This design comes from an exercise in tuning for small area and a short achievable clock period on the open sky130 flow, not from production work. At most, simulation tests tie the RTL to the original design; equivalence was not proved. Not every run is shown, and edits may drop behaviour that the tests do not exercise. Only the layout flow was run in runs 2 to 6 and 15; the RTL was not checked for function there. Power figures rest on the tool's default switching activity, not on a simulated workload.

### Clock wires, drivers and flops, run 1

Drawn at 1.5 px/micron.
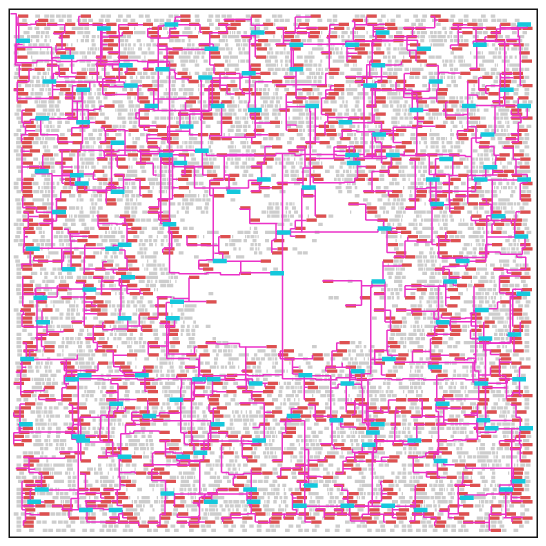
### The worst timing path, run 1

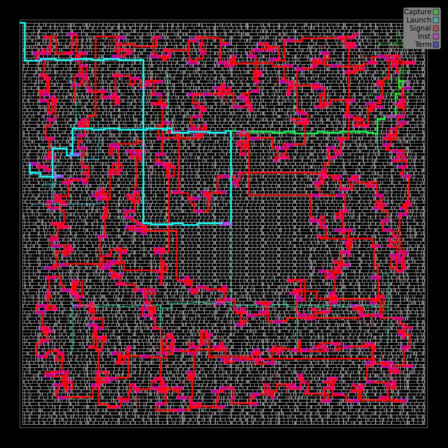
### Signal wires on met3, run 1

Drawn at 1.5 px/micron. Cells faint in the background.
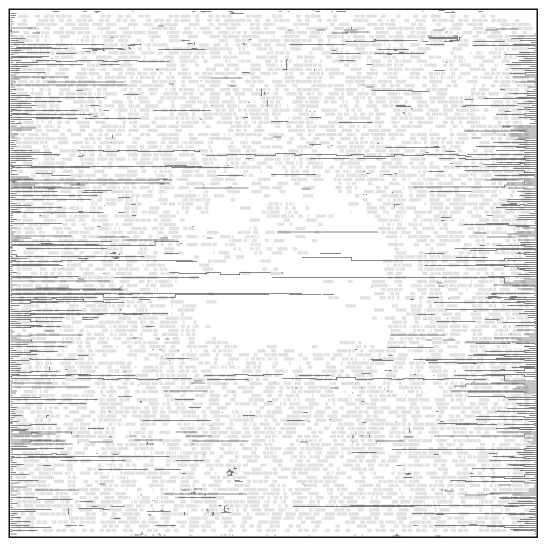
==> flow/design.v <==
module bcd_fadd(
    input  [3:0] a,
    input  [3:0] b,
    input        cin,
    output       cout,
    output [3:0] sum );
    wire [4:0] s = a + b + cin;
    assign cout = (s > 5'd9);
    assign sum  = cout ? (s[3:0] + 4'd6) : s[3:0];
endmodule
module bcd_adder100_core( 
    input [399:0] a, b,
    input cin,
    output cout,
    output [399:0] sum );
	wire [99:0] cout_temp;
	bcd_fadd u_bcd_fadd(
		.a(a[3:0]),
		.b(b[3:0]),
		.cin(cin),
		.cout(cout_temp[0]),
		.sum(sum[3:0])
	);
	generate
		genvar i;
		for(i=1; i<100; i=i+1)
		begin : block1
			bcd_fadd u_bcd_fadd(
				.a(a[4*i+3 : 4*i]),
				.b(b[4*i+3 : 4*i]),
				.cin(cout_temp[i-1]),
				.cout(cout_temp[i]),
				.sum(sum[4*i+3 : 4*i])
			);
		end
	endgenerate
	assign cout = cout_temp[99]; 
endmodule
module bcd_adder100(
    input              clk,
    input      [399:0] a,
    input      [399:0] b,
    input              cin,
    output reg         cout,
    output reg [399:0] sum );
    reg  [399:0] a_r;
    reg  [399:0] b_r;
    reg          cin_r;
    wire         cout_w;
    wire [399:0] sum_w;
    bcd_adder100_core u_core(
        .a(a_r), .b(b_r), .cin(cin_r), .cout(cout_w), .sum(sum_w));
    always @(posedge clk) begin
        a_r   <= a;
        b_r   <= b;
        cin_r <= cin;
        cout  <= cout_w;
        sum   <= sum_w;
    end
endmodule
==> flow/run.sh <==
#!/bin/bash
# synth_recipe.tcl (not shown) runs the flow's synth.tcl, then flattens the netlist and writes it again
# the make line also repeats each setting of config.mk as NAME=value (left out here)
make -C /OpenROAD-flow-scripts/flow DESIGN_CONFIG=/design/flow/config.mk WORK_HOME=/design/flow/orfs CLKGATE_MAP_FILE= SYNTH_SCRIPT=/design/flow/synth_recipe.tcl finish
==> flow/config.mk <==
export PLATFORM = sky130hd
export DESIGN_NAME = bcd_adder100
export DESIGN_NICKNAME = bcd_adder100
export VERILOG_FILES = /design/flow/design.v
export SDC_FILE = /design/flow/constraint.sdc
export NUM_CORES = 4
export LEC_CHECK = 0
export CAP_MARGIN = 20
export CORE_MARGIN = 2
export CORE_UTILIZATION = 40
export SLEW_MARGIN = 20
==> flow/constraint.sdc <==
create_clock -name core_clock -period 180.0 [get_ports {clk}]
set_input_delay 36.0000 -clock core_clock [delete_from_list [all_inputs] [get_ports {clk}]]
set_output_delay 36.0000 -clock core_clock [all_outputs]
set_load 0.01 [all_outputs]
==> results by group, run 1 <==
Logic synthesis
  – Net Count, Synth: 5550
  – Yosys warning count: 1
  – Unique cell type count in the Yosys netlist: 26
  – Primary FF master, synth: dfxtp_1
  – Seq cells post-synth: 1202
  – Syn_area_per_cell: 11.9 sq um

Floorplan
  – Core box area: 0.120 sq mm
  – # rows: 127
  – Die area: 0.123 sq mm
  – Starting density of the core: 40.2%
  – Die Y: 351 microns

Clock tree
  – Clk buf depth: 3
  – CTS tree: done
  – Root buf cell: clkbuf_16
  – Clock sink count: 1202
  – CTS Buf Count: 136
  – H-tree Lvls: 4

Hold path
  – Hold Path Sink: sum[0]
  – Worst min-delay path class: reg -> reg
  – Hold Startpoint: b_r[0]

Pwr
  – Max VDD drop: 0.00000960 V
  – Logic pwr share: 36.6%
  – P per Cell Area: 14.1 mW/mm^2
  – Switching power total: 0.000299 W
  – Lkg Pwr: 30.9 nW
  – Sw Share: 30.6%
  – P_comb: 0.000357 W
  – P_seq: 0.000336 W

Timing
  – Clock skew after layout: 0.0294 ns
  – Actual slew at the worst max-slew pin: 0.511 ns
  – Final period util: 95.9%
  – Max-slew violation count: 0
  – FMAX: 5.79 MHz

Route
  – Pre-antenna DRT Iters: 5
  – Routed WL per cell: 21.9 microns
  – DRC errors left: 0
  – Post-route antenna net violation count: 0
  – Final WL: 161000 microns

Outcome
  – Status: timing/DRC/antenna clean

Setup path
  – Crit path to: sum[399]
  – Crit Path Class: reg -> reg
  – Worst setup path startpoint: a_r[0]
  – Reg2Reg Depth: 796
  – Most used cell, CP: inv_1
  – Largest stage delay on the critical path: 0.56 ns
  – Buf+Inv Stages, Crit Path: 236
  – Reg2reg end: sum[399]
  – Crit path DAT: 173.23 ns
  – FF-to-FF setup slack: 7.39 ns
  – WP depth: 955

Layout
  – Final instance area: 0.0692 sq mm
  – Multi-input logic area: 0.0231 sq mm
  – Layout area overhead: 43.8%

Global routing
  – Vias in the first global route: 34500
  – Pin count of the biggest net entering global routing: 17
  – Initial antenna violation count: 102
  – Total GRT Usage: 24.9%

Place
  – HPWL Detailed: 135000 microns
About 'Clock wires, drivers and flops':
- red: flip-flops (count 1202)
- magenta: clock wires (length 15500 microns)
- cyan: clock drivers (count 136)
- flops lie: widely spread
- routed clock nets: 137

About 'The worst timing path':
fin util: 57.9%
TNS Setup: 0 ns

About 'Signal wires on met3':
- wire length on this layer: 14200 microns
- longest straight run: 194 microns
- nets with wire on the layer: 725

## run 1: area by class of cell
| type | instances | area share (%) |
|---|---|---|
| Inverter | 495 | 2.68 |
| Tap cell | 1612 | 2.91 |
| Timing Repair Buffer | 1387 | 19.4 |
| Clock inverter | 38 | 0.703 |
| Clock buffer | 208 | 5.97 |
| Sequential cell | 1202 | 34.8 |
| Antenna cell | 48 | 0.173 |
| Multi-Input combinational cell | 2353 | 33.4 |
## run 1: repair_timing
item / in CTS / in global routing
resized for setup: 0 / 208
setup endpoints to repair: 0 / 20
setup buffers: 0 / 185
## run 1: sequential cells by signal (all words and copies together), names as in the netlist
name   cells
cout       1
sum      400
b_r      400
cin_r      1
a_r      400
## run 1: Yosys cell counts, types with 2 or more instances
library cell / n
nor2b_1: 3
a21boi_0: 157
a2111oi_0: 3
a31oi_1: 58
dfxtp_1: 1202
o31a_1: 137
mux2i_1: 100
a31o_2: 41
ha_1: 498
and3b_1: 98
nor2_1: 155
nand3b_1: 98
or2_2: 2
a21o_1: 100
a21oi_1: 203
xnor2_1: 200
nand2b_1: 97
and3_1: 2
fa_1: 200
a22o_1: 97
nand3_1: 2
o22ai_1: 99
inv_1: 495
## run 1: kinds of logic (layout without fill, tap and decap cells)
group / count (synthesis) / count (layout) / synth area share (%)
compound gates: 897 / 897 / 13.3
simple gates: 458 / 458 / 5.91
buf+inv: 495 / 2128 / 3.86
fa+ha+maj: 698 / 698 / 21.3
xor+xnor: 200 / 200 / 3.64
mux: 100 / 100 / 2.08
other cells: 0 / 48 / 0
flops: 1202 / 1202 / 50.0
## run 1: layer usage
layer / part of all wire, % / GRT usage, % / wire [microns] / vias to the layer above
met3: 8.8 / 9.15 / 14200 / 383
met2: 50 / 43.9 / 81100 / 1149
met1: 36 / 25.9 / 57900 / 16600
met4: 4.6 / 12.6 / 7420 / 80
met5: 0.32 / 0 / 516 / -
li1: - / - / - / 17000
## run 1: metrics by stage
step                      setup WS [ns]  cells  util (%)  hold slack (ns)  TNS [ns]
after floorplan                   17.47   4050         -            0.516         0
after global placement             7.12   6864      52.0            0.589         0
after detailed placement           4.62   6864      52.0            0.576         0
after CTS                          4.01   7110      55.8            0.593         0
after global routing             -0.915   7325      57.8            0.639     -3.35
final                              7.39   7343      57.9            0.610         0
### Sizing map, run 1

Drawn at 1.5 px/micron.
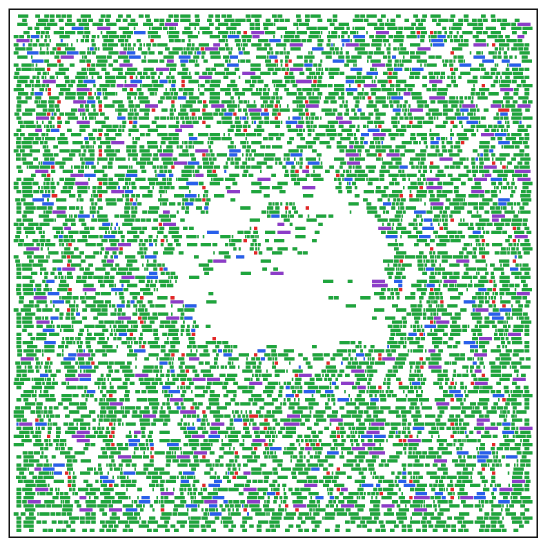

==> run 2: changes to the inputs <==
==> flow/design.v (replaced) <==
module bcd_fadd(
    input  [3:0] a,
    input  [3:0] b,
    output       g,
    output [3:0] l );
    wire [4:0] s = a + b;
    assign g = (s > 5'd9);
    assign l = g ? (s[3:0] + 4'd6) : s[3:0];
endmodule
module bcd_finc(
    input  [3:0] l,
    input        g,
    input        c,
    output       cout,
    output [3:0] sum );
    assign cout = g | (l[3] & l[0] & c);            
    assign sum  = (c & l[3] & l[0]) ? 4'd0 : (l + {3'd0, c});
endmodule
module bcd_adder100_core(
    input  [399:0] l,
    input  [99:0]  g,
    input          cin,
    output         cout,
    output [399:0] sum );
    wire [100:0] c;
    assign c[0] = cin;
    genvar i;
    generate
        for (i = 0; i < 100; i = i + 1) begin : digit
            bcd_finc u_inc(
                .l(l[4*i+3 : 4*i]),
                .g(g[i]),
                .c(c[i]),
                .cout(c[i+1]),
                .sum(sum[4*i+3 : 4*i]));
        end
    endgenerate
    assign cout = c[100];
endmodule
module bcd_adder100(
    input              clk,
    input      [399:0] a,
    input      [399:0] b,
    input              cin,
    output reg         cout,
    output reg [399:0] sum );
    wire [399:0] l_w;
    wire [99:0]  g_w;
    reg  [399:0] l_r;
    reg  [99:0]  g_r;
    reg          cin_r;
    wire         cout_w;
    wire [399:0] sum_w;
    genvar i;
    generate
        for (i = 0; i < 100; i = i + 1) begin : pre
            bcd_fadd u_pre(
                .a(a[4*i+3 : 4*i]),
                .b(b[4*i+3 : 4*i]),
                .g(g_w[i]),
                .l(l_w[4*i+3 : 4*i]));
        end
    endgenerate
    bcd_adder100_core u_core(
        .l(l_r), .g(g_r), .cin(cin_r), .cout(cout_w), .sum(sum_w));
    always @(posedge clk) begin
        l_r   <= l_w;
        g_r   <= g_w;
        cin_r <= cin;
        cout  <= cout_w;
        sum   <= sum_w;
    end
endmodule
### Sizing map, run 2

Drawn at 1.5 px/micron.
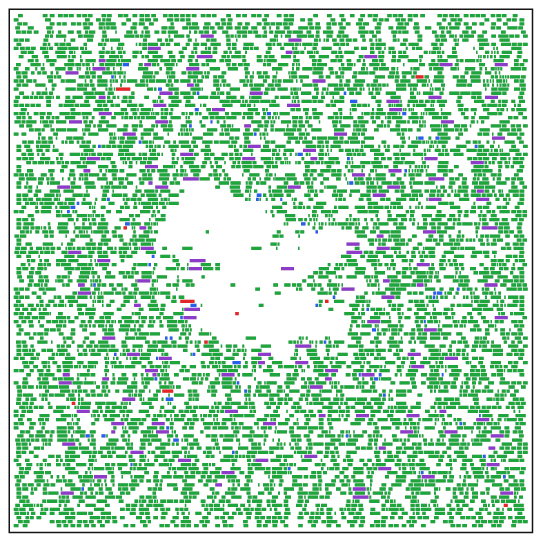
- blue: _2 cells (cells 75; share 1.3%)
- purple: _6 and larger (cells 137; share 2.4%)
- green: _0 and _1 cells (cells 5534; share 96%)
- red: _3 and _4 cells (cells 10; share 0.17%)

### The worst timing path, run 2

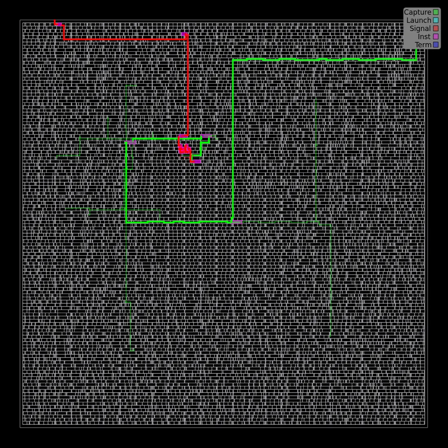
Period minus WS final: 38.05 ns
final worst slack: 141.95 ns

==> run 2 against run 1 <==
Still clean; flip-flop and latch count decreased by 300; sequential power hardly changed; area after synthesis is 1.8% lower; wire length up 6.6%; final area down 6.6%; first-iteration DRC count increased by 0.26%; global-route usage is 2.6 points higher; clock skew decreased by 0.0054 ns; final cell count fell by 0.29%; highest routed layer unchanged.
==> results by group, run 2 <==
Logic synthesis
  – Primary FF master, synth: dfxtp_1
  – Fraction of registers with async set/reset: 0%
  – Synth Area in Adders: 24.2%
  – Post-Syn Instances: 4383
  – Multiplexer share of the synthesized area: 2.12%
  – Post-Syn Area: 0.0473 sq mm
  – Yosys top cell by area: dfxtp_1
  – Seq cells post-synth: 902
  – Top cells by area, synth: dfxtp_1, ha_1, xnor2_1
  – Number of synthesized flops with an enable pin: 0
  – Unique cell type count in the Yosys netlist: 72
  – Most numerous cell in the Yosys netlist: dfxtp_1
  – Yosys warning count: 1
  – Syn_area_per_cell: 10.8 sq um
  – Post-synth top cells: dfxtp_1, ha_1, xnor2_1
  – Register area share after synthesis: 38.2%
  – Xor/xnor share of the synthesized area: 10.8%
  – Synth Area in Compound Gates: 12.5%
  – Yosys top cell area share: 38.2%
  – Simple-gate portion of the synthesized area: 11.2%
  – Net Count, Synth: 6039
  – Main combinational cell family by area after synthesis: adder cells

Floorplan
  – # rows: 126
  – Die area: 0.121 sq mm
  – IO Pins: 1203
  – Die Y: 348 microns
  – Starting density of the core: 40.2%
  – Core box area: 0.118 sq mm
  – Die X: 348 microns

Setup path
  – Crit path DAT: 38.63 ns
  – Crit path max fanout: 4
  – Crit path to: l_r[267]
  – Crit Path Class: in -> reg
  – Worst setup path startpoint: a[264]
  – Critical path endpoint category: flip-flop
  – Origin of the critical flop-to-flop path: g_r[63]
  – FF-to-FF setup slack: 175.16 ns
  – Worst setup SP type: primary input
  – Reg2Reg Depth: 12
  – Reg2reg end: sum[377]
  – Data required, critical path: 180.58 ns

Global routing
  – Vias in the first global route: 37400
  – Grt total ovfl: 0
  – Total GRT Usage: 27.5%
  – Global-route wire length before repair: 244000 microns
  – Pin count of the biggest net entering global routing: 15
  – Initial antenna violation count: 62

Pwr
  – Logic pwr share: 41.8%
  – Total internal power: 0.000601 W
  – Clk network pwr share: 22.3%
  – P per Cell Area: 14.4 mW/mm^2
  – Flop pwr share: 35.9%
  – Max VDD drop: 0.00000752 V
  – Sw Share: 35.3%
  – Switching power total: 0.000328 W
  – Lkg Pwr: 28.4 nW

Timing
  – Max-slew violation count: 0
  – Endpoints failing setup: 0
  – Slew HR: 32.3%
  – TNS Setup: 0 ns
  – Final hold violations: 0
  – Actual slew at the worst max-slew pin: 1.01 ns
  – FMAX: 26.3 MHz
  – Clock skew after layout: 0.0240 ns
  – Final period util: 21.1%
  – RSZ-0062 raised after global routing: false

Clock tree
  – Root buf cell: clkbuf_16
  – Worst-path clk slew: 0.06 ns
  – Post-CTS Setup Bufs: 0
  – Clk buf depth: 3
  – H-tree Lvls: 3
  – CTS tree: done
  – CTS Hold Bufs: 0
  – CTS Buf Count: 99
  – Clock sink count: 902
  – Clock latency on the worst-skew pair: 0.67 ns
  – # resized after CTS: 0

Run
  – Number of maximum-capacitance violations: 0

Place
  – HPWL Detailed: 151000 microns
  – Routability cong.: 0.957
  – I/O Buffers: 1202
  – Dpl cells: 7118

Layout
  – Final nets: 7339
  – Layout cells sized above 1: 3.86%
  – Layout area overhead: 36.7%
  – Commonest cells after routing, fill and taps aside: clkdlybuf4s50_1, dfxtp_1, ha_1, xnor2_1, a21o_1
  – Post-route non-filler standard cell count: 7322
  – Fin util: 55.0%
  – Most common cell after layout, fill and taps aside: clkdlybuf4s50_1
  – Largest regs: l_r: 400 flops, sum: 400 flops, g_r: 100 flops

Route
  – Pre-antenna DRT Iters: 5
  – Post-route antenna net violation count: 0
  – DR iter-0 viols: 1561
  – Final WL: 172000 microns
  – Routed WL per cell: 23.5 microns
  – DRC errors left: 0
  – Via count: 37200
  – Vias per cell: 5.08

Outcome
  – Status: timing/DRC/antenna clean

Hold path
  – Worst min-delay path class: reg -> reg
### Signal wires on met3, run 2

Drawn at 1.5 px/micron. Cells faint in the background.
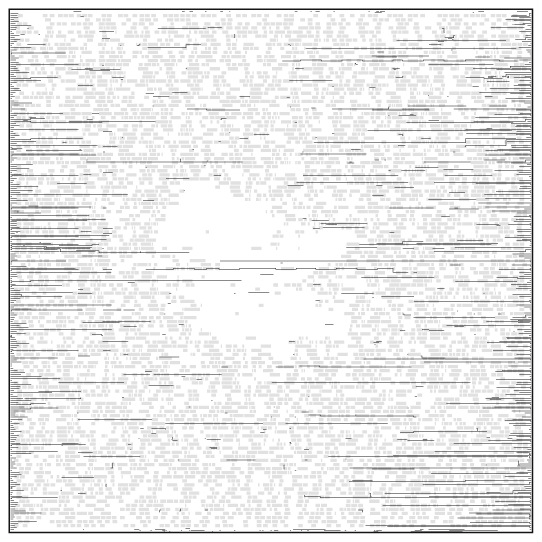
- wire length on this layer: 12600 microns
- longest straight run: 207 microns
- nets with wire on the layer: 675
- share of all routed wire: 7.3%

### Register map, names as in the netlist, run 2

Drawn at 1.5 px/micron. Other sequential cells in the stronger gray, the rest of the logic in the fainter gray.
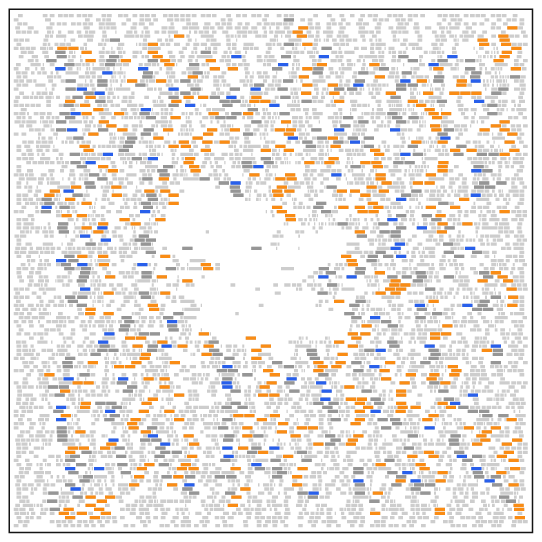
- orange: sum (sequential cells 400; where widely spread)
- blue: g_r (sequential cells 100; where widely spread)
- not colored: 402

==> run 2: cell count changes after synthesis, moves of 123 or more <==
cell / before / now
a21boi_0: 157 / 8
dfxtp_1: 1202 / 902
ha_1: 498 / 754
inv_1: 495 / 127
nand2_1: 0 / 169
nand3_1: 2 / 125
nor2b_1: 3 / 129
o31a_1: 137 / 4
xnor2_1: 200 / 493
==> run 2: worst min-delay path by stage <==
stage	from	to	slack [ns]	cells after the start
2_1_floorplan	g_r[76]	sum[311]	0.44	1
3_3_place_gp	l_r[151]	sum[151]	0.46	2
3_5_place_dp	l_r[151]	sum[151]	0.47	2
4_1_cts	l_r[151]	sum[151]	0.48	2
5_1_grt	g_r[76]	sum[311]	0.49	1
6_report	l_r[151]	sum[151]	0.49	2
==> run 2: critical path: stages <==
cell and delay, ns:
clkdlybuf4s50_1 0.55, ha_1 0.35, fa_1 0.42, xnor2_1 0.28
ha_1 0.20, nor2b_1 0.13, a31oi_1 0.05, a221o_1 0.40
nand2b_1 0.11, xnor2_1 0.12
==> run 2: per-layer routing <==
metal / vias up / share of wire, % / GRT usage (%)
li1: 18300 / - / -
met1: 17600 / 38 / 29.8
met2: 984 / 50 / 48.8
met3: 311 / 7.3 / 8.38
met4: 60 / 4.7 / 12.9
met5: - / 0.24 / 0
==> run 2: cell type report <==
class	count	area, sq um
antenna	30	75.1
clock buffer	152	2960
clock inverter	22	353
fill	10500	53000
inverter	127	477
multi-input combinational	3347	28800
sequential	902	18100
tap	1536	1920
timing repair buffer	1206	12100
==> run 2: power by group through the flow <==
stage                     clock [W]  sequential, W  combinational (W)
after floorplan                   0       0.000344           0.000168
after global placement            0       0.000336           0.000389
after detailed placement          0       0.000337           0.000391
after CTS                  0.000212       0.000334           0.000393
after global routing       0.000220       0.000341           0.000420
final                      0.000207       0.000333           0.000389
==> run 2: through the flow <==
stage	setup WS (ns)	hold slack (ns)	cell area, sq um	total power [W]
floorplan	142.17	0.441	47300	0.000512
global placement	141.39	0.462	61300	0.000724
detailed placement	141.32	0.472	61300	0.000728
CTS	142.04	0.481	64600	0.000938
global route	141.90	0.492	64600	0.000981
finish	141.95	0.485	64700	0.000929
==> run 2: cells by family after synthesis <==
kind of cell             count (synthesis)
AO/OA/AOI/OAI                          790
buffers and inverters                  134
adder cells (fa/ha/maj)                854
XOR/XNOR                               586
flip-flops                             902
multiplexers                           100
AND/OR/NAND/NOR                       1017
==> run 3: changes to the inputs <==
--- a/flow/design.v
+++ b/flow/design.v
@@ -3,9 +3,20 @@
     input  [3:0] b,
     output       g,
     output [3:0] l );
-    wire [4:0] s = a + b;
-    assign g = (s > 5'd9);
-    assign l = g ? (s[3:0] + 4'd6) : s[3:0];
+    wire       k = a[0] & b[0];
+    wire [3:0] h;
+    wire       c1, c2;
+    assign h[0] = a[1] ^ b[1] ^ k;
+    assign c1   = (a[1] & b[1]) | (a[1] & k) | (b[1] & k);
+    assign h[1] = a[2] ^ b[2] ^ c1;
+    assign c2   = (a[2] & b[2]) | (a[2] & c1) | (b[2] & c1);
+    assign h[2] = a[3] ^ b[3] ^ c2;
+    assign h[3] = (a[3] & b[3]) | (a[3] & c2) | (b[3] & c2);
+    assign g = h[3] | (h[2] & (h[1] | h[0]));
+    assign l[0] = a[0] ^ b[0];
+    assign l[1] = g ? ~(h[0] ^ h[3]) : h[0];
+    assign l[2] = g ? (h[3] | (h[1] & h[0])) & ~(h[3] & h[0]) : h[1];
+    assign l[3] = g ? (h[3] & h[0]) : h[2];
 endmodule
 module bcd_finc(
     input  [3:0] l,
@@ -13,8 +24,12 @@
     input        c,
     output       cout,
     output [3:0] sum );
-    assign cout = g | (l[3] & l[0] & c);            
-    assign sum  = (c & l[3] & l[0]) ? 4'd0 : (l + {3'd0, c});
+    wire w = l[0] & c;
+    assign cout   = g | (w & l[3]);                   
+    assign sum[0] = l[0] ^ c;
+    assign sum[1] = l[1] ^ (w & ~l[3]);
+    assign sum[2] = l[2] ^ (w & l[1]);
+    assign sum[3] = w ? (l[1] & l[2]) : l[3];
 endmodule
 module bcd_adder100_core(
     input  [399:0] l,
==> flow/flow/run.sh (new file) <==
#!/bin/bash
set -euo pipefail
export BUFFER_PORTS_ARGS="-buffer_cell sky130_fd_sc_hd__buf_1"
bash standard.sh > standard.log 2>&1
==> flow/standard.sh (new file) <==
#!/bin/bash
# synth_recipe.tcl (not shown) runs the flow's synth.tcl, then flattens the netlist and writes it again
# the make line also repeats each setting of config.mk as NAME=value (left out here)
make -C /OpenROAD-flow-scripts/flow DESIGN_CONFIG=/design/flow/config.mk WORK_HOME=/design/flow/orfs CLKGATE_MAP_FILE= SYNTH_SCRIPT=/design/flow/synth_recipe.tcl "${@:-finish}"
removed: flow/run.sh
==> run 3 against run 2 <==
The run now fails in 3_2_place_iop; area after synthesis shrank 11%; synthesized cell count shrank 7.4%.
==> results by group, run 3 <==
Outcome
  – Status: did not finish
  – Failed at: 3_2_place_iop
  – Error msg: [ERROR PPL-0024] Number of IO pins (1203) exceeds maximum number of available positions (1186). Increase the die perimeter from 1314.66um to 1636.08um.

Logic synthesis
  – Post-synth top cells: dfxtp_1, inv_1, fa_1, ha_1, nor2_1
  – Seq cells post-synth: 902
  – Syn_area_per_cell: 10.4 sq um
  – Number of synthesized flops with an enable pin: 0
  – Unique cell type count in the Yosys netlist: 20
  – Fraction of registers with async set/reset: 0%
  – Yosys top cell area share: 42.8%
  – Register area share after synthesis: 42.8%
  – Post-Syn Area: 0.0422 sq mm
  – Yosys top cell by area: dfxtp_1
  – Primary FF master, synth: dfxtp_1
  – Yosys warning count: 1
  – Top cells by area, synth: dfxtp_1, fa_1, ha_1
  – Most numerous cell in the Yosys netlist: dfxtp_1
  – Net Count, Synth: 5460
  – Post-Syn Instances: 4058

Floorplan
  – Die X: 329 microns
  – Starting density of the core: 40.2%
  – Die Y: 329 microns
  – # rows: 119
==> run 3: cell count changes after synthesis, moves of 116 or more <==
| cell | change |
|---|---|
| inv_1 | +633 |
| ha_1 | -454 |
| xnor2_1 | -293 |
| fa_1 | +200 |
| o21ai_0 | +163 |
| a21oi_1 | -146 |
| nand2b_1 | +125 |
| and2_1 | -120 |
| a21o_1 | -116 |
==> run 3: cells by family after synthesis <==
group           share of synthesized area (%)
xor+xnor                                 4.15
fa+ha+maj                                23.1
simple gates                             11.5
buf+inv                                  6.93
flops                                    42.8
compound gates                           11.5
==> run 4: changes to the inputs <==
==> flow/run.sh (new file) <==
#!/bin/bash
# synth_recipe.tcl (not shown) runs the flow's synth.tcl, then flattens the netlist and writes it again
# the make line also repeats each setting of config.mk as NAME=value (left out here)
make -C /OpenROAD-flow-scripts/flow DESIGN_CONFIG=/design/flow/config.mk WORK_HOME=/design/flow/orfs CLKGATE_MAP_FILE= SYNTH_SCRIPT=/design/flow/synth_recipe.tcl finish
removed: flow/flow/run.sh
removed: flow/standard.sh
==> run 4 against run 3 <==
The run again fails in 3_2_place_iop; area after synthesis unchanged; synthesized cell count unchanged.
==> results by group, run 4 <==
Logic synthesis
  – Yosys top cell area share: 42.8%
  – Top cells by area, synth: dfxtp_1, fa_1, ha_1
  – Post-synth top cells: dfxtp_1, inv_1, fa_1, ha_1, nor2_1
  – Fraction of registers with async set/reset: 0%
  – Post-Syn Instances: 4058
  – Net Count, Synth: 5460
  – Seq cells post-synth: 902
  – Yosys warning count: 1
  – Most numerous cell in the Yosys netlist: dfxtp_1
  – Post-Syn Area: 0.0422 sq mm
  – Register area share after synthesis: 42.8%
  – Yosys top cell by area: dfxtp_1
  – Unique cell type count in the Yosys netlist: 20
  – Primary FF master, synth: dfxtp_1
  – Syn_area_per_cell: 10.4 sq um
  – Number of synthesized flops with an enable pin: 0

Outcome
  – Failed at: 3_2_place_iop
  – Error msg: [ERROR PPL-0024] Number of IO pins (1203) exceeds maximum number of available positions (1186). Increase the die perimeter from 1314.66um to 1636.08um.
  – Status: did not finish

Floorplan
  – Starting density of the core: 40.2%
  – Die X: 329 microns
  – # rows: 119
  – Die Y: 329 microns
-- run 4: logic make-up after synthesis --
logic type	share of synthesized area, %
AND/OR/NAND/NOR	11.5
buffers and inverters	6.93
flip-flops	42.8
XOR/XNOR	4.15
AO/OA/AOI/OAI	11.5
adder cells (fa/ha/maj)	23.1
==> run 5: changes to the inputs <==
--- a/flow/config.mk
+++ b/flow/config.mk
@@ -6,6 +6,6 @@
 export NUM_CORES = 4
 export LEC_CHECK = 0
 export CAP_MARGIN = 20
-export CORE_MARGIN = 2
-export CORE_UTILIZATION = 40
+export CORE_AREA = 4 4 346 346
+export DIE_AREA = 0 0 350 350
 export SLEW_MARGIN = 20
### Register map, names as in the netlist, run 5

Drawn at 1.5 px/micron. Other sequential cells in the stronger gray, the rest of the logic in the fainter gray.
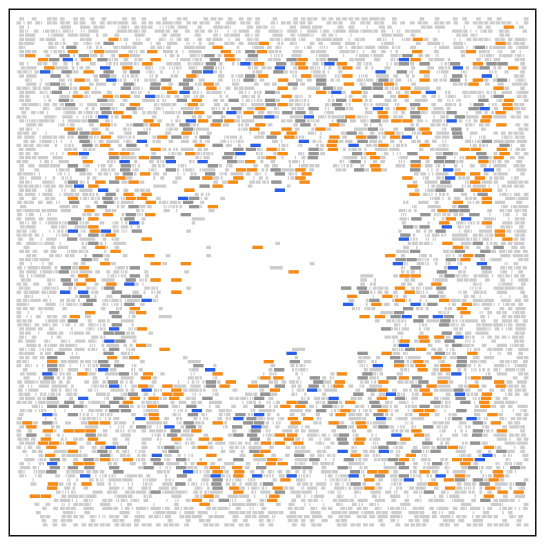
- orange: sum (sequential cells 400; where widely spread)
- blue: g_r (sequential cells 100; where widely spread)

### Signal wires on met3, run 5

Drawn at 1.5 px/micron. Cells faint in the background.
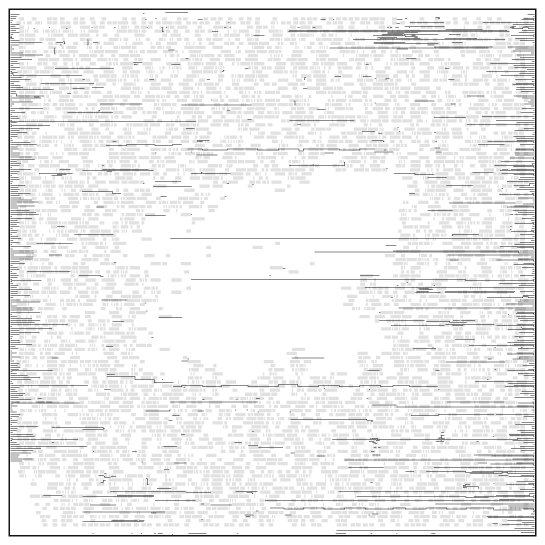
via count: 31800
final WL: 148000 microns
met3 usage: 6.12%

### The worst timing path, run 5

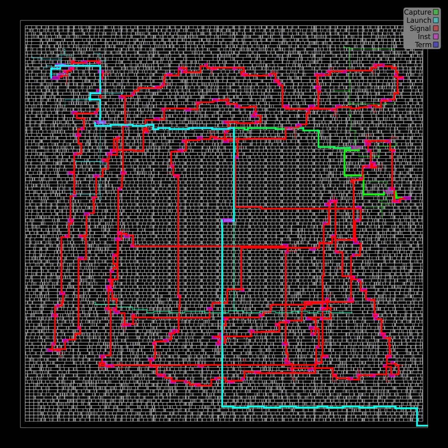
final worst slack: 136.87 ns
Period minus WS final: 43.13 ns
post-route non-filler standard cell count: 6970
fin util: 51.2%

### Clock wires, drivers and flops, run 5

Drawn at 1.5 px/micron.
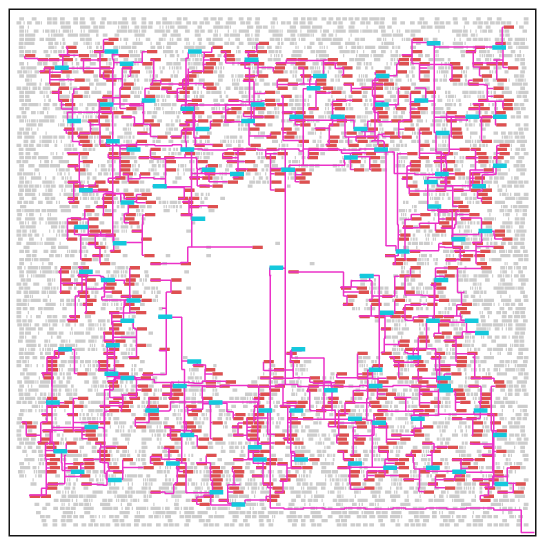
- magenta: clock wires (length 11400 microns)
- cyan: clock drivers (count 99)
- red: flip-flops (count 902)
- flops lie: widely spread
- routed clock nets: 100

==> run 5 against run 4 <==
Now clean on timing, DRC and antenna; synthesized cell count stayed put; area after synthesis stayed put.
==> results by group, run 5 <==
Outcome
  – Status: timing/DRC/antenna clean

Timing
  – FMAX: 23.2 MHz
  – Actual slew at the worst max-slew pin: 0.635 ns
  – Endpoints failing setup: 0
  – Max-slew violation count: 0
  – Worst hold slack: 0.420 ns
  – Clock skew after layout: 0.0282 ns

Logic synthesis
  – Yosys warning count: 1
  – Register area share after synthesis: 42.8%
  – Most numerous cell in the Yosys netlist: dfxtp_1
  – Primary FF master, synth: dfxtp_1
  – Net Count, Synth: 5460
  – Yosys top cell area share: 42.8%
  – Seq cells post-synth: 902
  – Yosys top cell by area: dfxtp_1

Route
  – DRC errors left: 0
  – Wire length on met2: 74100 microns
  – Pre-antenna DRT Iters: 5
  – Post-route antenna net violation count: 0
  – Detail Route met3 WL: 10600 microns
  – Vias per cell: 4.56

Place
  – I/O Buffers: 1202
  – Routability cong.: 0.961
  – HPWL Detailed: 129000 microns

Layout
  – Layout area overhead: 41.1%
  – Layout cells sized above 1: 5.59%
  – Final nets: 6763
  – Commonest cells after routing, fill and taps aside: clkdlybuf4s50_1, dfxtp_1, inv_1, fa_1, ha_1

Setup path
  – Largest stage delay on the critical path: 0.32 ns
  – Crit path max fanout: 5
  – Data required, critical path: 180.60 ns
  – Crit path DAT: 43.73 ns
  – Critical-path top delay cell: ha_1
  – Crit Path Class: reg -> reg

Pwr
  – P per Cell Area: 12.8 mW/mm^2

Global routing
  – Total GRT Usage: 23.2%
  – Global-route wire length before repair: 205000 microns

Floorplan
  – Die X: 350 microns

Hold path
  – Worst min-delay path class: reg -> reg

Clock tree
  – CTS Hold Bufs: 0
  – CTS tree: done
  – Post-CTS Setup Bufs: 0
  – Clk buf depth: 3
  – Worst-path clk slew: 0.06 ns
-- run 5: cell counts after synthesis --
Identical to the previous run, type by type.
-- run 5: kinds of logic after synthesis --
group	synth area share (%)
DFF	42.8
buffers and inverters	6.93
and+or+nand+nor	11.5
adders and majority gates	23.1
AOI/OAI and AO/OA	11.5
xor gates and xnor gates	4.15
-- run 5: power by group --
part | leakage (nW) | internal [W] | switching (W)
Combinational | 16.8 | 0.000135 | 0.000134
Sequential | 7.58 | 0.000257 | 0.0000261
Clock | 1.65 | 0.000126 | 0.0000821
-- run 5: worst paths after layout --
| check | cells past startpoint | from | slack, ns | to |
|---|---|---|---|---|
| worst max-delay path | 201 | l_r[0] | 136.87 | sum[397] |
| worst min-delay path | 1 | g_r[99] | 0.42 | cout |
| worst max register to register | 201 | l_r[0] | 136.87 | sum[397] |
| worst min register to register | 1 | g_r[99] | 0.42 | cout |
-- run 5: per-layer routing --
metal	up-vias	track usage (%)
met1	15000	26.4
met3	221	6.12
met5	-	0
met2	965	41.3
li1	15600	-
met4	8	9.49
-- run 5: final cells by class --
class | instances | area (sq um) | share of cell area, %
Antenna cell | 10 | 25.0 | 0.0421
Clock buffer | 137 | 2850 | 4.79
Clock inverter | 39 | 529 | 0.889
Inverter | 778 | 2920 | 4.91
Multi-Input combinational cell | 2378 | 21200 | 35.6
Sequential cell | 902 | 18100 | 30.3
Tap cell | 1524 | 1910 | 3.20
Timing Repair Buffer | 1202 | 12000 | 20.2
-- run 5: metrics by stage --
stage | instances | power, W | area [sq um] | setup slack, ns
2_1_floorplan | 4058 | 0.000402 | 42200 | 141.61
3_3_place_gp | 6784 | 0.000556 | 56100 | 137.26
3_5_place_dp | 6784 | 0.000558 | 56100 | 136.71
4_1_cts | 6960 | 0.000770 | 59500 | 136.53
5_1_grt | 6967 | 0.000798 | 59500 | 134.09
6_report | 6970 | 0.000760 | 59500 | 136.87
-- run 5: critical path, delay by kind of cell, from the launching register on --
kind,cells,cell delay [ns]
fa+ha+maj,100,23.34
compound gates,99,19.18
flops,1,0.30
xor+xnor,1,0.11
simple gates,1,0.10
==> run 6: changes to the inputs <==
==> flow/flow/run.sh (new file) <==
#!/bin/bash
set -euo pipefail
export BUFFER_PORTS_ARGS="-buffer_cell sky130_fd_sc_hd__buf_1"
bash standard.sh > standard.log 2>&1
==> flow/standard.sh (new file) <==
#!/bin/bash
# synth_recipe.tcl (not shown) runs the flow's synth.tcl, then flattens the netlist and writes it again
# the make line also repeats each setting of config.mk as NAME=value (left out here)
make -C /OpenROAD-flow-scripts/flow DESIGN_CONFIG=/design/flow/config.mk WORK_HOME=/design/flow/orfs CLKGATE_MAP_FILE= SYNTH_SCRIPT=/design/flow/synth_recipe.tcl "${@:-finish}"
removed: flow/run.sh
### Register map, names as in the netlist, run 6

Drawn at 1.5 px/micron. Other sequential cells in the stronger gray, the rest of the logic in the fainter gray.
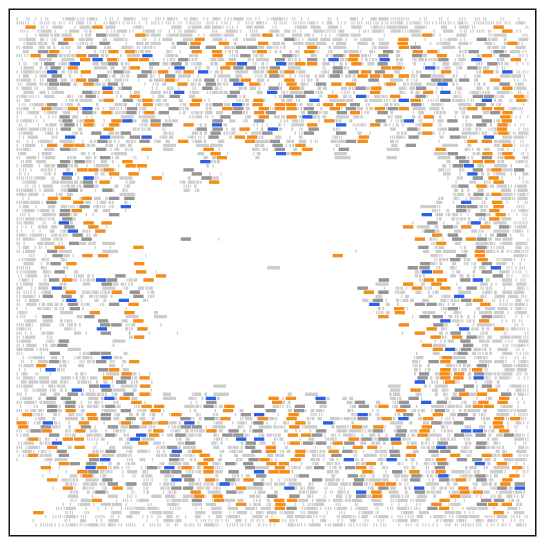
sequential share of cell area: 34.7%
P_seq: 0.000289 W
FF/Latch Area: 0.0181 sq mm
fin util: 44.7%

### Signal wires on met3, run 6

Drawn at 1.5 px/micron. Cells faint in the background.
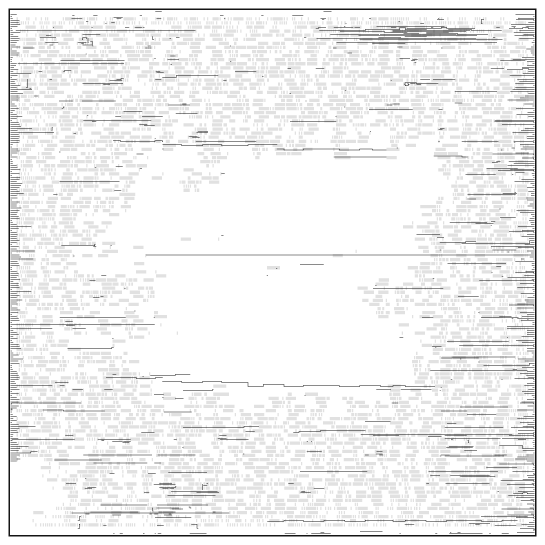
- longest straight run: 259 microns
- wire length on this layer: 8610 microns

==> run 6 against run 5 <==
Maximum frequency shrank 0.17%; total power shrank 7.5%; wire length shrank 6.6%; synthesized cell count is the same; die area is the same; non-clock buffer count is the same; final cell count is essentially flat; first-iteration DRC count grew 11%; global-route usage shrank 1.6 points; largest cell class unchanged; highest routed layer unchanged.
==> results by group, run 6 <==
Outcome
  – Status: timing/DRC/antenna clean

Route
  – Via count: 32100
  – Routed WL per cell: 19.8 microns
  – Vias per cell: 4.61
  – DR iter-0 viols: 1777
  – Pre-antenna DRT Iters: 5
  – DRC errors left: 0

Timing
  – Max-slew violation count: 0
  – Final hold violations: 0
  – Slew HR: 33.7%
  – TNS Setup: 0 ns
  – RSZ-0062 raised after global routing: false
  – FMAX: 23.1 MHz
  – Clock skew after layout: 0.0293 ns

Hold path
  – Hold Path Sink: sum[92]
  – Worst min-delay path class: reg -> reg
  – Hold path depth: 1
  – Hold Startpoint: l_r[92]

Place
  – HPWL Detailed: 119000 microns
  – I/O Buffers: 1202
  – Routability cong.: 1.04

Clock tree
  – CTS Buf Count: 97
  – CTS tree: done
  – H-tree Lvls: 3
  – # resized after CTS: 0
  – CTS Hold Bufs: 0
  – Root buf cell: clkbuf_16
  – Clock sink count: 902
  – Clock latency on the worst-skew pair: 0.66 ns

Logic synthesis
  – Register area share after synthesis: 42.8%
  – Main combinational cell family by area after synthesis: adder cells
  – Post-Syn Area: 0.0422 sq mm
  – Fraction of registers with async set/reset: 0%
  – Multiplexer share of the synthesized area: 0%
  – Seq cells post-synth: 902
  – Yosys top cell area share: 42.8%
  – Xor/xnor share of the synthesized area: 4.15%
  – Syn_area_per_cell: 10.4 sq um
  – Net Count, Synth: 5460
  – Number of synthesized flops with an enable pin: 0
  – Primary FF master, synth: dfxtp_1
  – Yosys warning count: 1

Layout
  – Layout area overhead: 23.3%
  – Commonest cells after routing, fill and taps aside: buf_1, dfxtp_1, inv_1, fa_1, ha_1
  – Final nets: 6761

Floorplan
  – Die area: 0.123 sq mm
  – # rows: 125
  – IO Pins: 1203
  – Starting density of the core: 36.3%
  – Die Y: 350 microns

Setup path
  – Critical-path top delay cell: ha_1
  – Crit path DAT: 43.76 ns
  – FF-to-FF setup slack: 136.79 ns
  – Origin of the critical flop-to-flop path: l_r[0]
  – Reg2reg end: cout

Run
  – Number of maximum-capacitance violations: 0

Pwr
  – Max VDD drop: 0.00000864 V
  – P per Cell Area: 13.5 mW/mm^2

Global routing
  – Initial antenna violation count: 22
  – Global-route wire length before repair: 195000 microns
### The worst timing path, run 6

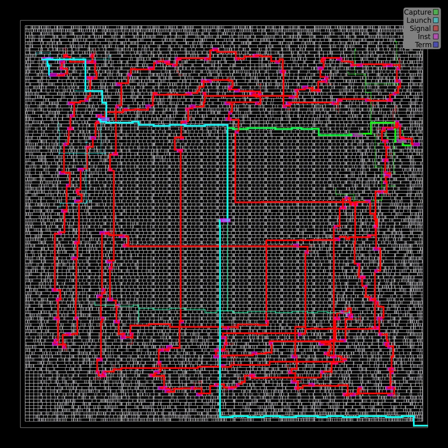
post-route non-filler standard cell count: 6971
Period minus WS final: 43.21 ns
final worst slack: 136.79 ns

### Clock wires, drivers and flops, run 6

Drawn at 1.5 px/micron.
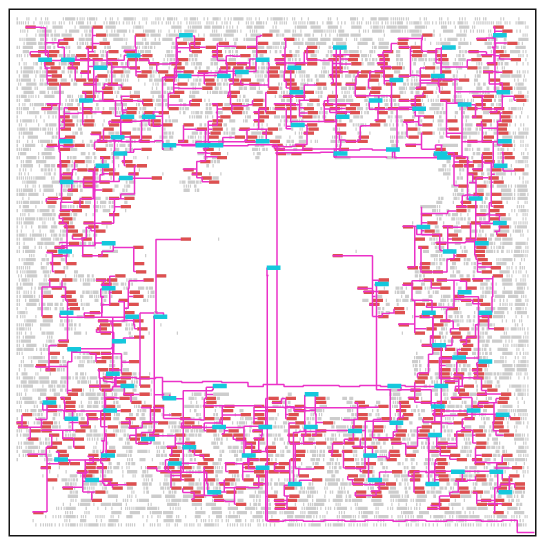
- cyan: clock drivers (count 97)
- red: flip-flops (count 902)
- magenta: clock wires (length 11300 microns)
- flops lie: widely spread

==> run 6: cell families (layout without fill, tap and decap cells) <==
kind of cell | after synthesis | after routing
fa+ha+maj | 600 | 600
other cells | 0 | 14
compound gates | 622 | 622
xor+xnor | 200 | 200
simple gates | 956 | 956
flops | 902 | 902
buf+inv | 778 | 2153
==> run 6: where the power goes <==
| part | internal (W) | total [W] | switching (W) |
|---|---|---|---|
| Sequential | 0.000257 | 0.000289 | 0.0000310 |
| Clock | 0.000127 | 0.000208 | 0.0000815 |
| Combinational | 0.0000819 | 0.000207 | 0.000125 |
==> run 6: worst max path at each step <==
| stage | start | endpoint | slack [ns] | cells after the start |
|---|---|---|---|---|
| after CTS | l_r[0] | cout | 136.37 | 200 |
| after floorplan | l_r[0] | cout | 141.61 | 200 |
| after global placement | l_r[0] | sum[397] | 137.06 | 201 |
| final | l_r[0] | cout | 136.79 | 200 |
| after detailed placement | l_r[0] | cout | 136.48 | 200 |
| after global routing | l_r[0] | sum[397] | 134.25 | 201 |
==> run 6: final cells by class <==
type / count / area [sq um]
multi-input combinational: 2378 / 21200
fill: 11200 / 64200
clock inverter: 29 / 510
clock buffer: 144 / 2850
inverter: 778 / 2920
tap: 1524 / 1910
antenna: 14 / 35.0
timing repair buffer: 1202 / 4510
sequential: 902 / 18100
==> run 6: worst max-delay path: cells and delay by family (launching register included) <==
family,cells,cell delay (ns)
AOI/OAI and AO/OA,100,19.45
adders and majority gates,100,23.27
DFF,1,0.30
==> run 6: routing by layer <==
| layer | global-route usage [%] | wire [microns] |
|---|---|---|
| met5 | 0.706 | 137 |
| met2 | 36.3 | 66200 |
| met3 | 4.69 | 8610 |
| met1 | 26.1 | 56100 |
| met4 | 10.8 | 7050 |
==> run 6: per-stage QoR <==
step / total power [W] / utilization [%] / instances / setup slack [ns] / instance area [sq um]
after detailed placement: 0.000500 / 41.8 / 6784 / 136.48 / 48600
after floorplan: 0.000402 / - / 4058 / 141.61 / 42200
final: 0.000703 / 44.7 / 6971 / 136.79 / 52000
after global routing: 0.000741 / 44.7 / 6967 / 134.25 / 52000
after global placement: 0.000498 / 41.8 / 6784 / 137.06 / 48600
after CTS: 0.000712 / 44.7 / 6957 / 136.37 / 51900
==> run 7: changes to the inputs <==
--- a/flow/design.v
+++ b/flow/design.v
@@ -3,20 +3,15 @@
     input  [3:0] b,
     output       g,
     output [3:0] l );
-    wire       k = a[0] & b[0];
-    wire [3:0] h;
-    wire       c1, c2;
-    assign h[0] = a[1] ^ b[1] ^ k;
+    wire k = a[0] & b[0];
+    wire c1, c2;
+    assign l[0] = a[0] ^ b[0];
+    assign l[1] = a[1] ^ b[1] ^ k;
     assign c1   = (a[1] & b[1]) | (a[1] & k) | (b[1] & k);
-    assign h[1] = a[2] ^ b[2] ^ c1;
+    assign l[2] = a[2] ^ b[2] ^ c1;
     assign c2   = (a[2] & b[2]) | (a[2] & c1) | (b[2] & c1);
-    assign h[2] = a[3] ^ b[3] ^ c2;
-    assign h[3] = (a[3] & b[3]) | (a[3] & c2) | (b[3] & c2);
-    assign g = h[3] | (h[2] & (h[1] | h[0]));
-    assign l[0] = a[0] ^ b[0];
-    assign l[1] = g ? ~(h[0] ^ h[3]) : h[0];
-    assign l[2] = g ? (h[3] | (h[1] & h[0])) & ~(h[3] & h[0]) : h[1];
-    assign l[3] = g ? (h[3] & h[0]) : h[2];
+    assign l[3] = a[3] ^ b[3] ^ c2;
+    assign g    = (a[3] & b[3]) | (a[3] & c2) | (b[3] & c2);
 endmodule
 module bcd_finc(
     input  [3:0] l,
@@ -24,12 +19,22 @@
     input        c,
     output       cout,
     output [3:0] sum );
-    wire w = l[0] & c;
-    assign cout   = g | (w & l[3]);                   
+    wire [3:0] h = {g, l[3:1]};
+    wire gen  = h[3] | (h[2] & (h[1] | h[0]));       
+    wire prop = (h[2] & ~h[1] & ~h[0]) & l[0];        
+    assign cout = gen | (c & prop);
+    wire is4 = h[2] & ~h[1] & ~h[0];
+    wire is9 = h[3] & h[0];
+    wire is3 = ~h[2] & h[1] & h[0];
+    wire is8 = h[3] & ~h[0];
+    wire [2:0] m;    
+    assign m[0] = h[0] ^ gen;
+    assign m[1] = h[1] ^ (~h[0] & (h[3] | (h[2] & h[1])));
+    assign m[2] = is4 | is9;
     assign sum[0] = l[0] ^ c;
-    assign sum[1] = l[1] ^ (w & ~l[3]);
-    assign sum[2] = l[2] ^ (w & l[1]);
-    assign sum[3] = w ? (l[1] & l[2]) : l[3];
+    assign sum[1] = m[0] ^ (c & (l[0] & ~m[2]));
+    assign sum[2] = m[1] ^ (c & (l[0] & m[0]));
+    assign sum[3] = m[2] ^ (c & (l[0] & (m[2] | is3 | is8)));
 endmodule
 module bcd_adder100_core(
     input  [399:0] l,
==> flow/flow/run.sh (replaced) <==
#!/bin/bash
# The standard layout (standard.sh), with two changes:
#  - synthesis maps with an area-oriented ABC script (flow/abc_area.script)
#    and skips the early "abc -fast" of Yosys's synth (-noabc), so the full
#    and half adders are extracted from the design as written;
#  - every port is buffered with the smallest buffer, buf_1.
# The rest of ORFS's scripts is used unchanged, from a copy in this folder.
set -euo pipefail
rm -rf scripts_local
cp -r "$FLOW_HOME/scripts" scripts_local
cp flow/abc_area.script scripts_local/abc_speed.script
export SCRIPTS_DIR="$PWD/scripts_local"
export SYNTH_ARGS="-noabc"
export BUFFER_PORTS_ARGS="-buffer_cell sky130_fd_sc_hd__buf_1"
bash standard.sh > standard.log 2>&1
==> flow/flow/abc_area.script (new file) <==
&get -n
&st
&dch
&nf -R 1000
&put
topo
stime -c
--- a/flow/config.mk
+++ b/flow/config.mk
@@ -7,5 +7,6 @@
 export LEC_CHECK = 0
 export CAP_MARGIN = 20
 export CORE_AREA = 4 4 346 346
+export CTS_BUF_LIST = sky130_fd_sc_hd__clkbuf_4
 export DIE_AREA = 0 0 350 350
 export SLEW_MARGIN = 20
### Register map, names as in the netlist, run 7

Drawn at 1.5 px/micron. Other sequential cells in the stronger gray, the rest of the logic in the fainter gray.
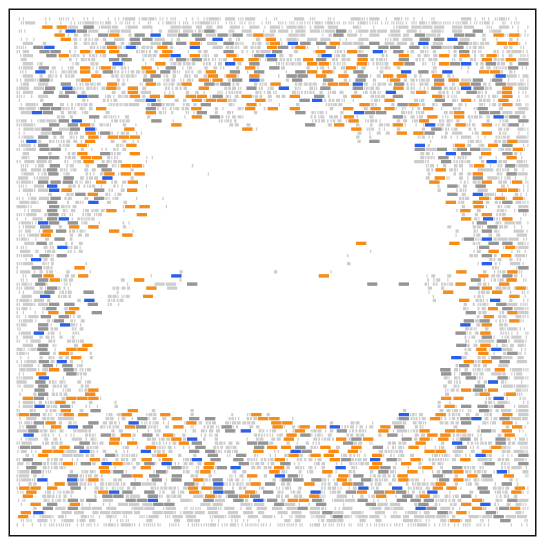
sequential share of cell area: 39.2%
P_seq: 0.000287 W
fin util: 39.6%

### Sizing map, run 7

Drawn at 1.5 px/micron.
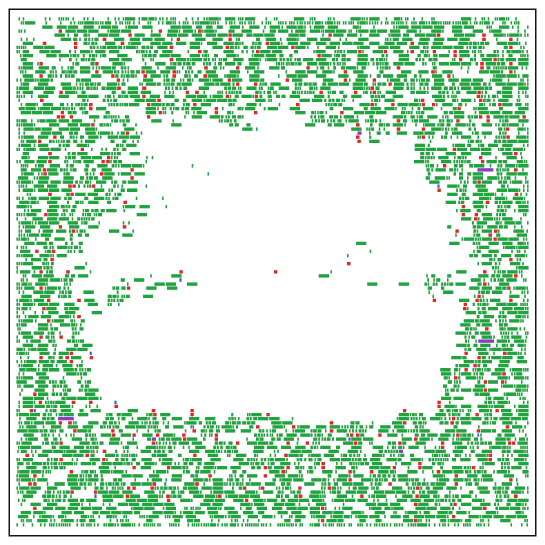
Signal buffers: 1202
final worst slack: 141.99 ns
final instance area: 0.0460 sq mm

### Clock wires, drivers and flops, run 7

Drawn at 1.5 px/micron.
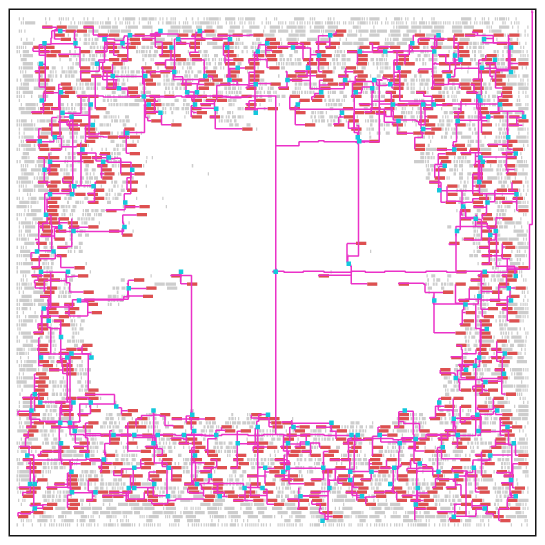
- magenta: clock wires (length 12000 microns)
- cyan: clock drivers (count 228)
- red: flip-flops (count 902)
- flops lie: widely spread

### The worst timing path, run 7

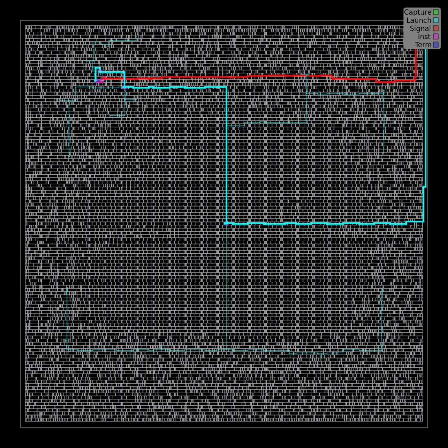
post-route non-filler standard cell count: 6317
Period minus WS final: 38.01 ns

==> run 7 against run 6 <==
Combinational power decreased by 9%; critical endpoint is now sum[168]; still clean; maximum frequency increased by 14%; flip-flop and latch count unchanged; via count decreased by 13%.
==> results by group, run 7 <==
Logic synthesis
  – Register area share after synthesis: 49.0%
  – Post-Syn Instances: 3201
  – Syn_area_per_cell: 11.5 sq um
  – Primary FF master, synth: dfxtp_1
  – Unique cell type count in the Yosys netlist: 27
  – Fraction of registers with async set/reset: 0%
  – Most numerous cell in the Yosys netlist: dfxtp_1
  – Yosys top cell by area: dfxtp_1

Pwr
  – P per Cell Area: 13.9 mW/mm^2
  – Sw Share: 35.9%
  – Total internal power: 0.000410 W
  – Clk network pwr share: 25.7%
  – Logic pwr share: 29.4%
  – Lkg Pwr: 18.6 nW
  – Max VDD drop: 0.00000668 V

Setup path
  – FF-to-FF setup slack: 148.06 ns
  – Cell Chain, Critical Path: buf_1
  – Largest stage delay on the critical path: 0.60 ns
  – Critical-path top delay cell: buf_1
  – Crit path DAT: 2.01 ns
  – Origin of the critical flop-to-flop path: l_r[1]
  – Crit Path Class: reg -> out
  – Reg2Reg Depth: 201
  – Crit path max fanout: 1

Route
  – DR iter-0 viols: 1450
  – Post-route antenna net violation count: 0
  – Vias per cell: 4.41
  – Pre-antenna DRT Iters: 5
  – Final WL: 122000 microns

Place
  – HPWL Detailed: 104000 microns
  – I/O Buffers: 1202
  – Routability cong.: 0.914

Clock tree
  – Clock latency on the worst-skew pair: 1.14 ns
  – CTS Hold Bufs: 0
  – CTS tree: done
  – Clock sink count: 902
  – Clk buf depth: 3
  – Worst-path clk slew: 0.06 ns
  – # resized after CTS: 0

Timing
  – Final period util: 21.1%
  – FMAX: 26.3 MHz
  – Actual slew at the worst max-slew pin: 0.806 ns
  – Slew HR: 46.5%
  – Clock skew after layout: 0.0850 ns
  – Final hold violations: 0
  – Worst hold slack: 0.456 ns

Layout
  – Layout cells sized above 1: 7.02%
  – Final nets: 5835
  – Fill cell count: 11600
  – Commonest cells after routing, fill and taps aside: buf_1, dfxtp_1, clkbuf_4, nor2_1, xnor2_1
  – FF/Latch Area: 0.0181 sq mm

Run
  – Number of maximum-capacitance violations: 0

Floorplan
  – IO Pins: 1203

Global routing
  – Pin count of the biggest net entering global routing: 17
  – Total GRT Usage: 19.0%
  – Global-route wire length before repair: 170000 microns

Outcome
  – Status: timing/DRC/antenna clean

Hold path
  – Hold Startpoint: l_r[20]
run 7: cell types whose count changed in the layout (fill, tap and decap cells not counted), moves of 100 or more:
cell,previous run,this run
and3_1,0,104
a2bb2oi_1,100,0
clkbuf_4,0,317
a21oi_1,0,278
ha_1,300,100
clkinv_1,0,130
xnor2_1,200,301
xor2_1,0,211
o21ai_0,200,2
nand2b_1,251,3
inv_1,760,0
run 7: kinds of logic (layout without fill, tap and decap cells):
| family | Yosys count | in the layout | synth area share (%) |
|---|---|---|---|
| flops | 902 | 902 | 49.0 |
| simple gates | 819 | 819 | 10.2 |
| xor+xnor | 512 | 512 | 12.2 |
| compound gates | 473 | 473 | 8.06 |
| fa+ha+maj | 400 | 400 | 19.7 |
| buf+inv | 95 | 1667 | 0.967 |
| other cells | 0 | 20 | 0 |
run 7: cell type report:
| cell class | count | area share [%] |
|---|---|---|
| Antenna cell | 20 | 0.109 |
| Clock buffer | 317 | 5.17 |
| Tap cell | 1524 | 4.14 |
| Timing Repair Buffer | 1202 | 9.80 |
| Multi-Input combinational cell | 2204 | 40.1 |
| Clock inverter | 53 | 0.685 |
| Sequential cell | 902 | 39.2 |
| Inverter | 95 | 0.774 |
run 7: power groups by stage:
stage / clock, W / combinational [W] / sequential [W]
after global placement: 0 / 0.000189 / 0.000291
after detailed placement: 0 / 0.000190 / 0.000291
after floorplan: 0 / 0.0000855 / 0.000300
after global routing: 0.000182 / 0.000205 / 0.000293
after CTS: 0.000171 / 0.000191 / 0.000288
final: 0.000164 / 0.000188 / 0.000287
run 7: worst max path at each step:
stage | startpoint | to | slack, ns | cells after the start
2_1_floorplan | a[100] | l_r[103] | 142.52 | 4
3_3_place_gp | a[208] | l_r[211] | 142.17 | 5
3_5_place_dp | a[208] | l_r[211] | 142.14 | 5
4_1_cts | sum[168] | sum[168] | 141.82 | 1
5_1_grt | sum[359] | sum[359] | 141.74 | 1
6_report | sum[168] | sum[168] | 141.99 | 1
run 7: layer usage:
layer	part of all wire [%]	vias to the layer above	track usage [%]
met1	40	13100	22.3
met4	2.9	6	7.21
met3	7.5	181	5.97
met2	49	1000	32.5
met5	0.033	-	0
li1	-	13600	-
run 7: per-stage QoR:
step                setup WS [ns]  total power (W)  util [%]  cells
global route               141.74         0.000679      39.6   6312
CTS                        141.82         0.000650      39.6   6297
finish                     141.99         0.000640      39.6   6317
global placement           142.17         0.000480      37.3   5927
floorplan                  142.52         0.000386         -   3201
detailed placement         142.14         0.000481      37.3   5927
==> run 8: changes to the inputs <==
--- a/flow/config.mk
+++ b/flow/config.mk
@@ -7,6 +7,5 @@
 export LEC_CHECK = 0
 export CAP_MARGIN = 20
 export CORE_AREA = 4 4 346 346
-export CTS_BUF_LIST = sky130_fd_sc_hd__clkbuf_4
 export DIE_AREA = 0 0 350 350
 export SLEW_MARGIN = 20
### The worst timing path, run 8

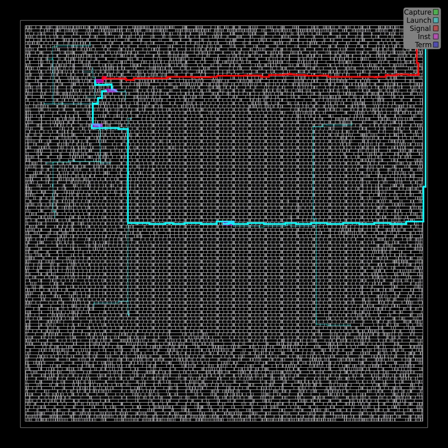
final worst slack: 142.42 ns
fin util: 40.0%
Period minus WS final: 37.58 ns
post-route non-filler standard cell count: 6107

### Signal wires on met3, run 8

Drawn at 1.5 px/micron. Cells faint in the background.
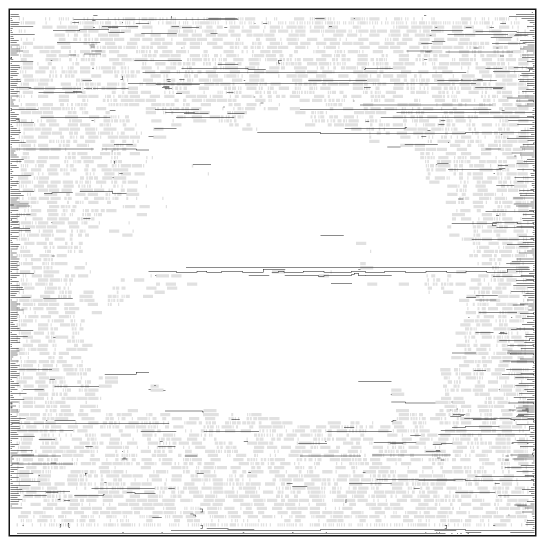
final WL: 120000 microns
via count: 27100

### Register map, names as in the netlist, run 8

Drawn at 1.5 px/micron. Other sequential cells in the stronger gray, the rest of the logic in the fainter gray.
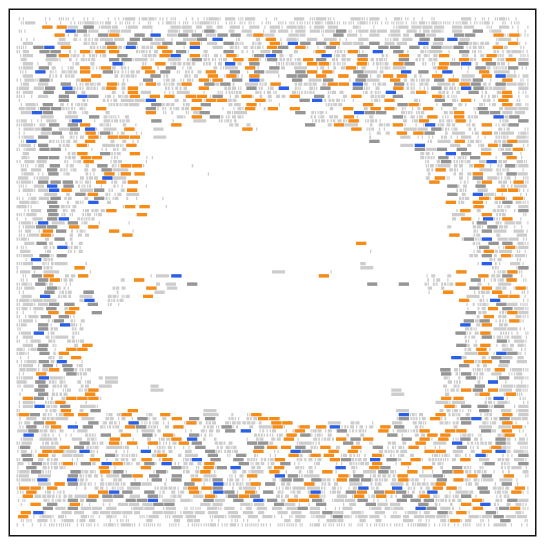
sequential share of cell area: 38.8%

### Clock wires, drivers and flops, run 8

Drawn at 1.5 px/micron.
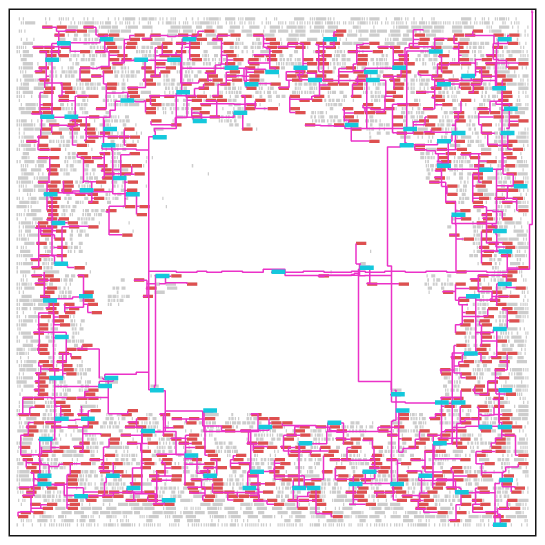
- cyan: clock drivers (count 97)
- magenta: clock wires (length 10800 microns)
- red: flip-flops (count 902)
- routed clock nets: 98

==> run 8 against run 7 <==
Worst setup slack improved by 0.43 ns; non-clock buffer count unchanged; first-iteration DRC count increased by 6.5%; synthesized cell count unchanged; sequential power about the same; combinational power about the same; critical path type unchanged; critical endpoint unchanged; highest routed layer unchanged.
==> results by group, run 8 <==
Outcome
  – Status: timing/DRC/antenna clean

Floorplan
  – Core box area: 0.116 sq mm
  – IO Pins: 1203
  – Starting density of the core: 31.7%
  – Die Y: 350 microns
  – # rows: 125
  – Die area: 0.123 sq mm
  – Die X: 350 microns

Clock tree
  – Worst-path clk slew: 0.06 ns
  – H-tree Lvls: 3
  – CTS Hold Bufs: 0
  – CTS tree: done
  – Clock latency on the worst-skew pair: 0.65 ns
  – Clk buf depth: 3
  – Post-CTS Setup Bufs: 0
  – CTS Buf Count: 97
  – Clock sink count: 902
  – Root buf cell: clkbuf_16
  – # resized after CTS: 0

Logic synthesis
  – Fraction of registers with async set/reset: 0%
  – Most numerous cell in the Yosys netlist: dfxtp_1
  – Post-synth top cells: dfxtp_1, nor2_1, xnor2_1
  – Top cells by area, synth: dfxtp_1, fa_1, xnor2_1
  – Yosys warning count: 1
  – Syn_area_per_cell: 11.5 sq um
  – Net Count, Synth: 4403
  – Yosys top cell area share: 49.0%
  – Register area share after synthesis: 49.0%
  – Post-Syn Instances: 3201
  – Seq cells post-synth: 902
  – Unique cell type count in the Yosys netlist: 27
  – Post-Syn Area: 0.0369 sq mm
  – Yosys top cell by area: dfxtp_1
  – Primary FF master, synth: dfxtp_1
  – Number of synthesized flops with an enable pin: 0

Hold path
  – Worst min-delay path class: reg -> reg
  – Hold path depth: 1

Timing
  – Endpoints failing setup: 0
  – Slew HR: 45.8%
  – Worst hold slack: 0.490 ns
  – TNS Setup: 0 ns
  – Max-slew violation count: 0
  – Actual slew at the worst max-slew pin: 0.816 ns
  – Clock skew after layout: 0.0235 ns
  – Final hold violations: 0
  – FMAX: 26.6 MHz
  – Final period util: 20.9%
  – RSZ-0062 raised after global routing: false

Global routing
  – Initial antenna violation count: 23
  – Total GRT Usage: 18.7%
  – Met1 Use GR: 22.4%
  – Vias in the first global route: 27100
  – Pin count of the biggest net entering global routing: 15
  – Grt peak-use layer: met2
  – Grt total ovfl: 0
  – Met2 GRT Util: 32.2%
  – Met3 usage: 4.95%
  – Global-route wire length before repair: 168000 microns

Setup path
  – Data required, critical path: 144.00 ns
  – Crit path max fanout: 1
  – Reg2Reg Depth: 201
  – CP top delay family: buffers and inverters
  – Critical-path top delay cell: buf_1
  – Buf+Inv Stages, Crit Path: 1
  – Crit path DAT: 1.58 ns
  – Largest stage delay on the critical path: 0.61 ns
  – WP depth: 1
  – Worst setup SP type: flip-flop
  – Cell Chain, Critical Path: buf_1
  – Crit Path Class: reg -> out
  – Critical path endpoint category: primary output

Route
  – Routed WL per cell: 19.7 microns
  – Post-route antenna net violation count: 0
  – Vias per cell: 4.44
  – DRC errors left: 0
  – Pre-antenna DRT Iters: 5
  – DR iter-0 viols: 1544

Place
  – HPWL Detailed: 104000 microns
  – I/O Buffers: 1202
  – Routability cong.: 0.914
  – Placed inst area: 0.0433 sq mm

Layout
  – Most common cell after layout, fill and taps aside: buf_1
  – Final instance area: 0.0465 sq mm
  – Layout area overhead: 26.1%
  – Commonest cells after routing, fill and taps aside: buf_1, dfxtp_1, nor2_1, xnor2_1, fa_1
  – Final nets: 5704
  – Largest regs: l_r: 400 flops, sum: 400 flops, g_r: 100 flops
  – Layout cells sized above 1: 3.22%

Pwr
  – Max VDD drop: 0.00000751 V
  – Lkg Pwr: 18.5 nW
  – Total power: 0.000673 W
  – P per Cell Area: 14.5 mW/mm^2

Run
  – Number of maximum-capacitance violations: 0
run 8: changes by cell type in the layout (fill, tap and decap cells not counted), sizes merged:
| cell | before | now |
|---|---|---|
| inv | 5 | 8 |
| diode | 20 | 12 |
| clkinvlp | 1 | 6 |
| clkbuf | 317 | 130 |
| clkinv | 139 | 111 |
| bufinv | 3 | 8 |
run 8: per-stage QoR:
stage | cells | setup slack (ns) | utilization [%]
detailed placement | 5927 | 142.14 | 37.3
finish | 6107 | 142.42 | 40.0
CTS | 6095 | 142.39 | 40.0
global route | 6099 | 142.33 | 40.0
floorplan | 3201 | 142.52 | -
global placement | 5927 | 142.17 | 37.3
run 8: worst register-to-register path: cells and delay by family (launching register included):
kind	cells	cell delay, ns
AND/OR/NAND/NOR	198	30.58
flip-flops	1	0.35
AO/OA/AOI/OAI	2	0.74
XOR/XNOR	1	0.18
run 8: logic make-up (layout without fill, tap and decap cells):
| kind of cell | after synthesis | after routing | share of synthesized area (%) |
|---|---|---|---|
| flops | 902 | 902 | 49.0 |
| simple gates | 819 | 819 | 10.2 |
| xor+xnor | 512 | 512 | 12.2 |
| compound gates | 473 | 473 | 8.06 |
| fa+ha+maj | 400 | 400 | 19.7 |
| buf+inv | 95 | 1465 | 0.967 |
| other cells | 0 | 12 | 0 |
run 8: final cells by class:
| class | count | area (sq um) |
|---|---|---|
| well taps | 1524 | 1910 |
| flip-flops and latches | 902 | 18100 |
| diodes | 12 | 30.0 |
| clock buffers | 130 | 2680 |
| inverters | 95 | 357 |
| fillers | 11500 | 69700 |
| repair buffers | 1202 | 4510 |
| multi-input cells | 2204 | 18500 |
| clock inverters | 38 | 503 |
run 8: final timing paths:
path / from / end / slack [ns]
worst max-delay path: sum[168] / sum[168] / 142.42
worst min-delay path: l_r[4] / sum[4] / 0.49
worst max register to register: l_r[1] / sum[399] / 148.02
worst min register to register: l_r[4] / sum[4] / 0.49
run 8: power breakdown:
part           leakage [nW]  switching (W)  total, W  internal, W
Clock                  1.55      0.0000814  0.000198     0.000117
Sequential             7.61      0.0000324  0.000287     0.000255
Combinational          9.37       0.000117  0.000188    0.0000704
Total                  18.5       0.000231  0.000673     0.000442
run 8: metal layers:
metal	part of all wire, %	up-vias
met2	49	907
met5	0.032	-
met3	7.0	182
met4	3.4	6
li1	-	13200
met1	41	12800
==> run 9: changes to the inputs <==
--- a/flow/design.v
+++ b/flow/design.v
@@ -23,18 +23,17 @@
     wire gen  = h[3] | (h[2] & (h[1] | h[0]));       
     wire prop = (h[2] & ~h[1] & ~h[0]) & l[0];        
     assign cout = gen | (c & prop);
+    wire w = l[0] & c;
+    assign sum[0] = l[0] ^ c;
     wire is4 = h[2] & ~h[1] & ~h[0];
     wire is9 = h[3] & h[0];
-    wire is3 = ~h[2] & h[1] & h[0];
-    wire is8 = h[3] & ~h[0];
     wire [2:0] m;    
     assign m[0] = h[0] ^ gen;
     assign m[1] = h[1] ^ (~h[0] & (h[3] | (h[2] & h[1])));
     assign m[2] = is4 | is9;
-    assign sum[0] = l[0] ^ c;
-    assign sum[1] = m[0] ^ (c & (l[0] & ~m[2]));
-    assign sum[2] = m[1] ^ (c & (l[0] & m[0]));
-    assign sum[3] = m[2] ^ (c & (l[0] & (m[2] | is3 | is8)));
+    assign sum[1] = m[0] ^ (w & ~m[2]);
+    assign sum[2] = m[1] ^ (w & m[0]);
+    assign sum[3] = w ? (m[0] & m[1]) : m[2];
 endmodule
 module bcd_adder100_core(
     input  [399:0] l,
--- a/flow/config.mk
+++ b/flow/config.mk
@@ -7,5 +7,8 @@
 export LEC_CHECK = 0
 export CAP_MARGIN = 20
 export CORE_AREA = 4 4 346 346
+export CTS_BUF_LIST = sky130_fd_sc_hd__clkbuf_16
+export CTS_CLUSTER_DIAMETER = 80
+export CTS_CLUSTER_SIZE = 20
 export DIE_AREA = 0 0 350 350
 export SLEW_MARGIN = 20
### Clock wires, drivers and flops, run 9

Drawn at 1.5 px/micron.
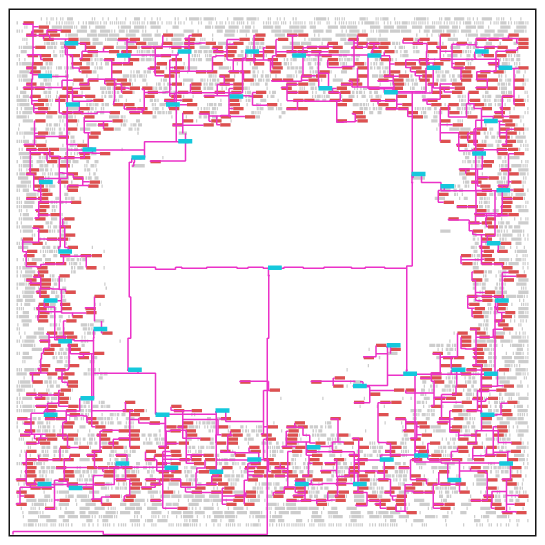
- magenta: clock wires (length 9820 microns)
- cyan: clock drivers (count 55)
- red: flip-flops (count 902)
- flops lie: widely spread
- routed clock nets: 56

### Sizing map, run 9

Drawn at 1.5 px/micron.
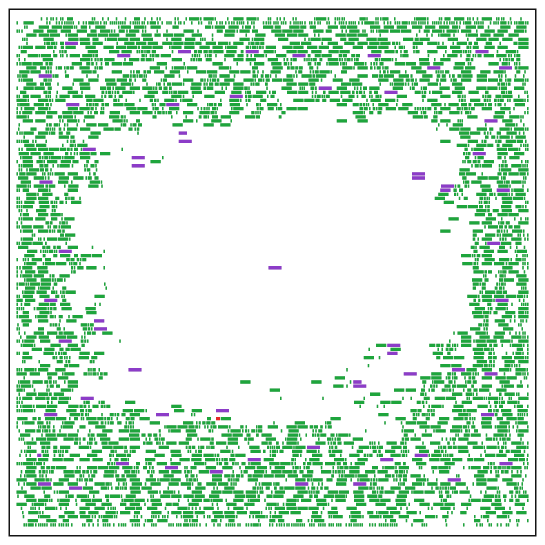
Layout area overhead: 23.0%
final worst slack: 142.37 ns
final instance area: 0.0428 sq mm

==> run 9 against run 8 <==
Still clean on timing, DRC and antenna; non-clock buffer count unchanged; global-route usage fell by 0.35 points; first-iteration DRC count is 10% lower; via count shrank 9.3%; final cell count is 8.2% lower; area after synthesis decreased by 5.6%; flip-flop and latch count is the same; register-to-register slack better by 7.0 ns; worst setup slack got worse by 0.054 ns; hold slack worse by 0.010 ns; sequential share of layout area increased by 3.4 points; critical endpoint is now sum[349]; highest routed layer unchanged.
==> results by group, run 9 <==
Hold path
  – Worst min-delay path class: reg -> reg
  – Hold Path Sink: sum[356]
  – Hold path depth: 1

Place
  – Routability cong.: 0.943
  – I/O Buffers: 1202
  – Placed inst area: 0.0412 sq mm

Floorplan
  – Core box area: 0.116 sq mm
  – Starting density of the core: 30.0%
  – # rows: 125

Logic synthesis
  – Register area share after synthesis: 51.9%
  – Primary FF master, synth: dfxtp_1
  – Syn_area_per_cell: 12.4 sq um
  – Post-Syn Instances: 2802
  – Number of synthesized flops with an enable pin: 0
  – Yosys top cell area share: 51.9%
  – Most numerous cell in the Yosys netlist: dfxtp_1
  – Fraction of registers with async set/reset: 0%

Setup path
  – Crit path DAT: 1.63 ns
  – Reg2reg end: sum[398]
  – Largest stage delay on the critical path: 0.70 ns
  – CP top delay family: buffers and inverters
  – Crit path max fanout: 1
  – FF-to-FF setup slack: 155.03 ns
  – Critical path endpoint category: primary output

Global routing
  – Initial antenna violation count: 23
  – Grt total ovfl: 0

Clock tree
  – H-tree Lvls: 2
  – Post-CTS Setup Bufs: 0
  – Root buf cell: clkbuf_16
  – Clk buf depth: 3
  – Clock latency on the worst-skew pair: 0.63 ns

Route
  – Routed WL per cell: 21.1 microns
  – DR iter-0 viols: 1382
  – Pre-antenna DRT Iters: 6
  – DRC errors left: 0
  – Vias per cell: 4.39

Timing
  – TNS Setup: 0 ns
  – Final hold violations: 0

Layout
  – Commonest cells after routing, fill and taps aside: buf_1, dfxtp_1, nand2_1, xnor2_1, fa_1
  – Most common cell after layout, fill and taps aside: buf_1
  – Multi-input logic area: 0.0164 sq mm

Pwr
  – Max VDD drop: 0.00000868 V

Run
  – Number of maximum-capacitance violations: 0

Outcome
  – Status: timing/DRC/antenna clean
### Register map, names as in the netlist, run 9

Drawn at 1.5 px/micron. Other sequential cells in the stronger gray, the rest of the logic in the fainter gray.
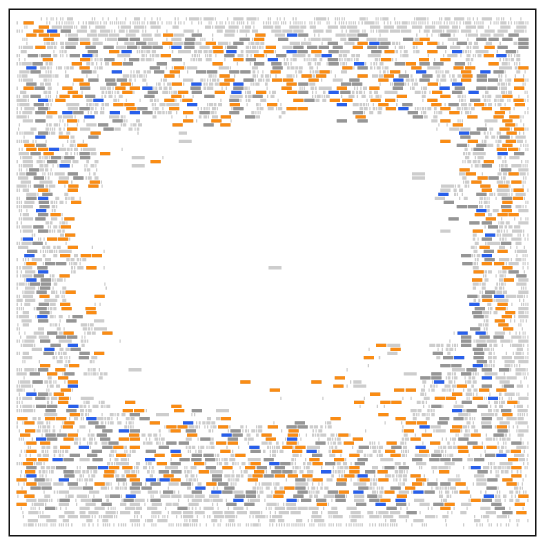
P_seq: 0.000285 W
sequential share of cell area: 42.2%
fin util: 36.8%

### The worst timing path, run 9

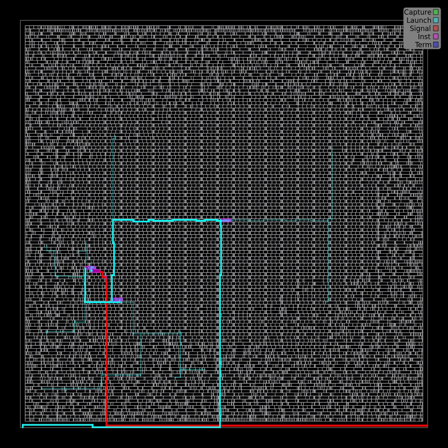
Period minus WS final: 37.63 ns
post-route non-filler standard cell count: 5606

==> run 9: through the flow <==
| stage | instances | power, W | setup slack, ns |
|---|---|---|---|
| 3_5_place_dp | 5528 | 0.000471 | 142.24 |
| 6_report | 5606 | 0.000591 | 142.37 |
| 2_1_floorplan | 2802 | 0.000375 | 142.52 |
| 3_3_place_gp | 5528 | 0.000470 | 142.28 |
| 4_1_cts | 5595 | 0.000598 | 142.29 |
| 5_1_grt | 5604 | 0.000625 | 142.28 |
==> run 9: power by group <==
group | leakage, nW | switching, W | internal, W | total [W]
sequential | 7.60 | 0.0000303 | 0.000255 | 0.000285
combinational | 7.82 | 0.000117 | 0.0000646 | 0.000181
clock | 0.767 | 0.0000669 | 0.0000576 | 0.000125
total | 16.2 | 0.000214 | 0.000377 | 0.000591
==> run 9: cell type report <==
type / count / area share (%)
Clock buffer: 57 / 3.33
Timing Repair Buffer: 1202 / 10.5
Multi-Input combinational cell: 1800 / 38.3
Antenna cell: 11 / 0.0643
Inverter: 100 / 0.877
Sequential cell: 902 / 42.2
Clock inverter: 10 / 0.283
Tap cell: 1524 / 4.45
==> run 9: worst max path at each step <==
stage | startpoint | endpoint | slack, ns | cells after the start
3_3_place_gp | b[184] | l_r[187] | 142.28 | 5
2_1_floorplan | a[100] | l_r[103] | 142.52 | 4
5_1_grt | sum[191] | sum[191] | 142.28 | 1
6_report | sum[349] | sum[349] | 142.37 | 1
4_1_cts | sum[349] | sum[349] | 142.29 | 1
3_5_place_dp | b[184] | l_r[187] | 142.24 | 5
==> run 9: logic make-up after synthesis <==
group           after synthesis  synth area share, %
flops                       902                 51.9
simple gates                600                 7.19
buf+inv                     100                 1.08
compound gates              300                 5.39
fa+ha+maj                   500                 24.4
xor+xnor                    400                 10.1
==> run 9: metal layers <==
metal  GRT usage (%)  share of wire [%]  vias to the layer above
li1                -                  -                    11900
met1            21.8                 40                    11600
met2            29.3                 46                      886
met3            7.10                9.8                      192
met4            7.96                4.4                       10
met5            1.53               0.28                        -
==> run 10: changes to the inputs <==
--- a/flow/config.mk
+++ b/flow/config.mk
@@ -9,6 +9,6 @@
 export CORE_AREA = 4 4 346 346
 export CTS_BUF_LIST = sky130_fd_sc_hd__clkbuf_16
 export CTS_CLUSTER_DIAMETER = 80
-export CTS_CLUSTER_SIZE = 20
+export CTS_CLUSTER_SIZE = 28
 export DIE_AREA = 0 0 350 350
 export SLEW_MARGIN = 20
### Sizing map, run 10

Drawn at 1.5 px/micron.
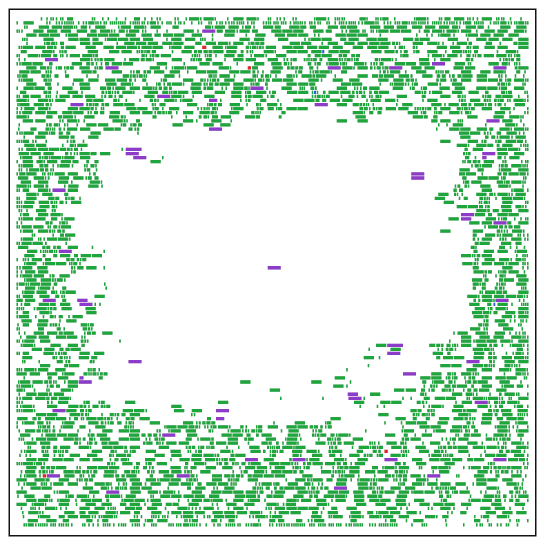
final worst slack: 142.33 ns
final instance area: 0.0426 sq mm
Layout area overhead: 22.4%

### Register map, names as in the netlist, run 10

Drawn at 1.5 px/micron. Other sequential cells in the stronger gray, the rest of the logic in the fainter gray.
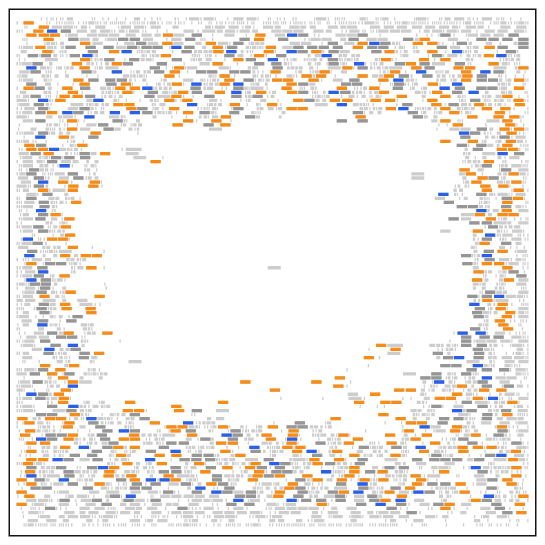
- orange: sum (sequential cells 400; where widely spread)
- blue: g_r (sequential cells 100; where widely spread)
- not colored: 402

### Clock wires, drivers and flops, run 10

Drawn at 1.5 px/micron.
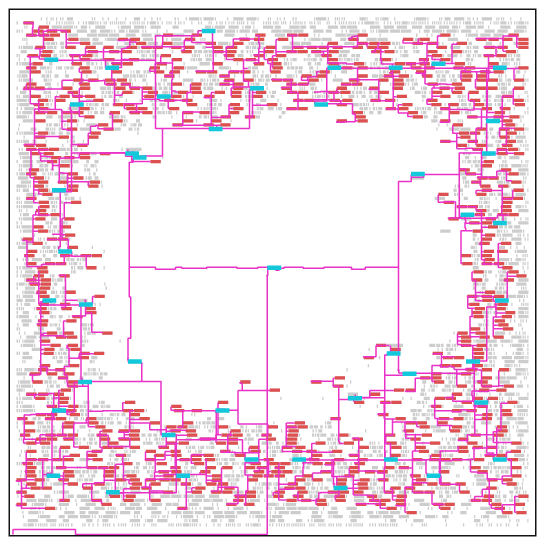
- cyan: clock drivers (count 44)
- magenta: clock wires (length 9580 microns)
- red: flip-flops (count 902)
- flops lie: widely spread

### Signal wires on met3, run 10

Drawn at 1.5 px/micron. Cells faint in the background.
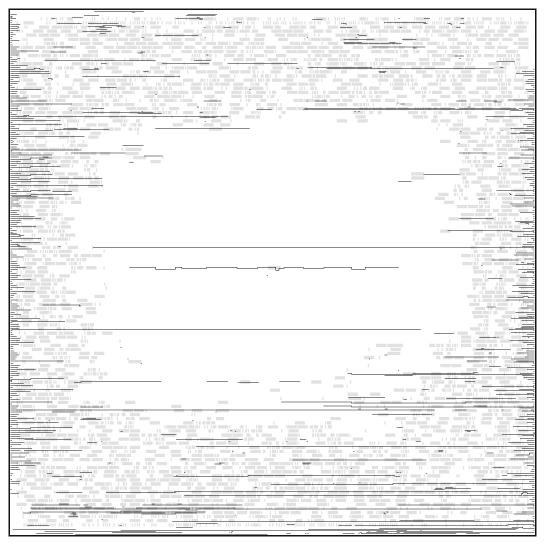
met3 usage: 6.75%
via count: 24600
final WL: 118000 microns

==> run 10 against run 9 <==
Die area did not move; maximum frequency barely moved; combinational power barely moved; critical path depth did not move; sequential power barely moved; synthesized cell count did not move; final cell count did not move; total power fell by 1.8%; largest power group unchanged; still clean on timing, DRC and antenna; register-to-register slack improved by 0.25 ns; worst setup slack got worse by 0.033 ns; count of clock-buffer cells in the layout fell by 12; highest routed layer unchanged; flip-flop and latch count did not move.
==> results by group, run 10 <==
Outcome
  – Status: timing/DRC/antenna clean

Logic synthesis
  – Fraction of registers with async set/reset: 0%
  – Top cells by area, synth: dfxtp_1, fa_1, xnor2_1
  – Seq cells post-synth: 902
  – Post-Syn Area: 0.0348 sq mm
  – Post-Syn Instances: 2802
  – Yosys top cell by area: dfxtp_1

Layout
  – Most common cell after layout, fill and taps aside: buf_1
  – Layout cells sized above 1: 1.50%
  – Commonest cells after routing, fill and taps aside: buf_1, dfxtp_1, nand2_1, xnor2_1, fa_1
  – Final nets: 5352
  – Fill cell count: 11600

Route
  – Vias per cell: 4.38
  – DR iter-0 viols: 1447
  – DRC errors left: 0
  – Post-route antenna net violation count: 0

Clock tree
  – Clock sink count: 902
  – CTS tree: done
  – Clk buf depth: 3
  – Root buf cell: clkbuf_16
  – # resized after CTS: 0
  – H-tree Lvls: 2

Global routing
  – Met2 GRT Util: 29.2%
  – Total GRT Usage: 18.3%
  – Grt peak-use layer: met2
  – Vias in the first global route: 24900
  – Global-route wire length before repair: 160000 microns

Timing
  – Worst hold slack: 0.451 ns
  – Final period util: 20.9%
  – RSZ-0062 raised after global routing: false
  – Slew HR: 34.0%
  – Max-slew violation count: 0
  – Final hold violations: 0
  – FMAX: 26.5 MHz

Pwr
  – Max VDD drop: 0.00000785 V

Floorplan
  – Die Y: 350 microns
  – IO Pins: 1203
  – Die area: 0.123 sq mm
  – Starting density of the core: 30.0%

Setup path
  – CP top delay family: buffers and inverters
  – Buf+Inv Stages, Crit Path: 1

Place
  – I/O Buffers: 1202

Hold path
  – Worst min-delay path class: reg -> reg
==> run 10: report_power, final <==
group          internal, W  leakage (nW)  switching, W
sequential        0.000255          7.60     0.0000303
clock            0.0000478         0.657     0.0000670
combinational    0.0000646          7.82      0.000116
==> run 10: final cells by class <==
cell class | count | area [sq um] | area share (%)
Antenna cell | 13 | 32.5 | 0.0763
Inverter | 100 | 375 | 0.880
Multi-Input combinational cell | 1800 | 16400 | 38.4
Clock buffer | 45 | 1130 | 2.64
Sequential cell | 902 | 18100 | 42.4
Tap cell | 1524 | 1910 | 4.47
Clock inverter | 20 | 231 | 0.543
Timing Repair Buffer | 1202 | 4510 | 10.6
==> run 10: metal layers <==
metal / vias up / wire, microns
met4: 12 / 5100
met1: 11600 / 47400
met3: 194 / 11300
met5: - / 296
met2: 901 / 53900
li1: 11800 / -
==> run 10: worst paths after layout <==
| check | start | to | slack [ns] |
|---|---|---|---|
| worst max-delay path | sum[349] | sum[349] | 142.33 |
| worst min-delay path | l_r[356] | sum[356] | 0.45 |
| worst min register to register | l_r[356] | sum[356] | 0.45 |
| worst max register to register | l_r[1] | sum[398] | 155.28 |
==> run 10: kinds of logic (layout without fill, tap and decap cells) <==
logic type	count (synthesis)	count (layout)	synth area share [%]
DFF	902	902	51.9
xor gates and xnor gates	400	400	10.1
buffers and inverters	100	1367	1.08
and+or+nand+nor	600	600	7.19
AOI/OAI and AO/OA	300	300	5.39
adders and majority gates	500	500	24.4
other	0	13	0
==> run 10: per-stage QoR <==
stage / setup slack [ns] / total power [W] / cell area, sq um / utilization, % / instances
6_report: 142.33 / 0.000581 / 42600 / 36.7 / 5606
3_3_place_gp: 142.28 / 0.000470 / 41200 / 35.5 / 5528
5_1_grt: 142.25 / 0.000615 / 42600 / 36.7 / 5601
3_5_place_dp: 142.24 / 0.000471 / 41200 / 35.5 / 5528
2_1_floorplan: 142.52 / 0.000375 / 34800 / - / 2802
4_1_cts: 142.29 / 0.000588 / 42600 / 36.7 / 5593
==> run 11: changes to the inputs <==
--- a/flow/config.mk
+++ b/flow/config.mk
@@ -6,9 +6,9 @@
 export NUM_CORES = 4
 export LEC_CHECK = 0
 export CAP_MARGIN = 20
-export CORE_AREA = 4 4 346 346
+export CORE_AREA = 4 4 616 156
 export CTS_BUF_LIST = sky130_fd_sc_hd__clkbuf_16
 export CTS_CLUSTER_DIAMETER = 80
 export CTS_CLUSTER_SIZE = 28
-export DIE_AREA = 0 0 350 350
+export DIE_AREA = 0 0 620 160
 export SLEW_MARGIN = 20
### Clock wires, drivers and flops, run 11

Drawn at 1 px/micron.
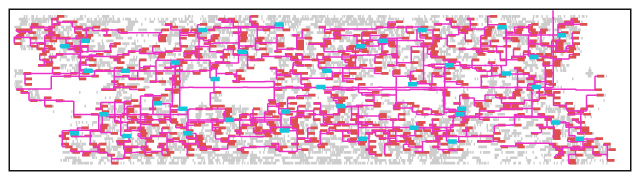
total clock network power: 0.000105 W
clock skew after layout: 0.0515 ns
Clk network pwr share: 18.4%
clock latency on the worst-skew pair: 0.62 ns

### Register map, names as in the netlist, run 11

Drawn at 1 px/micron. Other sequential cells in the stronger gray, the rest of the logic in the fainter gray.
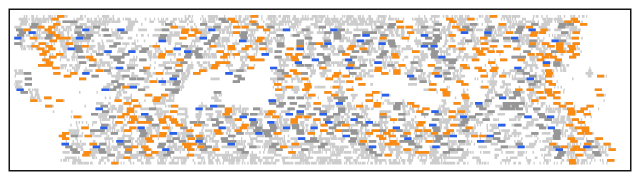
- orange: sum (sequential cells 400; where widely spread)
- blue: g_r (sequential cells 100; where widely spread)

==> run 11 against run 10 <==
Still clean; final area fell by 1.5%; count of clock-buffer cells in the layout fell by 4; clock skew rose by 0.0044 ns; register-to-register slack improved by 0.47 ns; area after synthesis did not move; hold slack improved by 0.038 ns; utilization rose by 9.2 points; first-iteration DRC count rose by 4.6%.
==> results by group, run 11 <==
Outcome
  – Status: timing/DRC/antenna clean

Pwr
  – Total power: 0.000569 W
  – P per Cell Area: 13.6 mW/mm^2

Hold path
  – Worst min-delay path class: reg -> reg
  – Hold Startpoint: l_r[184]

Layout
  – Commonest cells after routing, fill and taps aside: buf_1, dfxtp_1, nand2_1, xnor2_1, fa_1
  – Most common cell after layout, fill and taps aside: buf_1
  – Layout area overhead: 20.6%
  – Fin util: 45.9%

Setup path
  – Origin of the critical flop-to-flop path: l_r[1]
  – Critical-path top delay cell: buf_1
  – Cell Chain, Critical Path: buf_1
  – Crit path max fanout: 1
  – CP top delay family: buffers and inverters

Floorplan
  – Die Y: 160 microns
  – Starting density of the core: 38.0%
  – Die X: 620 microns
  – Core box area: 0.0915 sq mm
  – IO Pins: 1203

Clock tree
  – Root buf cell: clkbuf_16
  – CTS Buf Count: 38
  – # resized after CTS: 0
  – CTS tree: done
  – Post-CTS Setup Bufs: 0
  – CTS Hold Bufs: 0

Global routing
  – Grt total ovfl: 0
  – Initial antenna violation count: 20
  – Total GRT Usage: 22.9%
  – Global-route wire length before repair: 164000 microns

Route
  – Routed WL per cell: 22.0 microns
  – DR iter-0 viols: 1513
  – DRC errors left: 0
  – Via count: 24500

Timing
  – Final worst slack: 142.48 ns
  – Final hold violations: 0
  – FMAX: 26.6 MHz
  – Actual slew at the worst max-slew pin: 0.965 ns

Logic synthesis
  – Post-Syn Instances: 2802
  – Yosys top cell by area: dfxtp_1
  – Top cells by area, synth: dfxtp_1, fa_1, xnor2_1
  – Post-synth top cells: dfxtp_1, fa_1, nand2_1, xnor2_1
  – Most numerous cell in the Yosys netlist: dfxtp_1
  – Unique cell type count in the Yosys netlist: 12
  – Register area share after synthesis: 51.9%
  – Yosys warning count: 1

Place
  – HPWL Detailed: 103000 microns
  – Routability cong.: 1.02
### Signal wires on met3, run 11

Drawn at 1 px/micron. Cells faint in the background.
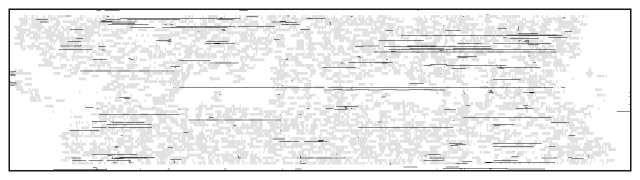
- main direction: horizontal
- share of all routed wire: 3.9%
- nets with wire on the layer: 201
- wire length on this layer: 4610 microns
- longest straight run: 183 microns

==> run 11: worst reg2reg max path: cells and delay by family, from the launching register on <==
kind          cells  cell delay, ns
simple gates    200           23.43
fa+ha+maj         1            0.21
xor+xnor          1            0.15
flops             1            0.35
==> run 11: metrics by stage <==
step	instance area [sq um]	hold slack, ns
global route	42000	0.521
CTS	42000	0.495
detailed placement	40900	0.469
floorplan	34800	0.443
global placement	40900	0.470
finish	42000	0.489
==> run 11: routing by layer <==
metal / wire [microns] / share of wire, % / GRT usage [%] / up-vias
li1: - / - / - / 11800
met1: 50000 / 43 / 29.8 / 12100
met2: 59800 / 51 / 40.5 / 458
met3: 4610 / 3.9 / 3.64 / 122
met4: 2410 / 2.1 / 4.69 / 2
met5: 13 / 0.011 / 0 / -
==> run 11: area by class of cell <==
type / count / share of cell area, %
multi-input combinational: 1800 / 39.0
clock buffer: 41 / 2.44
inverter: 100 / 0.894
tap: 1254 / 3.74
timing repair buffer: 1202 / 10.7
sequential: 902 / 43.0
clock inverter: 1 / 0.0715
antenna: 10 / 0.0596
==> run 11: path summary, 6_finish.rpt <==
path | depth (start not counted) | slack (ns) | end
max | 1 | 142.48 | sum[265]
max reg2reg | 202 | 155.75 | sum[398]
min reg2reg | 1 | 0.49 | sum[184]
min | 1 | 0.49 | sum[184]
==> run 11: cells by family (layout without fill, tap and decap cells) <==
kind of cell / Yosys count / after routing / share of synthesized area [%]
AOI/OAI and AO/OA: 300 / 300 / 5.39
other: 0 / 10 / 0
buffers and inverters: 100 / 1344 / 1.08
DFF: 902 / 902 / 51.9
and+or+nand+nor: 600 / 600 / 7.19
xor gates and xnor gates: 400 / 400 / 10.1
adders and majority gates: 500 / 500 / 24.4
==> run 11: report_power, final <==
| part | total, W | switching, W | internal [W] |
|---|---|---|---|
| Combinational | 0.000181 | 0.000117 | 0.0000646 |
| Sequential | 0.000283 | 0.0000286 | 0.000255 |
| Clock | 0.000105 | 0.0000635 | 0.0000414 |
==> run 12: changes to the inputs <==
--- a/flow/flow/run.sh
+++ b/flow/flow/run.sh
@@ -3,7 +3,8 @@
 #  - synthesis maps with an area-oriented ABC script (flow/abc_area.script)
 #    and skips the early "abc -fast" of Yosys's synth (-noabc), so the full
 #    and half adders are extracted from the design as written;
-#  - every port is buffered with the smallest buffer, buf_1.
+#  - every port is buffered with the smallest buffer, buf_1;
+#  - the ports are placed digit by digit along the die (flow/io.tcl).
 # The rest of ORFS's scripts is used unchanged, from a copy in this folder.
 set -euo pipefail
 rm -rf scripts_local
@@ -12,4 +13,5 @@
 export SCRIPTS_DIR="$PWD/scripts_local"
 export SYNTH_ARGS="-noabc"
 export BUFFER_PORTS_ARGS="-buffer_cell sky130_fd_sc_hd__buf_1"
+export IO_CONSTRAINTS="$PWD/flow/io.tcl"
 bash standard.sh > standard.log 2>&1
==> flow/flow/io.tcl (new file) <==
# Pin placement: digit i of a, b and sum gets the edge slice of the die
# above and below x = [M + i*DW, M + (i+1)*DW): a and two sum bits on the
# top edge, b and the other two sum bits on the bottom edge, so each
# digit's logic sits in one column and its port wires stay short.
set M 10.0
set W [expr {[lindex [ord::get_die_area] 2] - [lindex [ord::get_die_area] 0]}]
set DW [expr {($W - 2 * $M) / 100.0}]
for {set i 0} {$i < 100} {incr i} {
  set x0 [expr {$M + $i * $DW}]
  set x1 [expr {$x0 + $DW}]
  set top {}
  set bot {}
  for {set j 0} {$j < 4} {incr j} {
    set k [expr {4 * $i + $j}]
    lappend top "a\[$k\]"
    lappend bot "b\[$k\]"
  }
  lappend top "sum\[[expr {4 * $i}]\]" "sum\[[expr {4 * $i + 1}]\]"
  lappend bot "sum\[[expr {4 * $i + 2}]\]" "sum\[[expr {4 * $i + 3}]\]"
  set_io_pin_constraint -pin_names $top -region top:[format %.2f $x0]-[format %.2f $x1]
  set_io_pin_constraint -pin_names $bot -region bottom:[format %.2f $x0]-[format %.2f $x1]
}
set_io_pin_constraint -pin_names {cin} -region left:*
set_io_pin_constraint -pin_names {cout} -region right:*
set xm [expr {$W / 2.0}]
set_io_pin_constraint -pin_names {clk} -region left:*
--- a/flow/config.mk
+++ b/flow/config.mk
@@ -6,9 +6,9 @@
 export NUM_CORES = 4
 export LEC_CHECK = 0
 export CAP_MARGIN = 20
-export CORE_AREA = 4 4 616 156
+export CORE_AREA = 4 4 756 126
 export CTS_BUF_LIST = sky130_fd_sc_hd__clkbuf_16
 export CTS_CLUSTER_DIAMETER = 80
 export CTS_CLUSTER_SIZE = 28
-export DIE_AREA = 0 0 620 160
+export DIE_AREA = 0 0 760 130
 export SLEW_MARGIN = 20
==> run 12 against run 11 <==
Worst setup slack better by 0.31 ns; sequential power about the same; still clean; via count down 1.5%; die area down 0.40%; first-iteration DRC count down 30%; largest power group unchanged.
==> results by group, run 12 <==
Outcome
  – Status: timing/DRC/antenna clean

Hold path
  – Hold Startpoint: l_r[348]
  – Hold Path Sink: sum[348]
  – Hold path depth: 1

Logic synthesis
  – Net Count, Synth: 4104
  – Yosys top cell by area: dfxtp_1
  – Post-Syn Area: 0.0348 sq mm
  – Unique cell type count in the Yosys netlist: 12
  – Fraction of registers with async set/reset: 0%
  – Most numerous cell in the Yosys netlist: dfxtp_1
  – Primary FF master, synth: dfxtp_1
  – Post-synth top cells: dfxtp_1, fa_1, nand2_1, xnor2_1
  – Top cells by area, synth: dfxtp_1, fa_1, xnor2_1
  – Register area share after synthesis: 51.9%
  – Yosys warning count: 1
  – Number of synthesized flops with an enable pin: 0
  – Syn_area_per_cell: 12.4 sq um

Layout
  – Layout cells sized above 1: 1.01%
  – Fill cell count: 8473
  – Final instance area: 0.0419 sq mm
  – Most common cell after layout, fill and taps aside: buf_1
  – Largest regs: l_r: 400 flops, sum: 400 flops, g_r: 100 flops
  – Commonest cells after routing, fill and taps aside: buf_1, dfxtp_1, nand2_1, xnor2_1, fa_1
  – ANT cells: 0
  – Layout area overhead: 20.3%

Route
  – Routed WL per cell: 23.0 microns
  – Detail Route met3 WL: 2230 microns
  – DR iter-0 viols: 1063
  – Wire length on met2: 86700 microns
  – Post-route antenna net violation count: 0

Global routing
  – Initial antenna violation count: 0
  – Grt total ovfl: 0
  – Vias in the first global route: 24600
  – Total GRT Usage: 23.7%
  – Global-route wire length before repair: 161000 microns

Place
  – HPWL Detailed: 106000 microns
  – I/O Buffers: 1202
  – Post-place setup slack: 142.24 ns
  – Routability cong.: 0.883
  – Placed inst area: 0.0409 sq mm

Clock tree
  – Clock sink count: 902
  – CTS Buf Count: 38
  – Worst-path clk slew: 0.12 ns
  – H-tree Lvls: 2
  – Post-CTS Setup Bufs: 0
  – Root buf cell: clkbuf_16
  – CTS Hold Bufs: 0
  – CTS tree: done
  – # resized after CTS: 0

Setup path
  – Critical path endpoint category: primary output
  – Cell Chain, Critical Path: buf_1
  – Crit Path Class: reg -> out
  – Origin of the critical flop-to-flop path: l_r[1]
  – Buf+Inv Stages, Crit Path: 1
  – Worst setup SP type: flip-flop
  – CP top delay family: flip-flops
  – Critical-path top delay cell: dfxtp_1
  – Data required, critical path: 144.00 ns

Timing
  – Final hold violations: 0
  – Max-slew violation count: 0
  – Final worst slack: 142.79 ns
  – TNS Setup: 0 ns
  – FMAX: 26.9 MHz
  – Actual slew at the worst max-slew pin: 0.446 ns
  – Final period util: 20.7%
  – Clock skew after layout: 0.0343 ns
  – Slew HR: 70.2%
  – Period minus WS final: 37.21 ns

Floorplan
  – Die X: 760 microns
  – IO Pins: 1203
  – Die Y: 130 microns
  – Die area: 0.0988 sq mm
  – Core box area: 0.0900 sq mm
  – # rows: 44

Pwr
  – Lkg Pwr: 15.9 nW
  – P per Cell Area: 13.3 mW/mm^2

Run
  – Number of maximum-capacitance violations: 0
## run 12: cell counts after synthesis
No cell type changed its count.
## run 12: worst max-delay path by stage
| stage | slack [ns] | start | cells past startpoint | to |
|---|---|---|---|---|
| floorplan | 142.52 | a[100] | 4 | l_r[103] |
| detailed placement | 142.24 | b[240] | 5 | l_r[243] |
| global route | 142.69 | sum[321] | 1 | sum[321] |
| CTS | 142.70 | sum[321] | 1 | sum[321] |
| finish | 142.79 | sum[17] | 1 | sum[17] |
| global placement | 142.32 | b[356] | 5 | l_r[359] |
## run 12: kinds of logic after synthesis
group	count (synthesis)	share of synthesized area, %
compound gates	300	5.39
xor+xnor	400	10.1
fa+ha+maj	500	24.4
buf+inv	100	1.08
flops	902	51.9
simple gates	600	7.19
## run 12: power breakdown
part	internal, W	total (W)	switching (W)
registers	0.000255	0.000281	0.0000262
clock network	0.0000398	0.000105	0.0000656
logic	0.0000631	0.000172	0.000109
## run 12: layout make-up
type | count | area (sq um) | area share (%)
clock buffers | 39 | 976 | 2.33
clock inverters | 2 | 38.8 | 0.0926
inverters | 100 | 375 | 0.896
multi-input cells | 1800 | 16400 | 39.1
flip-flops and latches | 902 | 18100 | 43.1
well taps | 1242 | 1550 | 3.71
repair buffers | 1202 | 4510 | 10.8
## run 12: through the flow
stage | hold slack [ns] | cells | power (W)
2_1_floorplan | 0.443 | 2802 | 0.000375
3_3_place_gp | 0.471 | 5246 | 0.000461
3_5_place_dp | 0.464 | 5246 | 0.000461
4_1_cts | 0.479 | 5287 | 0.000568
5_1_grt | 0.504 | 5287 | 0.000592
6_report | 0.480 | 5287 | 0.000558
## run 12: layer usage
metal	vias to the layer above	global-route usage, %
met5	-	0
met4	0	9.10
met3	164	3.18
met2	260	62.4
met1	11900	14.7
li1	11800	-
### Clock wires, drivers and flops, run 12

Drawn at 1 px/micron.
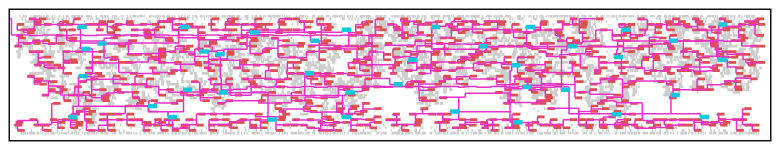
- red: flip-flops (count 902)
- cyan: clock drivers (count 38)
- magenta: clock wires (length 11200 microns)
- flops lie: widely spread
- routed clock nets: 39

### Register map, names as in the netlist, run 12

Drawn at 1 px/micron. Other sequential cells in the stronger gray, the rest of the logic in the fainter gray.
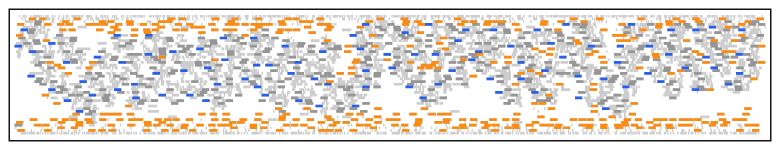
- orange: sum (sequential cells 400; where widely spread)
- blue: g_r (sequential cells 100)
- not colored: 402

### Signal wires on met3, run 12

Drawn at 1 px/micron. Cells faint in the background.
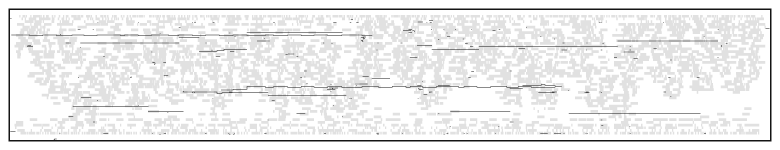
met3 usage: 3.18%
via count: 24100
final WL: 122000 microns

==> run 13: changes to the inputs <==
--- a/flow/flow/run.sh
+++ b/flow/flow/run.sh
@@ -1,5 +1,5 @@
 #!/bin/bash
-# The standard layout (standard.sh), with two changes:
+# The standard layout (standard.sh), with these changes:
 #  - synthesis maps with an area-oriented ABC script (flow/abc_area.script)
 #    and skips the early "abc -fast" of Yosys's synth (-noabc), so the full
 #    and half adders are extracted from the design as written;
--- a/flow/flow/io.tcl
+++ b/flow/flow/io.tcl
@@ -22,5 +22,4 @@
 }
 set_io_pin_constraint -pin_names {cin} -region left:*
 set_io_pin_constraint -pin_names {cout} -region right:*
-set xm [expr {$W / 2.0}]
 set_io_pin_constraint -pin_names {clk} -region left:*
==> run 13 against run 12 <==
Still clean on timing, DRC and antenna; global-route usage did not move; hold slack did not move; sequential power barely moved; critical path type unchanged; largest cell class unchanged; largest power group unchanged.
==> results by group, run 13 <==
Place
  – Placed inst area: 0.0409 sq mm
  – I/O Buffers: 1202

Route
  – Via count: 24100
  – DRC errors left: 0
  – Vias per cell: 4.56
  – Final WL: 122000 microns

Floorplan
  – Starting density of the core: 38.7%
  – Die area: 0.0988 sq mm
  – IO Pins: 1203
  – Core box area: 0.0900 sq mm

Logic synthesis
  – Yosys top cell area share: 51.9%
  – Simple-gate portion of the synthesized area: 7.19%
  – Register area share after synthesis: 51.9%
  – Yosys warning count: 1
  – Synth Area in Adders: 24.4%
  – Most numerous cell in the Yosys netlist: dfxtp_1
  – Synth Area in Compound Gates: 5.39%
  – Top cells by area, synth: dfxtp_1, fa_1, xnor2_1
  – Number of synthesized flops with an enable pin: 0
  – Unique cell type count in the Yosys netlist: 12
  – Fraction of registers with async set/reset: 0%
  – Post-Syn Area: 0.0348 sq mm
  – Seq cells post-synth: 902
  – Post-synth top cells: dfxtp_1, fa_1, nand2_1, xnor2_1
  – Xor/xnor share of the synthesized area: 10.1%
  – Net Count, Synth: 4104
  – Yosys top cell by area: dfxtp_1
  – Post-Syn Instances: 2802
  – Multiplexer share of the synthesized area: 0%

Clock tree
  – Root buf cell: clkbuf_16
  – H-tree Lvls: 2
  – Post-CTS Setup Bufs: 0
  – Clk buf depth: 3
  – Clock sink count: 902
  – Worst-path clk slew: 0.12 ns
  – CTS tree: done
  – CTS Buf Count: 38

Timing
  – Final worst slack: 142.79 ns
  – Clock skew after layout: 0.0343 ns
  – FMAX: 26.9 MHz
  – Slew HR: 70.2%
  – Final hold violations: 0
  – Max-slew violation count: 0
  – Final period util: 20.7%
  – RSZ-0062 raised after global routing: false
  – Endpoints failing setup: 0
  – Period minus WS final: 37.21 ns
  – Actual slew at the worst max-slew pin: 0.446 ns
  – Worst hold slack: 0.480 ns

Run
  – Number of maximum-capacitance violations: 0

Layout
  – Layout cells sized above 1: 1.01%
  – Final nets: 5346
  – Most common cell after layout, fill and taps aside: buf_1
  – Fill cell count: 8473
  – Multi-input logic area: 0.0164 sq mm
  – Commonest cells after routing, fill and taps aside: buf_1, dfxtp_1, nand2_1, xnor2_1, fa_1
  – FF/Latch Area: 0.0181 sq mm
  – Largest regs: l_r: 400 flops, sum: 400 flops, g_r: 100 flops

Global routing
  – Initial antenna violation count: 0
  – Pin count of the biggest net entering global routing: 29
  – Vias in the first global route: 24600

Pwr
  – Total power: 0.000558 W
  – Max VDD drop: 0.00000663 V

Setup path
  – Crit Path Class: reg -> out
  – Critical path endpoint category: primary output
  – Cell Chain, Critical Path: buf_1
  – Critical-path top delay cell: dfxtp_1
  – Crit path max fanout: 1
  – Crit path DAT: 1.21 ns
  – Worst setup SP type: flip-flop
  – Buf+Inv Stages, Crit Path: 1
  – Largest stage delay on the critical path: 0.40 ns

Outcome
  – Status: timing/DRC/antenna clean

Hold path
  – Worst min-delay path class: reg -> reg
-- run 13: worst paths after layout --
check / start / endpoint / slack (ns) / cells past startpoint
max: sum[17] / sum[17] / 142.79 / 1
min: l_r[348] / sum[348] / 0.48 / 1
max reg2reg: l_r[1] / sum[399] / 157.61 / 202
min reg2reg: l_r[348] / sum[348] / 0.48 / 1
-- run 13: stage by stage --
step,instances,util [%]
after floorplan,2802,-
after global placement,5246,45.5
after detailed placement,5246,45.5
after CTS,5287,46.6
after global routing,5287,46.6
final,5287,46.6
-- run 13: final cells by class --
type / count / area share [%]
timing repair buffer: 1202 / 10.8
multi-input combinational: 1800 / 39.1
inverter: 100 / 0.896
tap: 1242 / 3.71
clock inverter: 2 / 0.0926
sequential: 902 / 43.1
clock buffer: 39 / 2.33
-- run 13: cell families after synthesis --
logic type | Yosys count
flops | 902
compound gates | 300
buf+inv | 100
simple gates | 600
xor+xnor | 400
fa+ha+maj | 500
-- run 13: power breakdown --
part,internal [W],switching [W]
Combinational,0.0000631,0.000109
Sequential,0.000255,0.0000262
Clock,0.0000398,0.0000656
-- run 13: per-layer routing --
layer  vias to the layer above  wire length (microns)  GRT usage (%)
li1                      11800                      -              -
met1                     11900                  27800           14.7
met2                       260                  86700           62.4
met3                       164                   2230           3.18
met4                         0                   4910           9.10
met5                         -                      0              0
==> run 14: changes to the inputs <==
--- a/flow/flow/io.tcl
+++ b/flow/flow/io.tcl
@@ -22,4 +22,4 @@
 }
 set_io_pin_constraint -pin_names {cin} -region left:*
 set_io_pin_constraint -pin_names {cout} -region right:*
-set_io_pin_constraint -pin_names {clk} -region left:*
+set_io_pin_constraint -pin_names {clk} -region bottom:[format %.2f [expr {$W / 2.0 - 3.0}]]-[format %.2f [expr {$W / 2.0 + 3.0}]]
### Register map, names as in the netlist, run 14

Drawn at 1 px/micron. Other sequential cells in the stronger gray, the rest of the logic in the fainter gray.
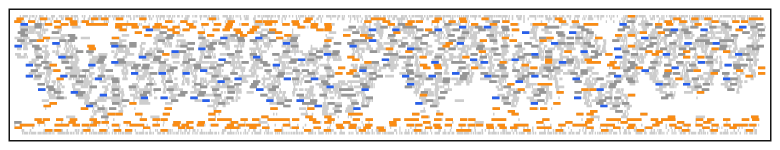
- orange: sum (sequential cells 400; where widely spread)
- blue: g_r (sequential cells 100)

### Clock wires, drivers and flops, run 14

Drawn at 1 px/micron.
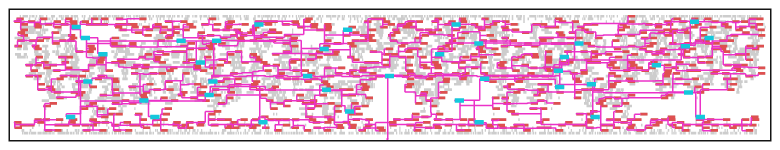
- red: flip-flops (count 902)
- magenta: clock wires (length 11000 microns)
- cyan: clock drivers (count 38)
- flops lie: widely spread
- routed clock nets: 39

### Signal wires on met3, run 14

Drawn at 1 px/micron. Cells faint in the background.
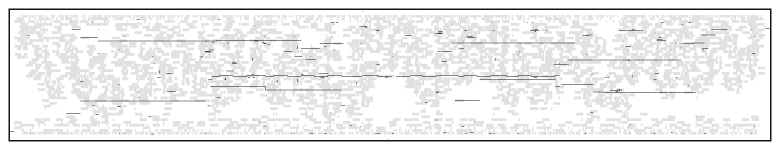
final WL: 121000 microns
met3 usage: 2.11%

==> run 14 against run 13 <==
Total power increased by 0.14%; still clean on timing, DRC and antenna; die area unchanged; synthesized cell count unchanged; largest cell class unchanged; non-clock buffer count did not move; first-iteration DRC count is 21% higher; final cell count stayed put; highest routed layer unchanged; clock power is essentially flat.
==> results by group, run 14 <==
Timing
  – Final period util: 20.7%
  – Actual slew at the worst max-slew pin: 0.475 ns
  – TNS Setup: 0 ns
  – Final hold violations: 0
  – Endpoints failing setup: 0
  – RSZ-0062 raised after global routing: false
  – Slew HR: 68.4%

Outcome
  – Status: timing/DRC/antenna clean

Logic synthesis
  – Post-Syn Area: 0.0348 sq mm
  – Post-synth top cells: dfxtp_1, fa_1, nand2_1, xnor2_1
  – Yosys top cell by area: dfxtp_1
  – Register area share after synthesis: 51.9%
  – Most numerous cell in the Yosys netlist: dfxtp_1
  – Multiplexer share of the synthesized area: 0%
  – Yosys top cell area share: 51.9%
  – Xor/xnor share of the synthesized area: 10.1%
  – Main combinational cell family by area after synthesis: adder cells
  – Synth Area in Adders: 24.4%
  – Fraction of registers with async set/reset: 0%
  – Primary FF master, synth: dfxtp_1
  – Simple-gate portion of the synthesized area: 7.19%

Setup path
  – Cell Chain, Critical Path: buf_1
  – Buf+Inv Stages, Crit Path: 1
  – Critical-path top delay cell: dfxtp_1
  – Crit Path Class: reg -> out
  – Crit path DAT: 1.22 ns
  – Crit path max fanout: 1
  – Critical path endpoint category: primary output
  – Data required, critical path: 144.00 ns

Floorplan
  – Die Y: 130 microns
  – # rows: 44
  – Die X: 760 microns
  – Core box area: 0.0900 sq mm
  – Starting density of the core: 38.7%

Global routing
  – Total GRT Usage: 23.6%
  – Global-route wire length before repair: 161000 microns
  – Vias in the first global route: 24500
  – Initial antenna violation count: 0
  – Grt total ovfl: 0

Hold path
  – Worst min-delay path class: reg -> reg

Clock tree
  – CTS Buf Count: 38
  – Clock latency on the worst-skew pair: 0.64 ns
  – Root buf cell: clkbuf_16
  – Clock sink count: 902
  – Clk buf depth: 3
  – # resized after CTS: 0
  – CTS tree: done
  – H-tree Lvls: 2
  – Worst-path clk slew: 0.12 ns
  – CTS Hold Bufs: 0

Pwr
  – Switching power total: 0.000202 W
  – Clk network pwr share: 19.0%
  – Max VDD drop: 0.00000603 V
  – P per Cell Area: 13.3 mW/mm^2
  – Lkg Pwr: 15.9 nW
  – Sw Share: 36.0%

Layout
  – Final nets: 5346
  – Fill cell count: 8446
  – Fin util: 46.6%
  – ANT cells: 0
  – FF/Latch Area: 0.0181 sq mm

Route
  – Routed WL per cell: 23.0 microns
  – Via count: 24100
  – Post-route antenna net violation count: 0

Place
  – I/O Buffers: 1202
  – Routability cong.: 0.889
  – HPWL Detailed: 106000 microns
[run 14: power groups by stage]
stage / Combinational [W] / Clock, W / Sequential, W
CTS: 0.000176 / 0.000110 / 0.000282
global route: 0.000188 / 0.000118 / 0.000286
global placement: 0.000174 / 0 / 0.000286
finish: 0.000172 / 0.000106 / 0.000281
floorplan: 0.0000765 / 0 / 0.000299
detailed placement: 0.000175 / 0 / 0.000286
[run 14: final timing paths]
check / startpoint / end / slack [ns] / cells past startpoint
worst max-delay path: sum[321] / sum[321] / 142.78 / 1
worst min-delay path: l_r[276] / sum[276] / 0.50 / 1
worst max register to register: l_r[1] / sum[399] / 157.60 / 203
worst min register to register: l_r[276] / sum[276] / 0.50 / 1
[run 14: routing by layer]
| metal | GRT usage (%) | vias up | routed length (microns) | part of all wire, % |
|---|---|---|---|---|
| li1 | - | 11800 | - | - |
| met1 | 14.9 | 11900 | 28100 | 23 |
| met2 | 62.1 | 311 | 86200 | 71 |
| met3 | 2.11 | 162 | 1920 | 1.6 |
| met4 | 9.64 | 0 | 5210 | 4.3 |
| met5 | 0 | - | 0 | 0 |
[run 14: cell families after synthesis]
kind of cell / count (synthesis)
AND/OR/NAND/NOR: 600
flip-flops: 902
AO/OA/AOI/OAI: 300
adder cells (fa/ha/maj): 500
buffers and inverters: 100
XOR/XNOR: 400
[run 14: cell type report]
class / count / area share (%)
clock buffer: 39 / 2.33
clock inverter: 2 / 0.0926
inverter: 100 / 0.896
multi-input combinational: 1800 / 39.1
sequential: 902 / 43.1
tap: 1242 / 3.71
timing repair buffer: 1202 / 10.8
[run 14: metrics by stage]
step	area [sq um]	power [W]	std cells	hold slack (ns)	worst slack (ns)
6_report	41900	0.000559	5287	0.495	142.78
5_1_grt	41900	0.000592	5287	0.514	142.71
4_1_cts	41900	0.000568	5287	0.494	142.71
3_5_place_dp	40900	0.000461	5246	0.469	142.25
3_3_place_gp	40900	0.000461	5246	0.470	142.32
2_1_floorplan	34800	0.000375	2802	0.443	142.52
==> run 15: changes to the inputs <==
--- a/flow/design.v
+++ b/flow/design.v
@@ -10,8 +10,8 @@
     assign c1   = (a[1] & b[1]) | (a[1] & k) | (b[1] & k);
     assign l[2] = a[2] ^ b[2] ^ c1;
     assign c2   = (a[2] & b[2]) | (a[2] & c1) | (b[2] & c1);
-    assign l[3] = a[3] ^ b[3] ^ c2;
-    assign g    = (a[3] & b[3]) | (a[3] & c2) | (b[3] & c2);
+    assign l[3] = a[3] | b[3] | c2;                        
+    assign g    = (a[3] & b[3]) | (a[3] & c2) | (b[3] & c2);  
 endmodule
 module bcd_finc(
     input  [3:0] l,
@@ -19,7 +19,7 @@
     input        c,
     output       cout,
     output [3:0] sum );
-    wire [3:0] h = {g, l[3:1]};
+    wire [3:0] h = {g, l[3] & ~g, l[2:1]};
     wire gen  = h[3] | (h[2] & (h[1] | h[0]));       
     wire prop = (h[2] & ~h[1] & ~h[0]) & l[0];        
     assign cout = gen | (c & prop);
--- a/flow/flow/io.tcl
+++ b/flow/flow/io.tcl
@@ -22,4 +22,4 @@
 }
 set_io_pin_constraint -pin_names {cin} -region left:*
 set_io_pin_constraint -pin_names {cout} -region right:*
-set_io_pin_constraint -pin_names {clk} -region bottom:[format %.2f [expr {$W / 2.0 - 3.0}]]-[format %.2f [expr {$W / 2.0 + 3.0}]]
+set_io_pin_constraint -pin_names {clk} -region left:*
==> run 15 against run 14 <==
Still clean; clock power is essentially flat; sequential share of layout area up 0.38 points; sequential power decreased by 5%; largest power group unchanged.
==> results by group, run 15 <==
Outcome
  – Status: timing/DRC/antenna clean

Place
  – HPWL Detailed: 106000 microns
  – Placed inst area: 0.0405 sq mm

Setup path
  – CP top delay family: flip-flops
  – Critical-path top delay cell: dfxtp_1
  – Data required, critical path: 144.00 ns
  – Crit path max fanout: 1
  – Origin of the critical flop-to-flop path: l_r[1]
  – Critical path endpoint category: primary output

Layout
  – Fin util: 46.2%
  – Final instance area: 0.0415 sq mm
  – Post-route non-filler standard cell count: 5390
  – Layout cells sized above 1: 0.989%

Floorplan
  – Core box area: 0.0900 sq mm
  – Die X: 760 microns
  – Die Y: 130 microns
  – Starting density of the core: 38.3%
  – IO Pins: 1203

Logic synthesis
  – Yosys warning count: 1
  – Seq cells post-synth: 902
  – Synth Area in Adders: 21.8%
  – Post-synth top cells: dfxtp_1, a21oi_1
  – Register area share after synthesis: 52.4%
  – Net Count, Synth: 4104
  – Syn_area_per_cell: 11.9 sq um
  – Xor/xnor share of the synthesized area: 7.63%
  – Number of synthesized flops with an enable pin: 0

Timing
  – TNS Setup: 0 ns
  – Final hold violations: 0
  – Clock skew after layout: 0.0348 ns
  – FMAX: 26.8 MHz
  – Endpoints failing setup: 0
  – Max-slew violation count: 0

Clock tree
  – Worst-path clk slew: 0.11 ns
  – CTS Buf Count: 38
  – # resized after CTS: 0
  – Post-CTS Setup Bufs: 0

Run
  – Number of maximum-capacitance violations: 0

Route
  – Post-route antenna net violation count: 0

Global routing
  – Grt total ovfl: 0
  – Initial antenna violation count: 3
  – Pin count of the biggest net entering global routing: 29
  – Global-route wire length before repair: 163000 microns

Pwr
  – P per Cell Area: 12.7 mW/mm^2
  – Lkg Pwr: 15.2 nW
## run 15: power breakdown
group          leakage [nW]  internal [W]  switching (W)  total, W
clock network         0.497     0.0000398      0.0000675  0.000107
logic                  7.08     0.0000554      0.0000963  0.000152
registers              7.59      0.000246      0.0000213  0.000267
total                  15.2      0.000341       0.000185  0.000526
## run 15: worst max-delay path by stage
| stage | startpoint | to |
|---|---|---|
| finish | sum[137] | sum[137] |
| global route | sum[137] | sum[137] |
| CTS | sum[137] | sum[137] |
| detailed placement | b[48] | l_r[51] |
| global placement | b[52] | l_r[55] |
| floorplan | a[100] | l_r[103] |
## run 15: per-layer routing
| metal | wire, microns | global-route usage, % | share of wire, % | up-vias |
|---|---|---|---|---|
| met4 | 4520 | 8.41 | 3.7 | 0 |
| met5 | 0 | 0 | 0 | - |
| met3 | 2680 | 3.31 | 2.2 | 180 |
| met1 | 29600 | 15.5 | 24 | 12100 |
| li1 | - | - | - | 12500 |
| met2 | 86500 | 62.3 | 70 | 347 |
## run 15: layout make-up
type / instances / area, sq um / area share [%]
Sequential cell: 902 / 18100 / 43.5
Multi-Input combinational cell: 2000 / 16400 / 39.5
Timing Repair Buffer: 1202 / 4510 / 10.9
Tap cell: 1242 / 1550 / 3.74
Clock buffer: 39 / 976 / 2.35
Clock inverter: 2 / 38.8 / 0.0934
Antenna cell: 3 / 7.51 / 0.0181
## run 15: metrics by stage
stage / power [W] / setup WS (ns)
after floorplan: 0.000351 / 142.59
after global placement: 0.000426 / 142.38
after detailed placement: 0.000426 / 142.35
after CTS: 0.000534 / 142.70
after global routing: 0.000557 / 142.69
final: 0.000526 / 142.75
## run 15: kinds of logic after synthesis
logic type                 count (synthesis)
DFF                                      902
and+or+nand+nor                          700
xor gates and xnor gates                 300
adders and majority gates                500
AOI/OAI and AO/OA                        500
### Register map, names as in the netlist, run 15

Drawn at 1 px/micron. Other sequential cells in the stronger gray, the rest of the logic in the fainter gray.
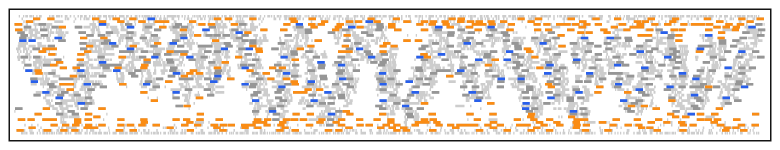
- blue: g_r (sequential cells 100)
- orange: sum (sequential cells 400; where widely spread)
- not colored: 402

### Signal wires on met3, run 15

Drawn at 1 px/micron. Cells faint in the background.
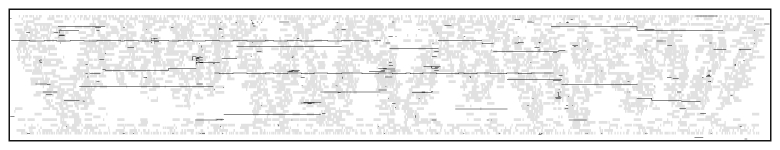
- longest straight run: 134 microns
- wire length on this layer: 2680 microns
- share of all routed wire: 2.2%

### Clock wires, drivers and flops, run 15

Drawn at 1 px/micron.
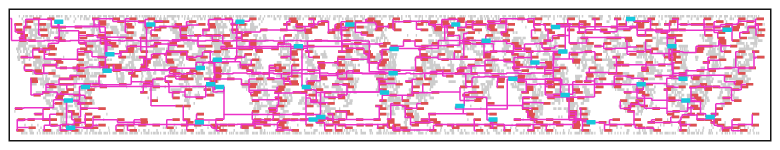
- cyan: clock drivers (count 38)
- magenta: clock wires (length 11600 microns)
- red: flip-flops (count 902)
- flops lie: widely spread
- routed clock nets: 39

==> run 16: changes to the inputs <==
--- a/flow/design.v
+++ b/flow/design.v
@@ -19,7 +19,7 @@
     input        c,
     output       cout,
     output [3:0] sum );
-    wire [3:0] h = {g, l[3] & ~g, l[2:1]};
+    wire [3:0] h = {g, l[3] & ~g, l[2:1]};            
     wire gen  = h[3] | (h[2] & (h[1] | h[0]));       
     wire prop = (h[2] & ~h[1] & ~h[0]) & l[0];        
     assign cout = gen | (c & prop);
==> run 16 against run 15 <==
Via count stayed put; wire length stayed put; synthesized cell count unchanged; critical endpoint unchanged; first-iteration DRC count did not move; non-clock buffer count unchanged; sequential share of layout area unchanged; total power unchanged; critical path depth did not move; global-route usage is the same; maximum frequency did not move; final area stayed put; clock power barely moved; critical path type unchanged.
==> results by group, run 16 <==
Logic synthesis
  – Most numerous cell in the Yosys netlist: dfxtp_1
  – Number of synthesized flops with an enable pin: 0
  – Post-synth top cells: dfxtp_1, a21oi_1
  – Net Count, Synth: 4104
  – Fraction of registers with async set/reset: 0%
  – Seq cells post-synth: 902
  – Syn_area_per_cell: 11.9 sq um
  – Primary FF master, synth: dfxtp_1
  – Unique cell type count in the Yosys netlist: 14
  – Post-Syn Instances: 2902
  – Register area share after synthesis: 52.4%
  – Yosys top cell by area: dfxtp_1
  – Yosys top cell area share: 52.4%

Pwr
  – Max VDD drop: 0.00000661 V

Setup path
  – Reg2reg end: sum[399]
  – Largest stage delay on the critical path: 0.42 ns
  – CP top delay family: flip-flops
  – Buf+Inv Stages, Crit Path: 1
  – Origin of the critical flop-to-flop path: l_r[1]
  – Reg2Reg Depth: 203
  – Worst setup SP type: flip-flop
  – Critical path endpoint category: primary output

Hold path
  – Worst min-delay path class: reg -> reg

Route
  – Via count: 25100
  – Routed WL per cell: 22.9 microns
  – DR iter-0 viols: 1251
  – Pre-antenna DRT Iters: 5
  – DRC errors left: 0

Timing
  – Endpoints failing setup: 0
  – Final hold violations: 0
  – Period minus WS final: 37.25 ns
  – Final period util: 20.7%
  – Clock skew after layout: 0.0348 ns
  – Worst hold slack: 0.480 ns
  – Slew HR: 69.5%
  – TNS Setup: 0 ns

Global routing
  – Total GRT Usage: 23.9%
  – Vias in the first global route: 25200
  – Initial antenna violation count: 3
  – Grt total ovfl: 0

Floorplan
  – IO Pins: 1203
  – Die X: 760 microns
  – Starting density of the core: 38.3%
  – # rows: 44
  – Die area: 0.0988 sq mm

Clock tree
  – Worst-path clk slew: 0.11 ns
  – # resized after CTS: 0
  – Clock sink count: 902
  – CTS tree: done
  – CTS Buf Count: 38
  – CTS Hold Bufs: 0
  – Post-CTS Setup Bufs: 0

Layout
  – Largest regs: l_r: 400 flops, sum: 400 flops, g_r: 100 flops
  – Most common cell after layout, fill and taps aside: buf_1
  – Layout cells sized above 1: 0.989%
  – Commonest cells after routing, fill and taps aside: buf_1, dfxtp_1, a21oi_1

Outcome
  – Status: timing/DRC/antenna clean

Place
  – Post-place setup slack: 142.35 ns
  – Routability cong.: 0.894
## run 16: cell counts in the layout (fill, tap and decap cells not counted)
No cell type changed its count.
## run 16: per-layer routing
layer,GRT usage [%],vias up,part of all wire [%]
met5,0,-,0
met1,15.5,12100,24
met4,8.41,0,3.7
li1,-,12500,-
met2,62.3,347,70
met3,3.31,180,2.2
## run 16: logic make-up after synthesis
| logic type | share of synthesized area (%) |
|---|---|
| flip-flops | 52.4 |
| AND/OR/NAND/NOR | 10.5 |
| AO/OA/AOI/OAI | 7.63 |
| adder cells (fa/ha/maj) | 21.8 |
| XOR/XNOR | 7.63 |
## run 16: cell type report
class / instances / area, sq um
multi-input cells: 2000 / 16400
fillers: 8623 / 48400
diodes: 3 / 7.51
clock buffers: 39 / 976
clock inverters: 2 / 38.8
repair buffers: 1202 / 4510
well taps: 1242 / 1550
flip-flops and latches: 902 / 18100
## run 16: power breakdown
group | total (W) | switching, W | internal (W) | leakage, nW
clock network | 0.000107 | 0.0000675 | 0.0000398 | 0.497
registers | 0.000267 | 0.0000213 | 0.000246 | 7.59
logic | 0.000152 | 0.0000963 | 0.0000554 | 7.08
total | 0.000526 | 0.000185 | 0.000341 | 15.2
## run 16: worst max path at each step
stage | endpoint | cells past startpoint | start | slack (ns)
floorplan | l_r[103] | 4 | a[100] | 142.59
global placement | l_r[55] | 5 | b[52] | 142.38
detailed placement | l_r[51] | 5 | b[48] | 142.35
CTS | sum[137] | 1 | sum[137] | 142.70
global route | sum[137] | 1 | sum[137] | 142.69
finish | sum[137] | 1 | sum[137] | 142.75
## run 16: per-stage QoR
step                      cells  power, W  util [%]  cell area, sq um
final                      5390  0.000526      46.2             41500
after global routing       5389  0.000557      46.2             41500
after CTS                  5387  0.000534      46.2             41500
after detailed placement   5346  0.000426      45.0             40500
after global placement     5346  0.000426      45.0             40500
after floorplan            2902  0.000351         -             34400

-- separate check: timing with driven ports --
The results above use ideal ports. As a check the final layouts listed here were re-extracted and re-timed, cells and wires unchanged. Step 1: set_driving_cell puts a clkbuf_16 on clk and a buf_2 on each other input, an assumption about the parent block. Step 2 adds t to the input delays and takes it off the output delays; t is the mean of the earliest and latest rising clock arrival at the registers after step 1. Input paths then give back, and output paths get back, about the clock's delay inside the block. a / b / c = ideal / step 1 / step 2; a / b = the first two.
run	shift t [ns]	setup slack, ns	worst setup path at the end	slew at the worst register clock pin (ns)	worst data-port slew with drivers (ns)
run 1	0.826	7.390 / 7.390 / 7.390	register to register	0.06 / 0.06	0.23
run 2	0.742	141.954 / 142.006 / 141.271	input to register	0.06 / 0.06	0.19
run 5	0.738	136.866 / 136.866 / 136.866	register to register	0.06 / 0.06	0.19
run 6	0.724	136.793 / 136.793 / 136.793	register to register	0.07 / 0.07	0.13
run 7	1.171	141.991 / 141.918 / 142.202	input to register	0.08 / 0.08	0.25
run 8	0.718	142.421 / 142.346 / 142.180	input to register	0.06 / 0.06	0.26
run 9	0.698	142.367 / 142.290 / 142.242	input to register	0.09 / 0.09	0.33
run 10	0.682	142.334 / 142.261 / 142.264	input to register	0.11 / 0.11	0.24
run 11	0.665	142.476 / 142.407 / 142.225	input to register	0.12 / 0.12	0.15
run 12	0.722	142.788 / 142.697 / 142.249	input to register	0.12 / 0.12	0.05
run 13	0.722	142.788 / 142.697 / 142.249	input to register	0.12 / 0.12	0.05
run 14	0.655	142.780 / 142.746 / 142.282	input to register	0.12 / 0.12	0.07
run 15	0.734	142.750 / 142.656 / 142.365	input to register	0.12 / 0.12	0.11
run 16	0.734	142.750 / 142.656 / 142.365	input to register	0.12 / 0.12	0.11
After both steps every run listed still meets setup and hold. For run 2, which loses most, drivers alone change the setup slack by +0.052 ns; drivers and shift together by -0.683 ns.
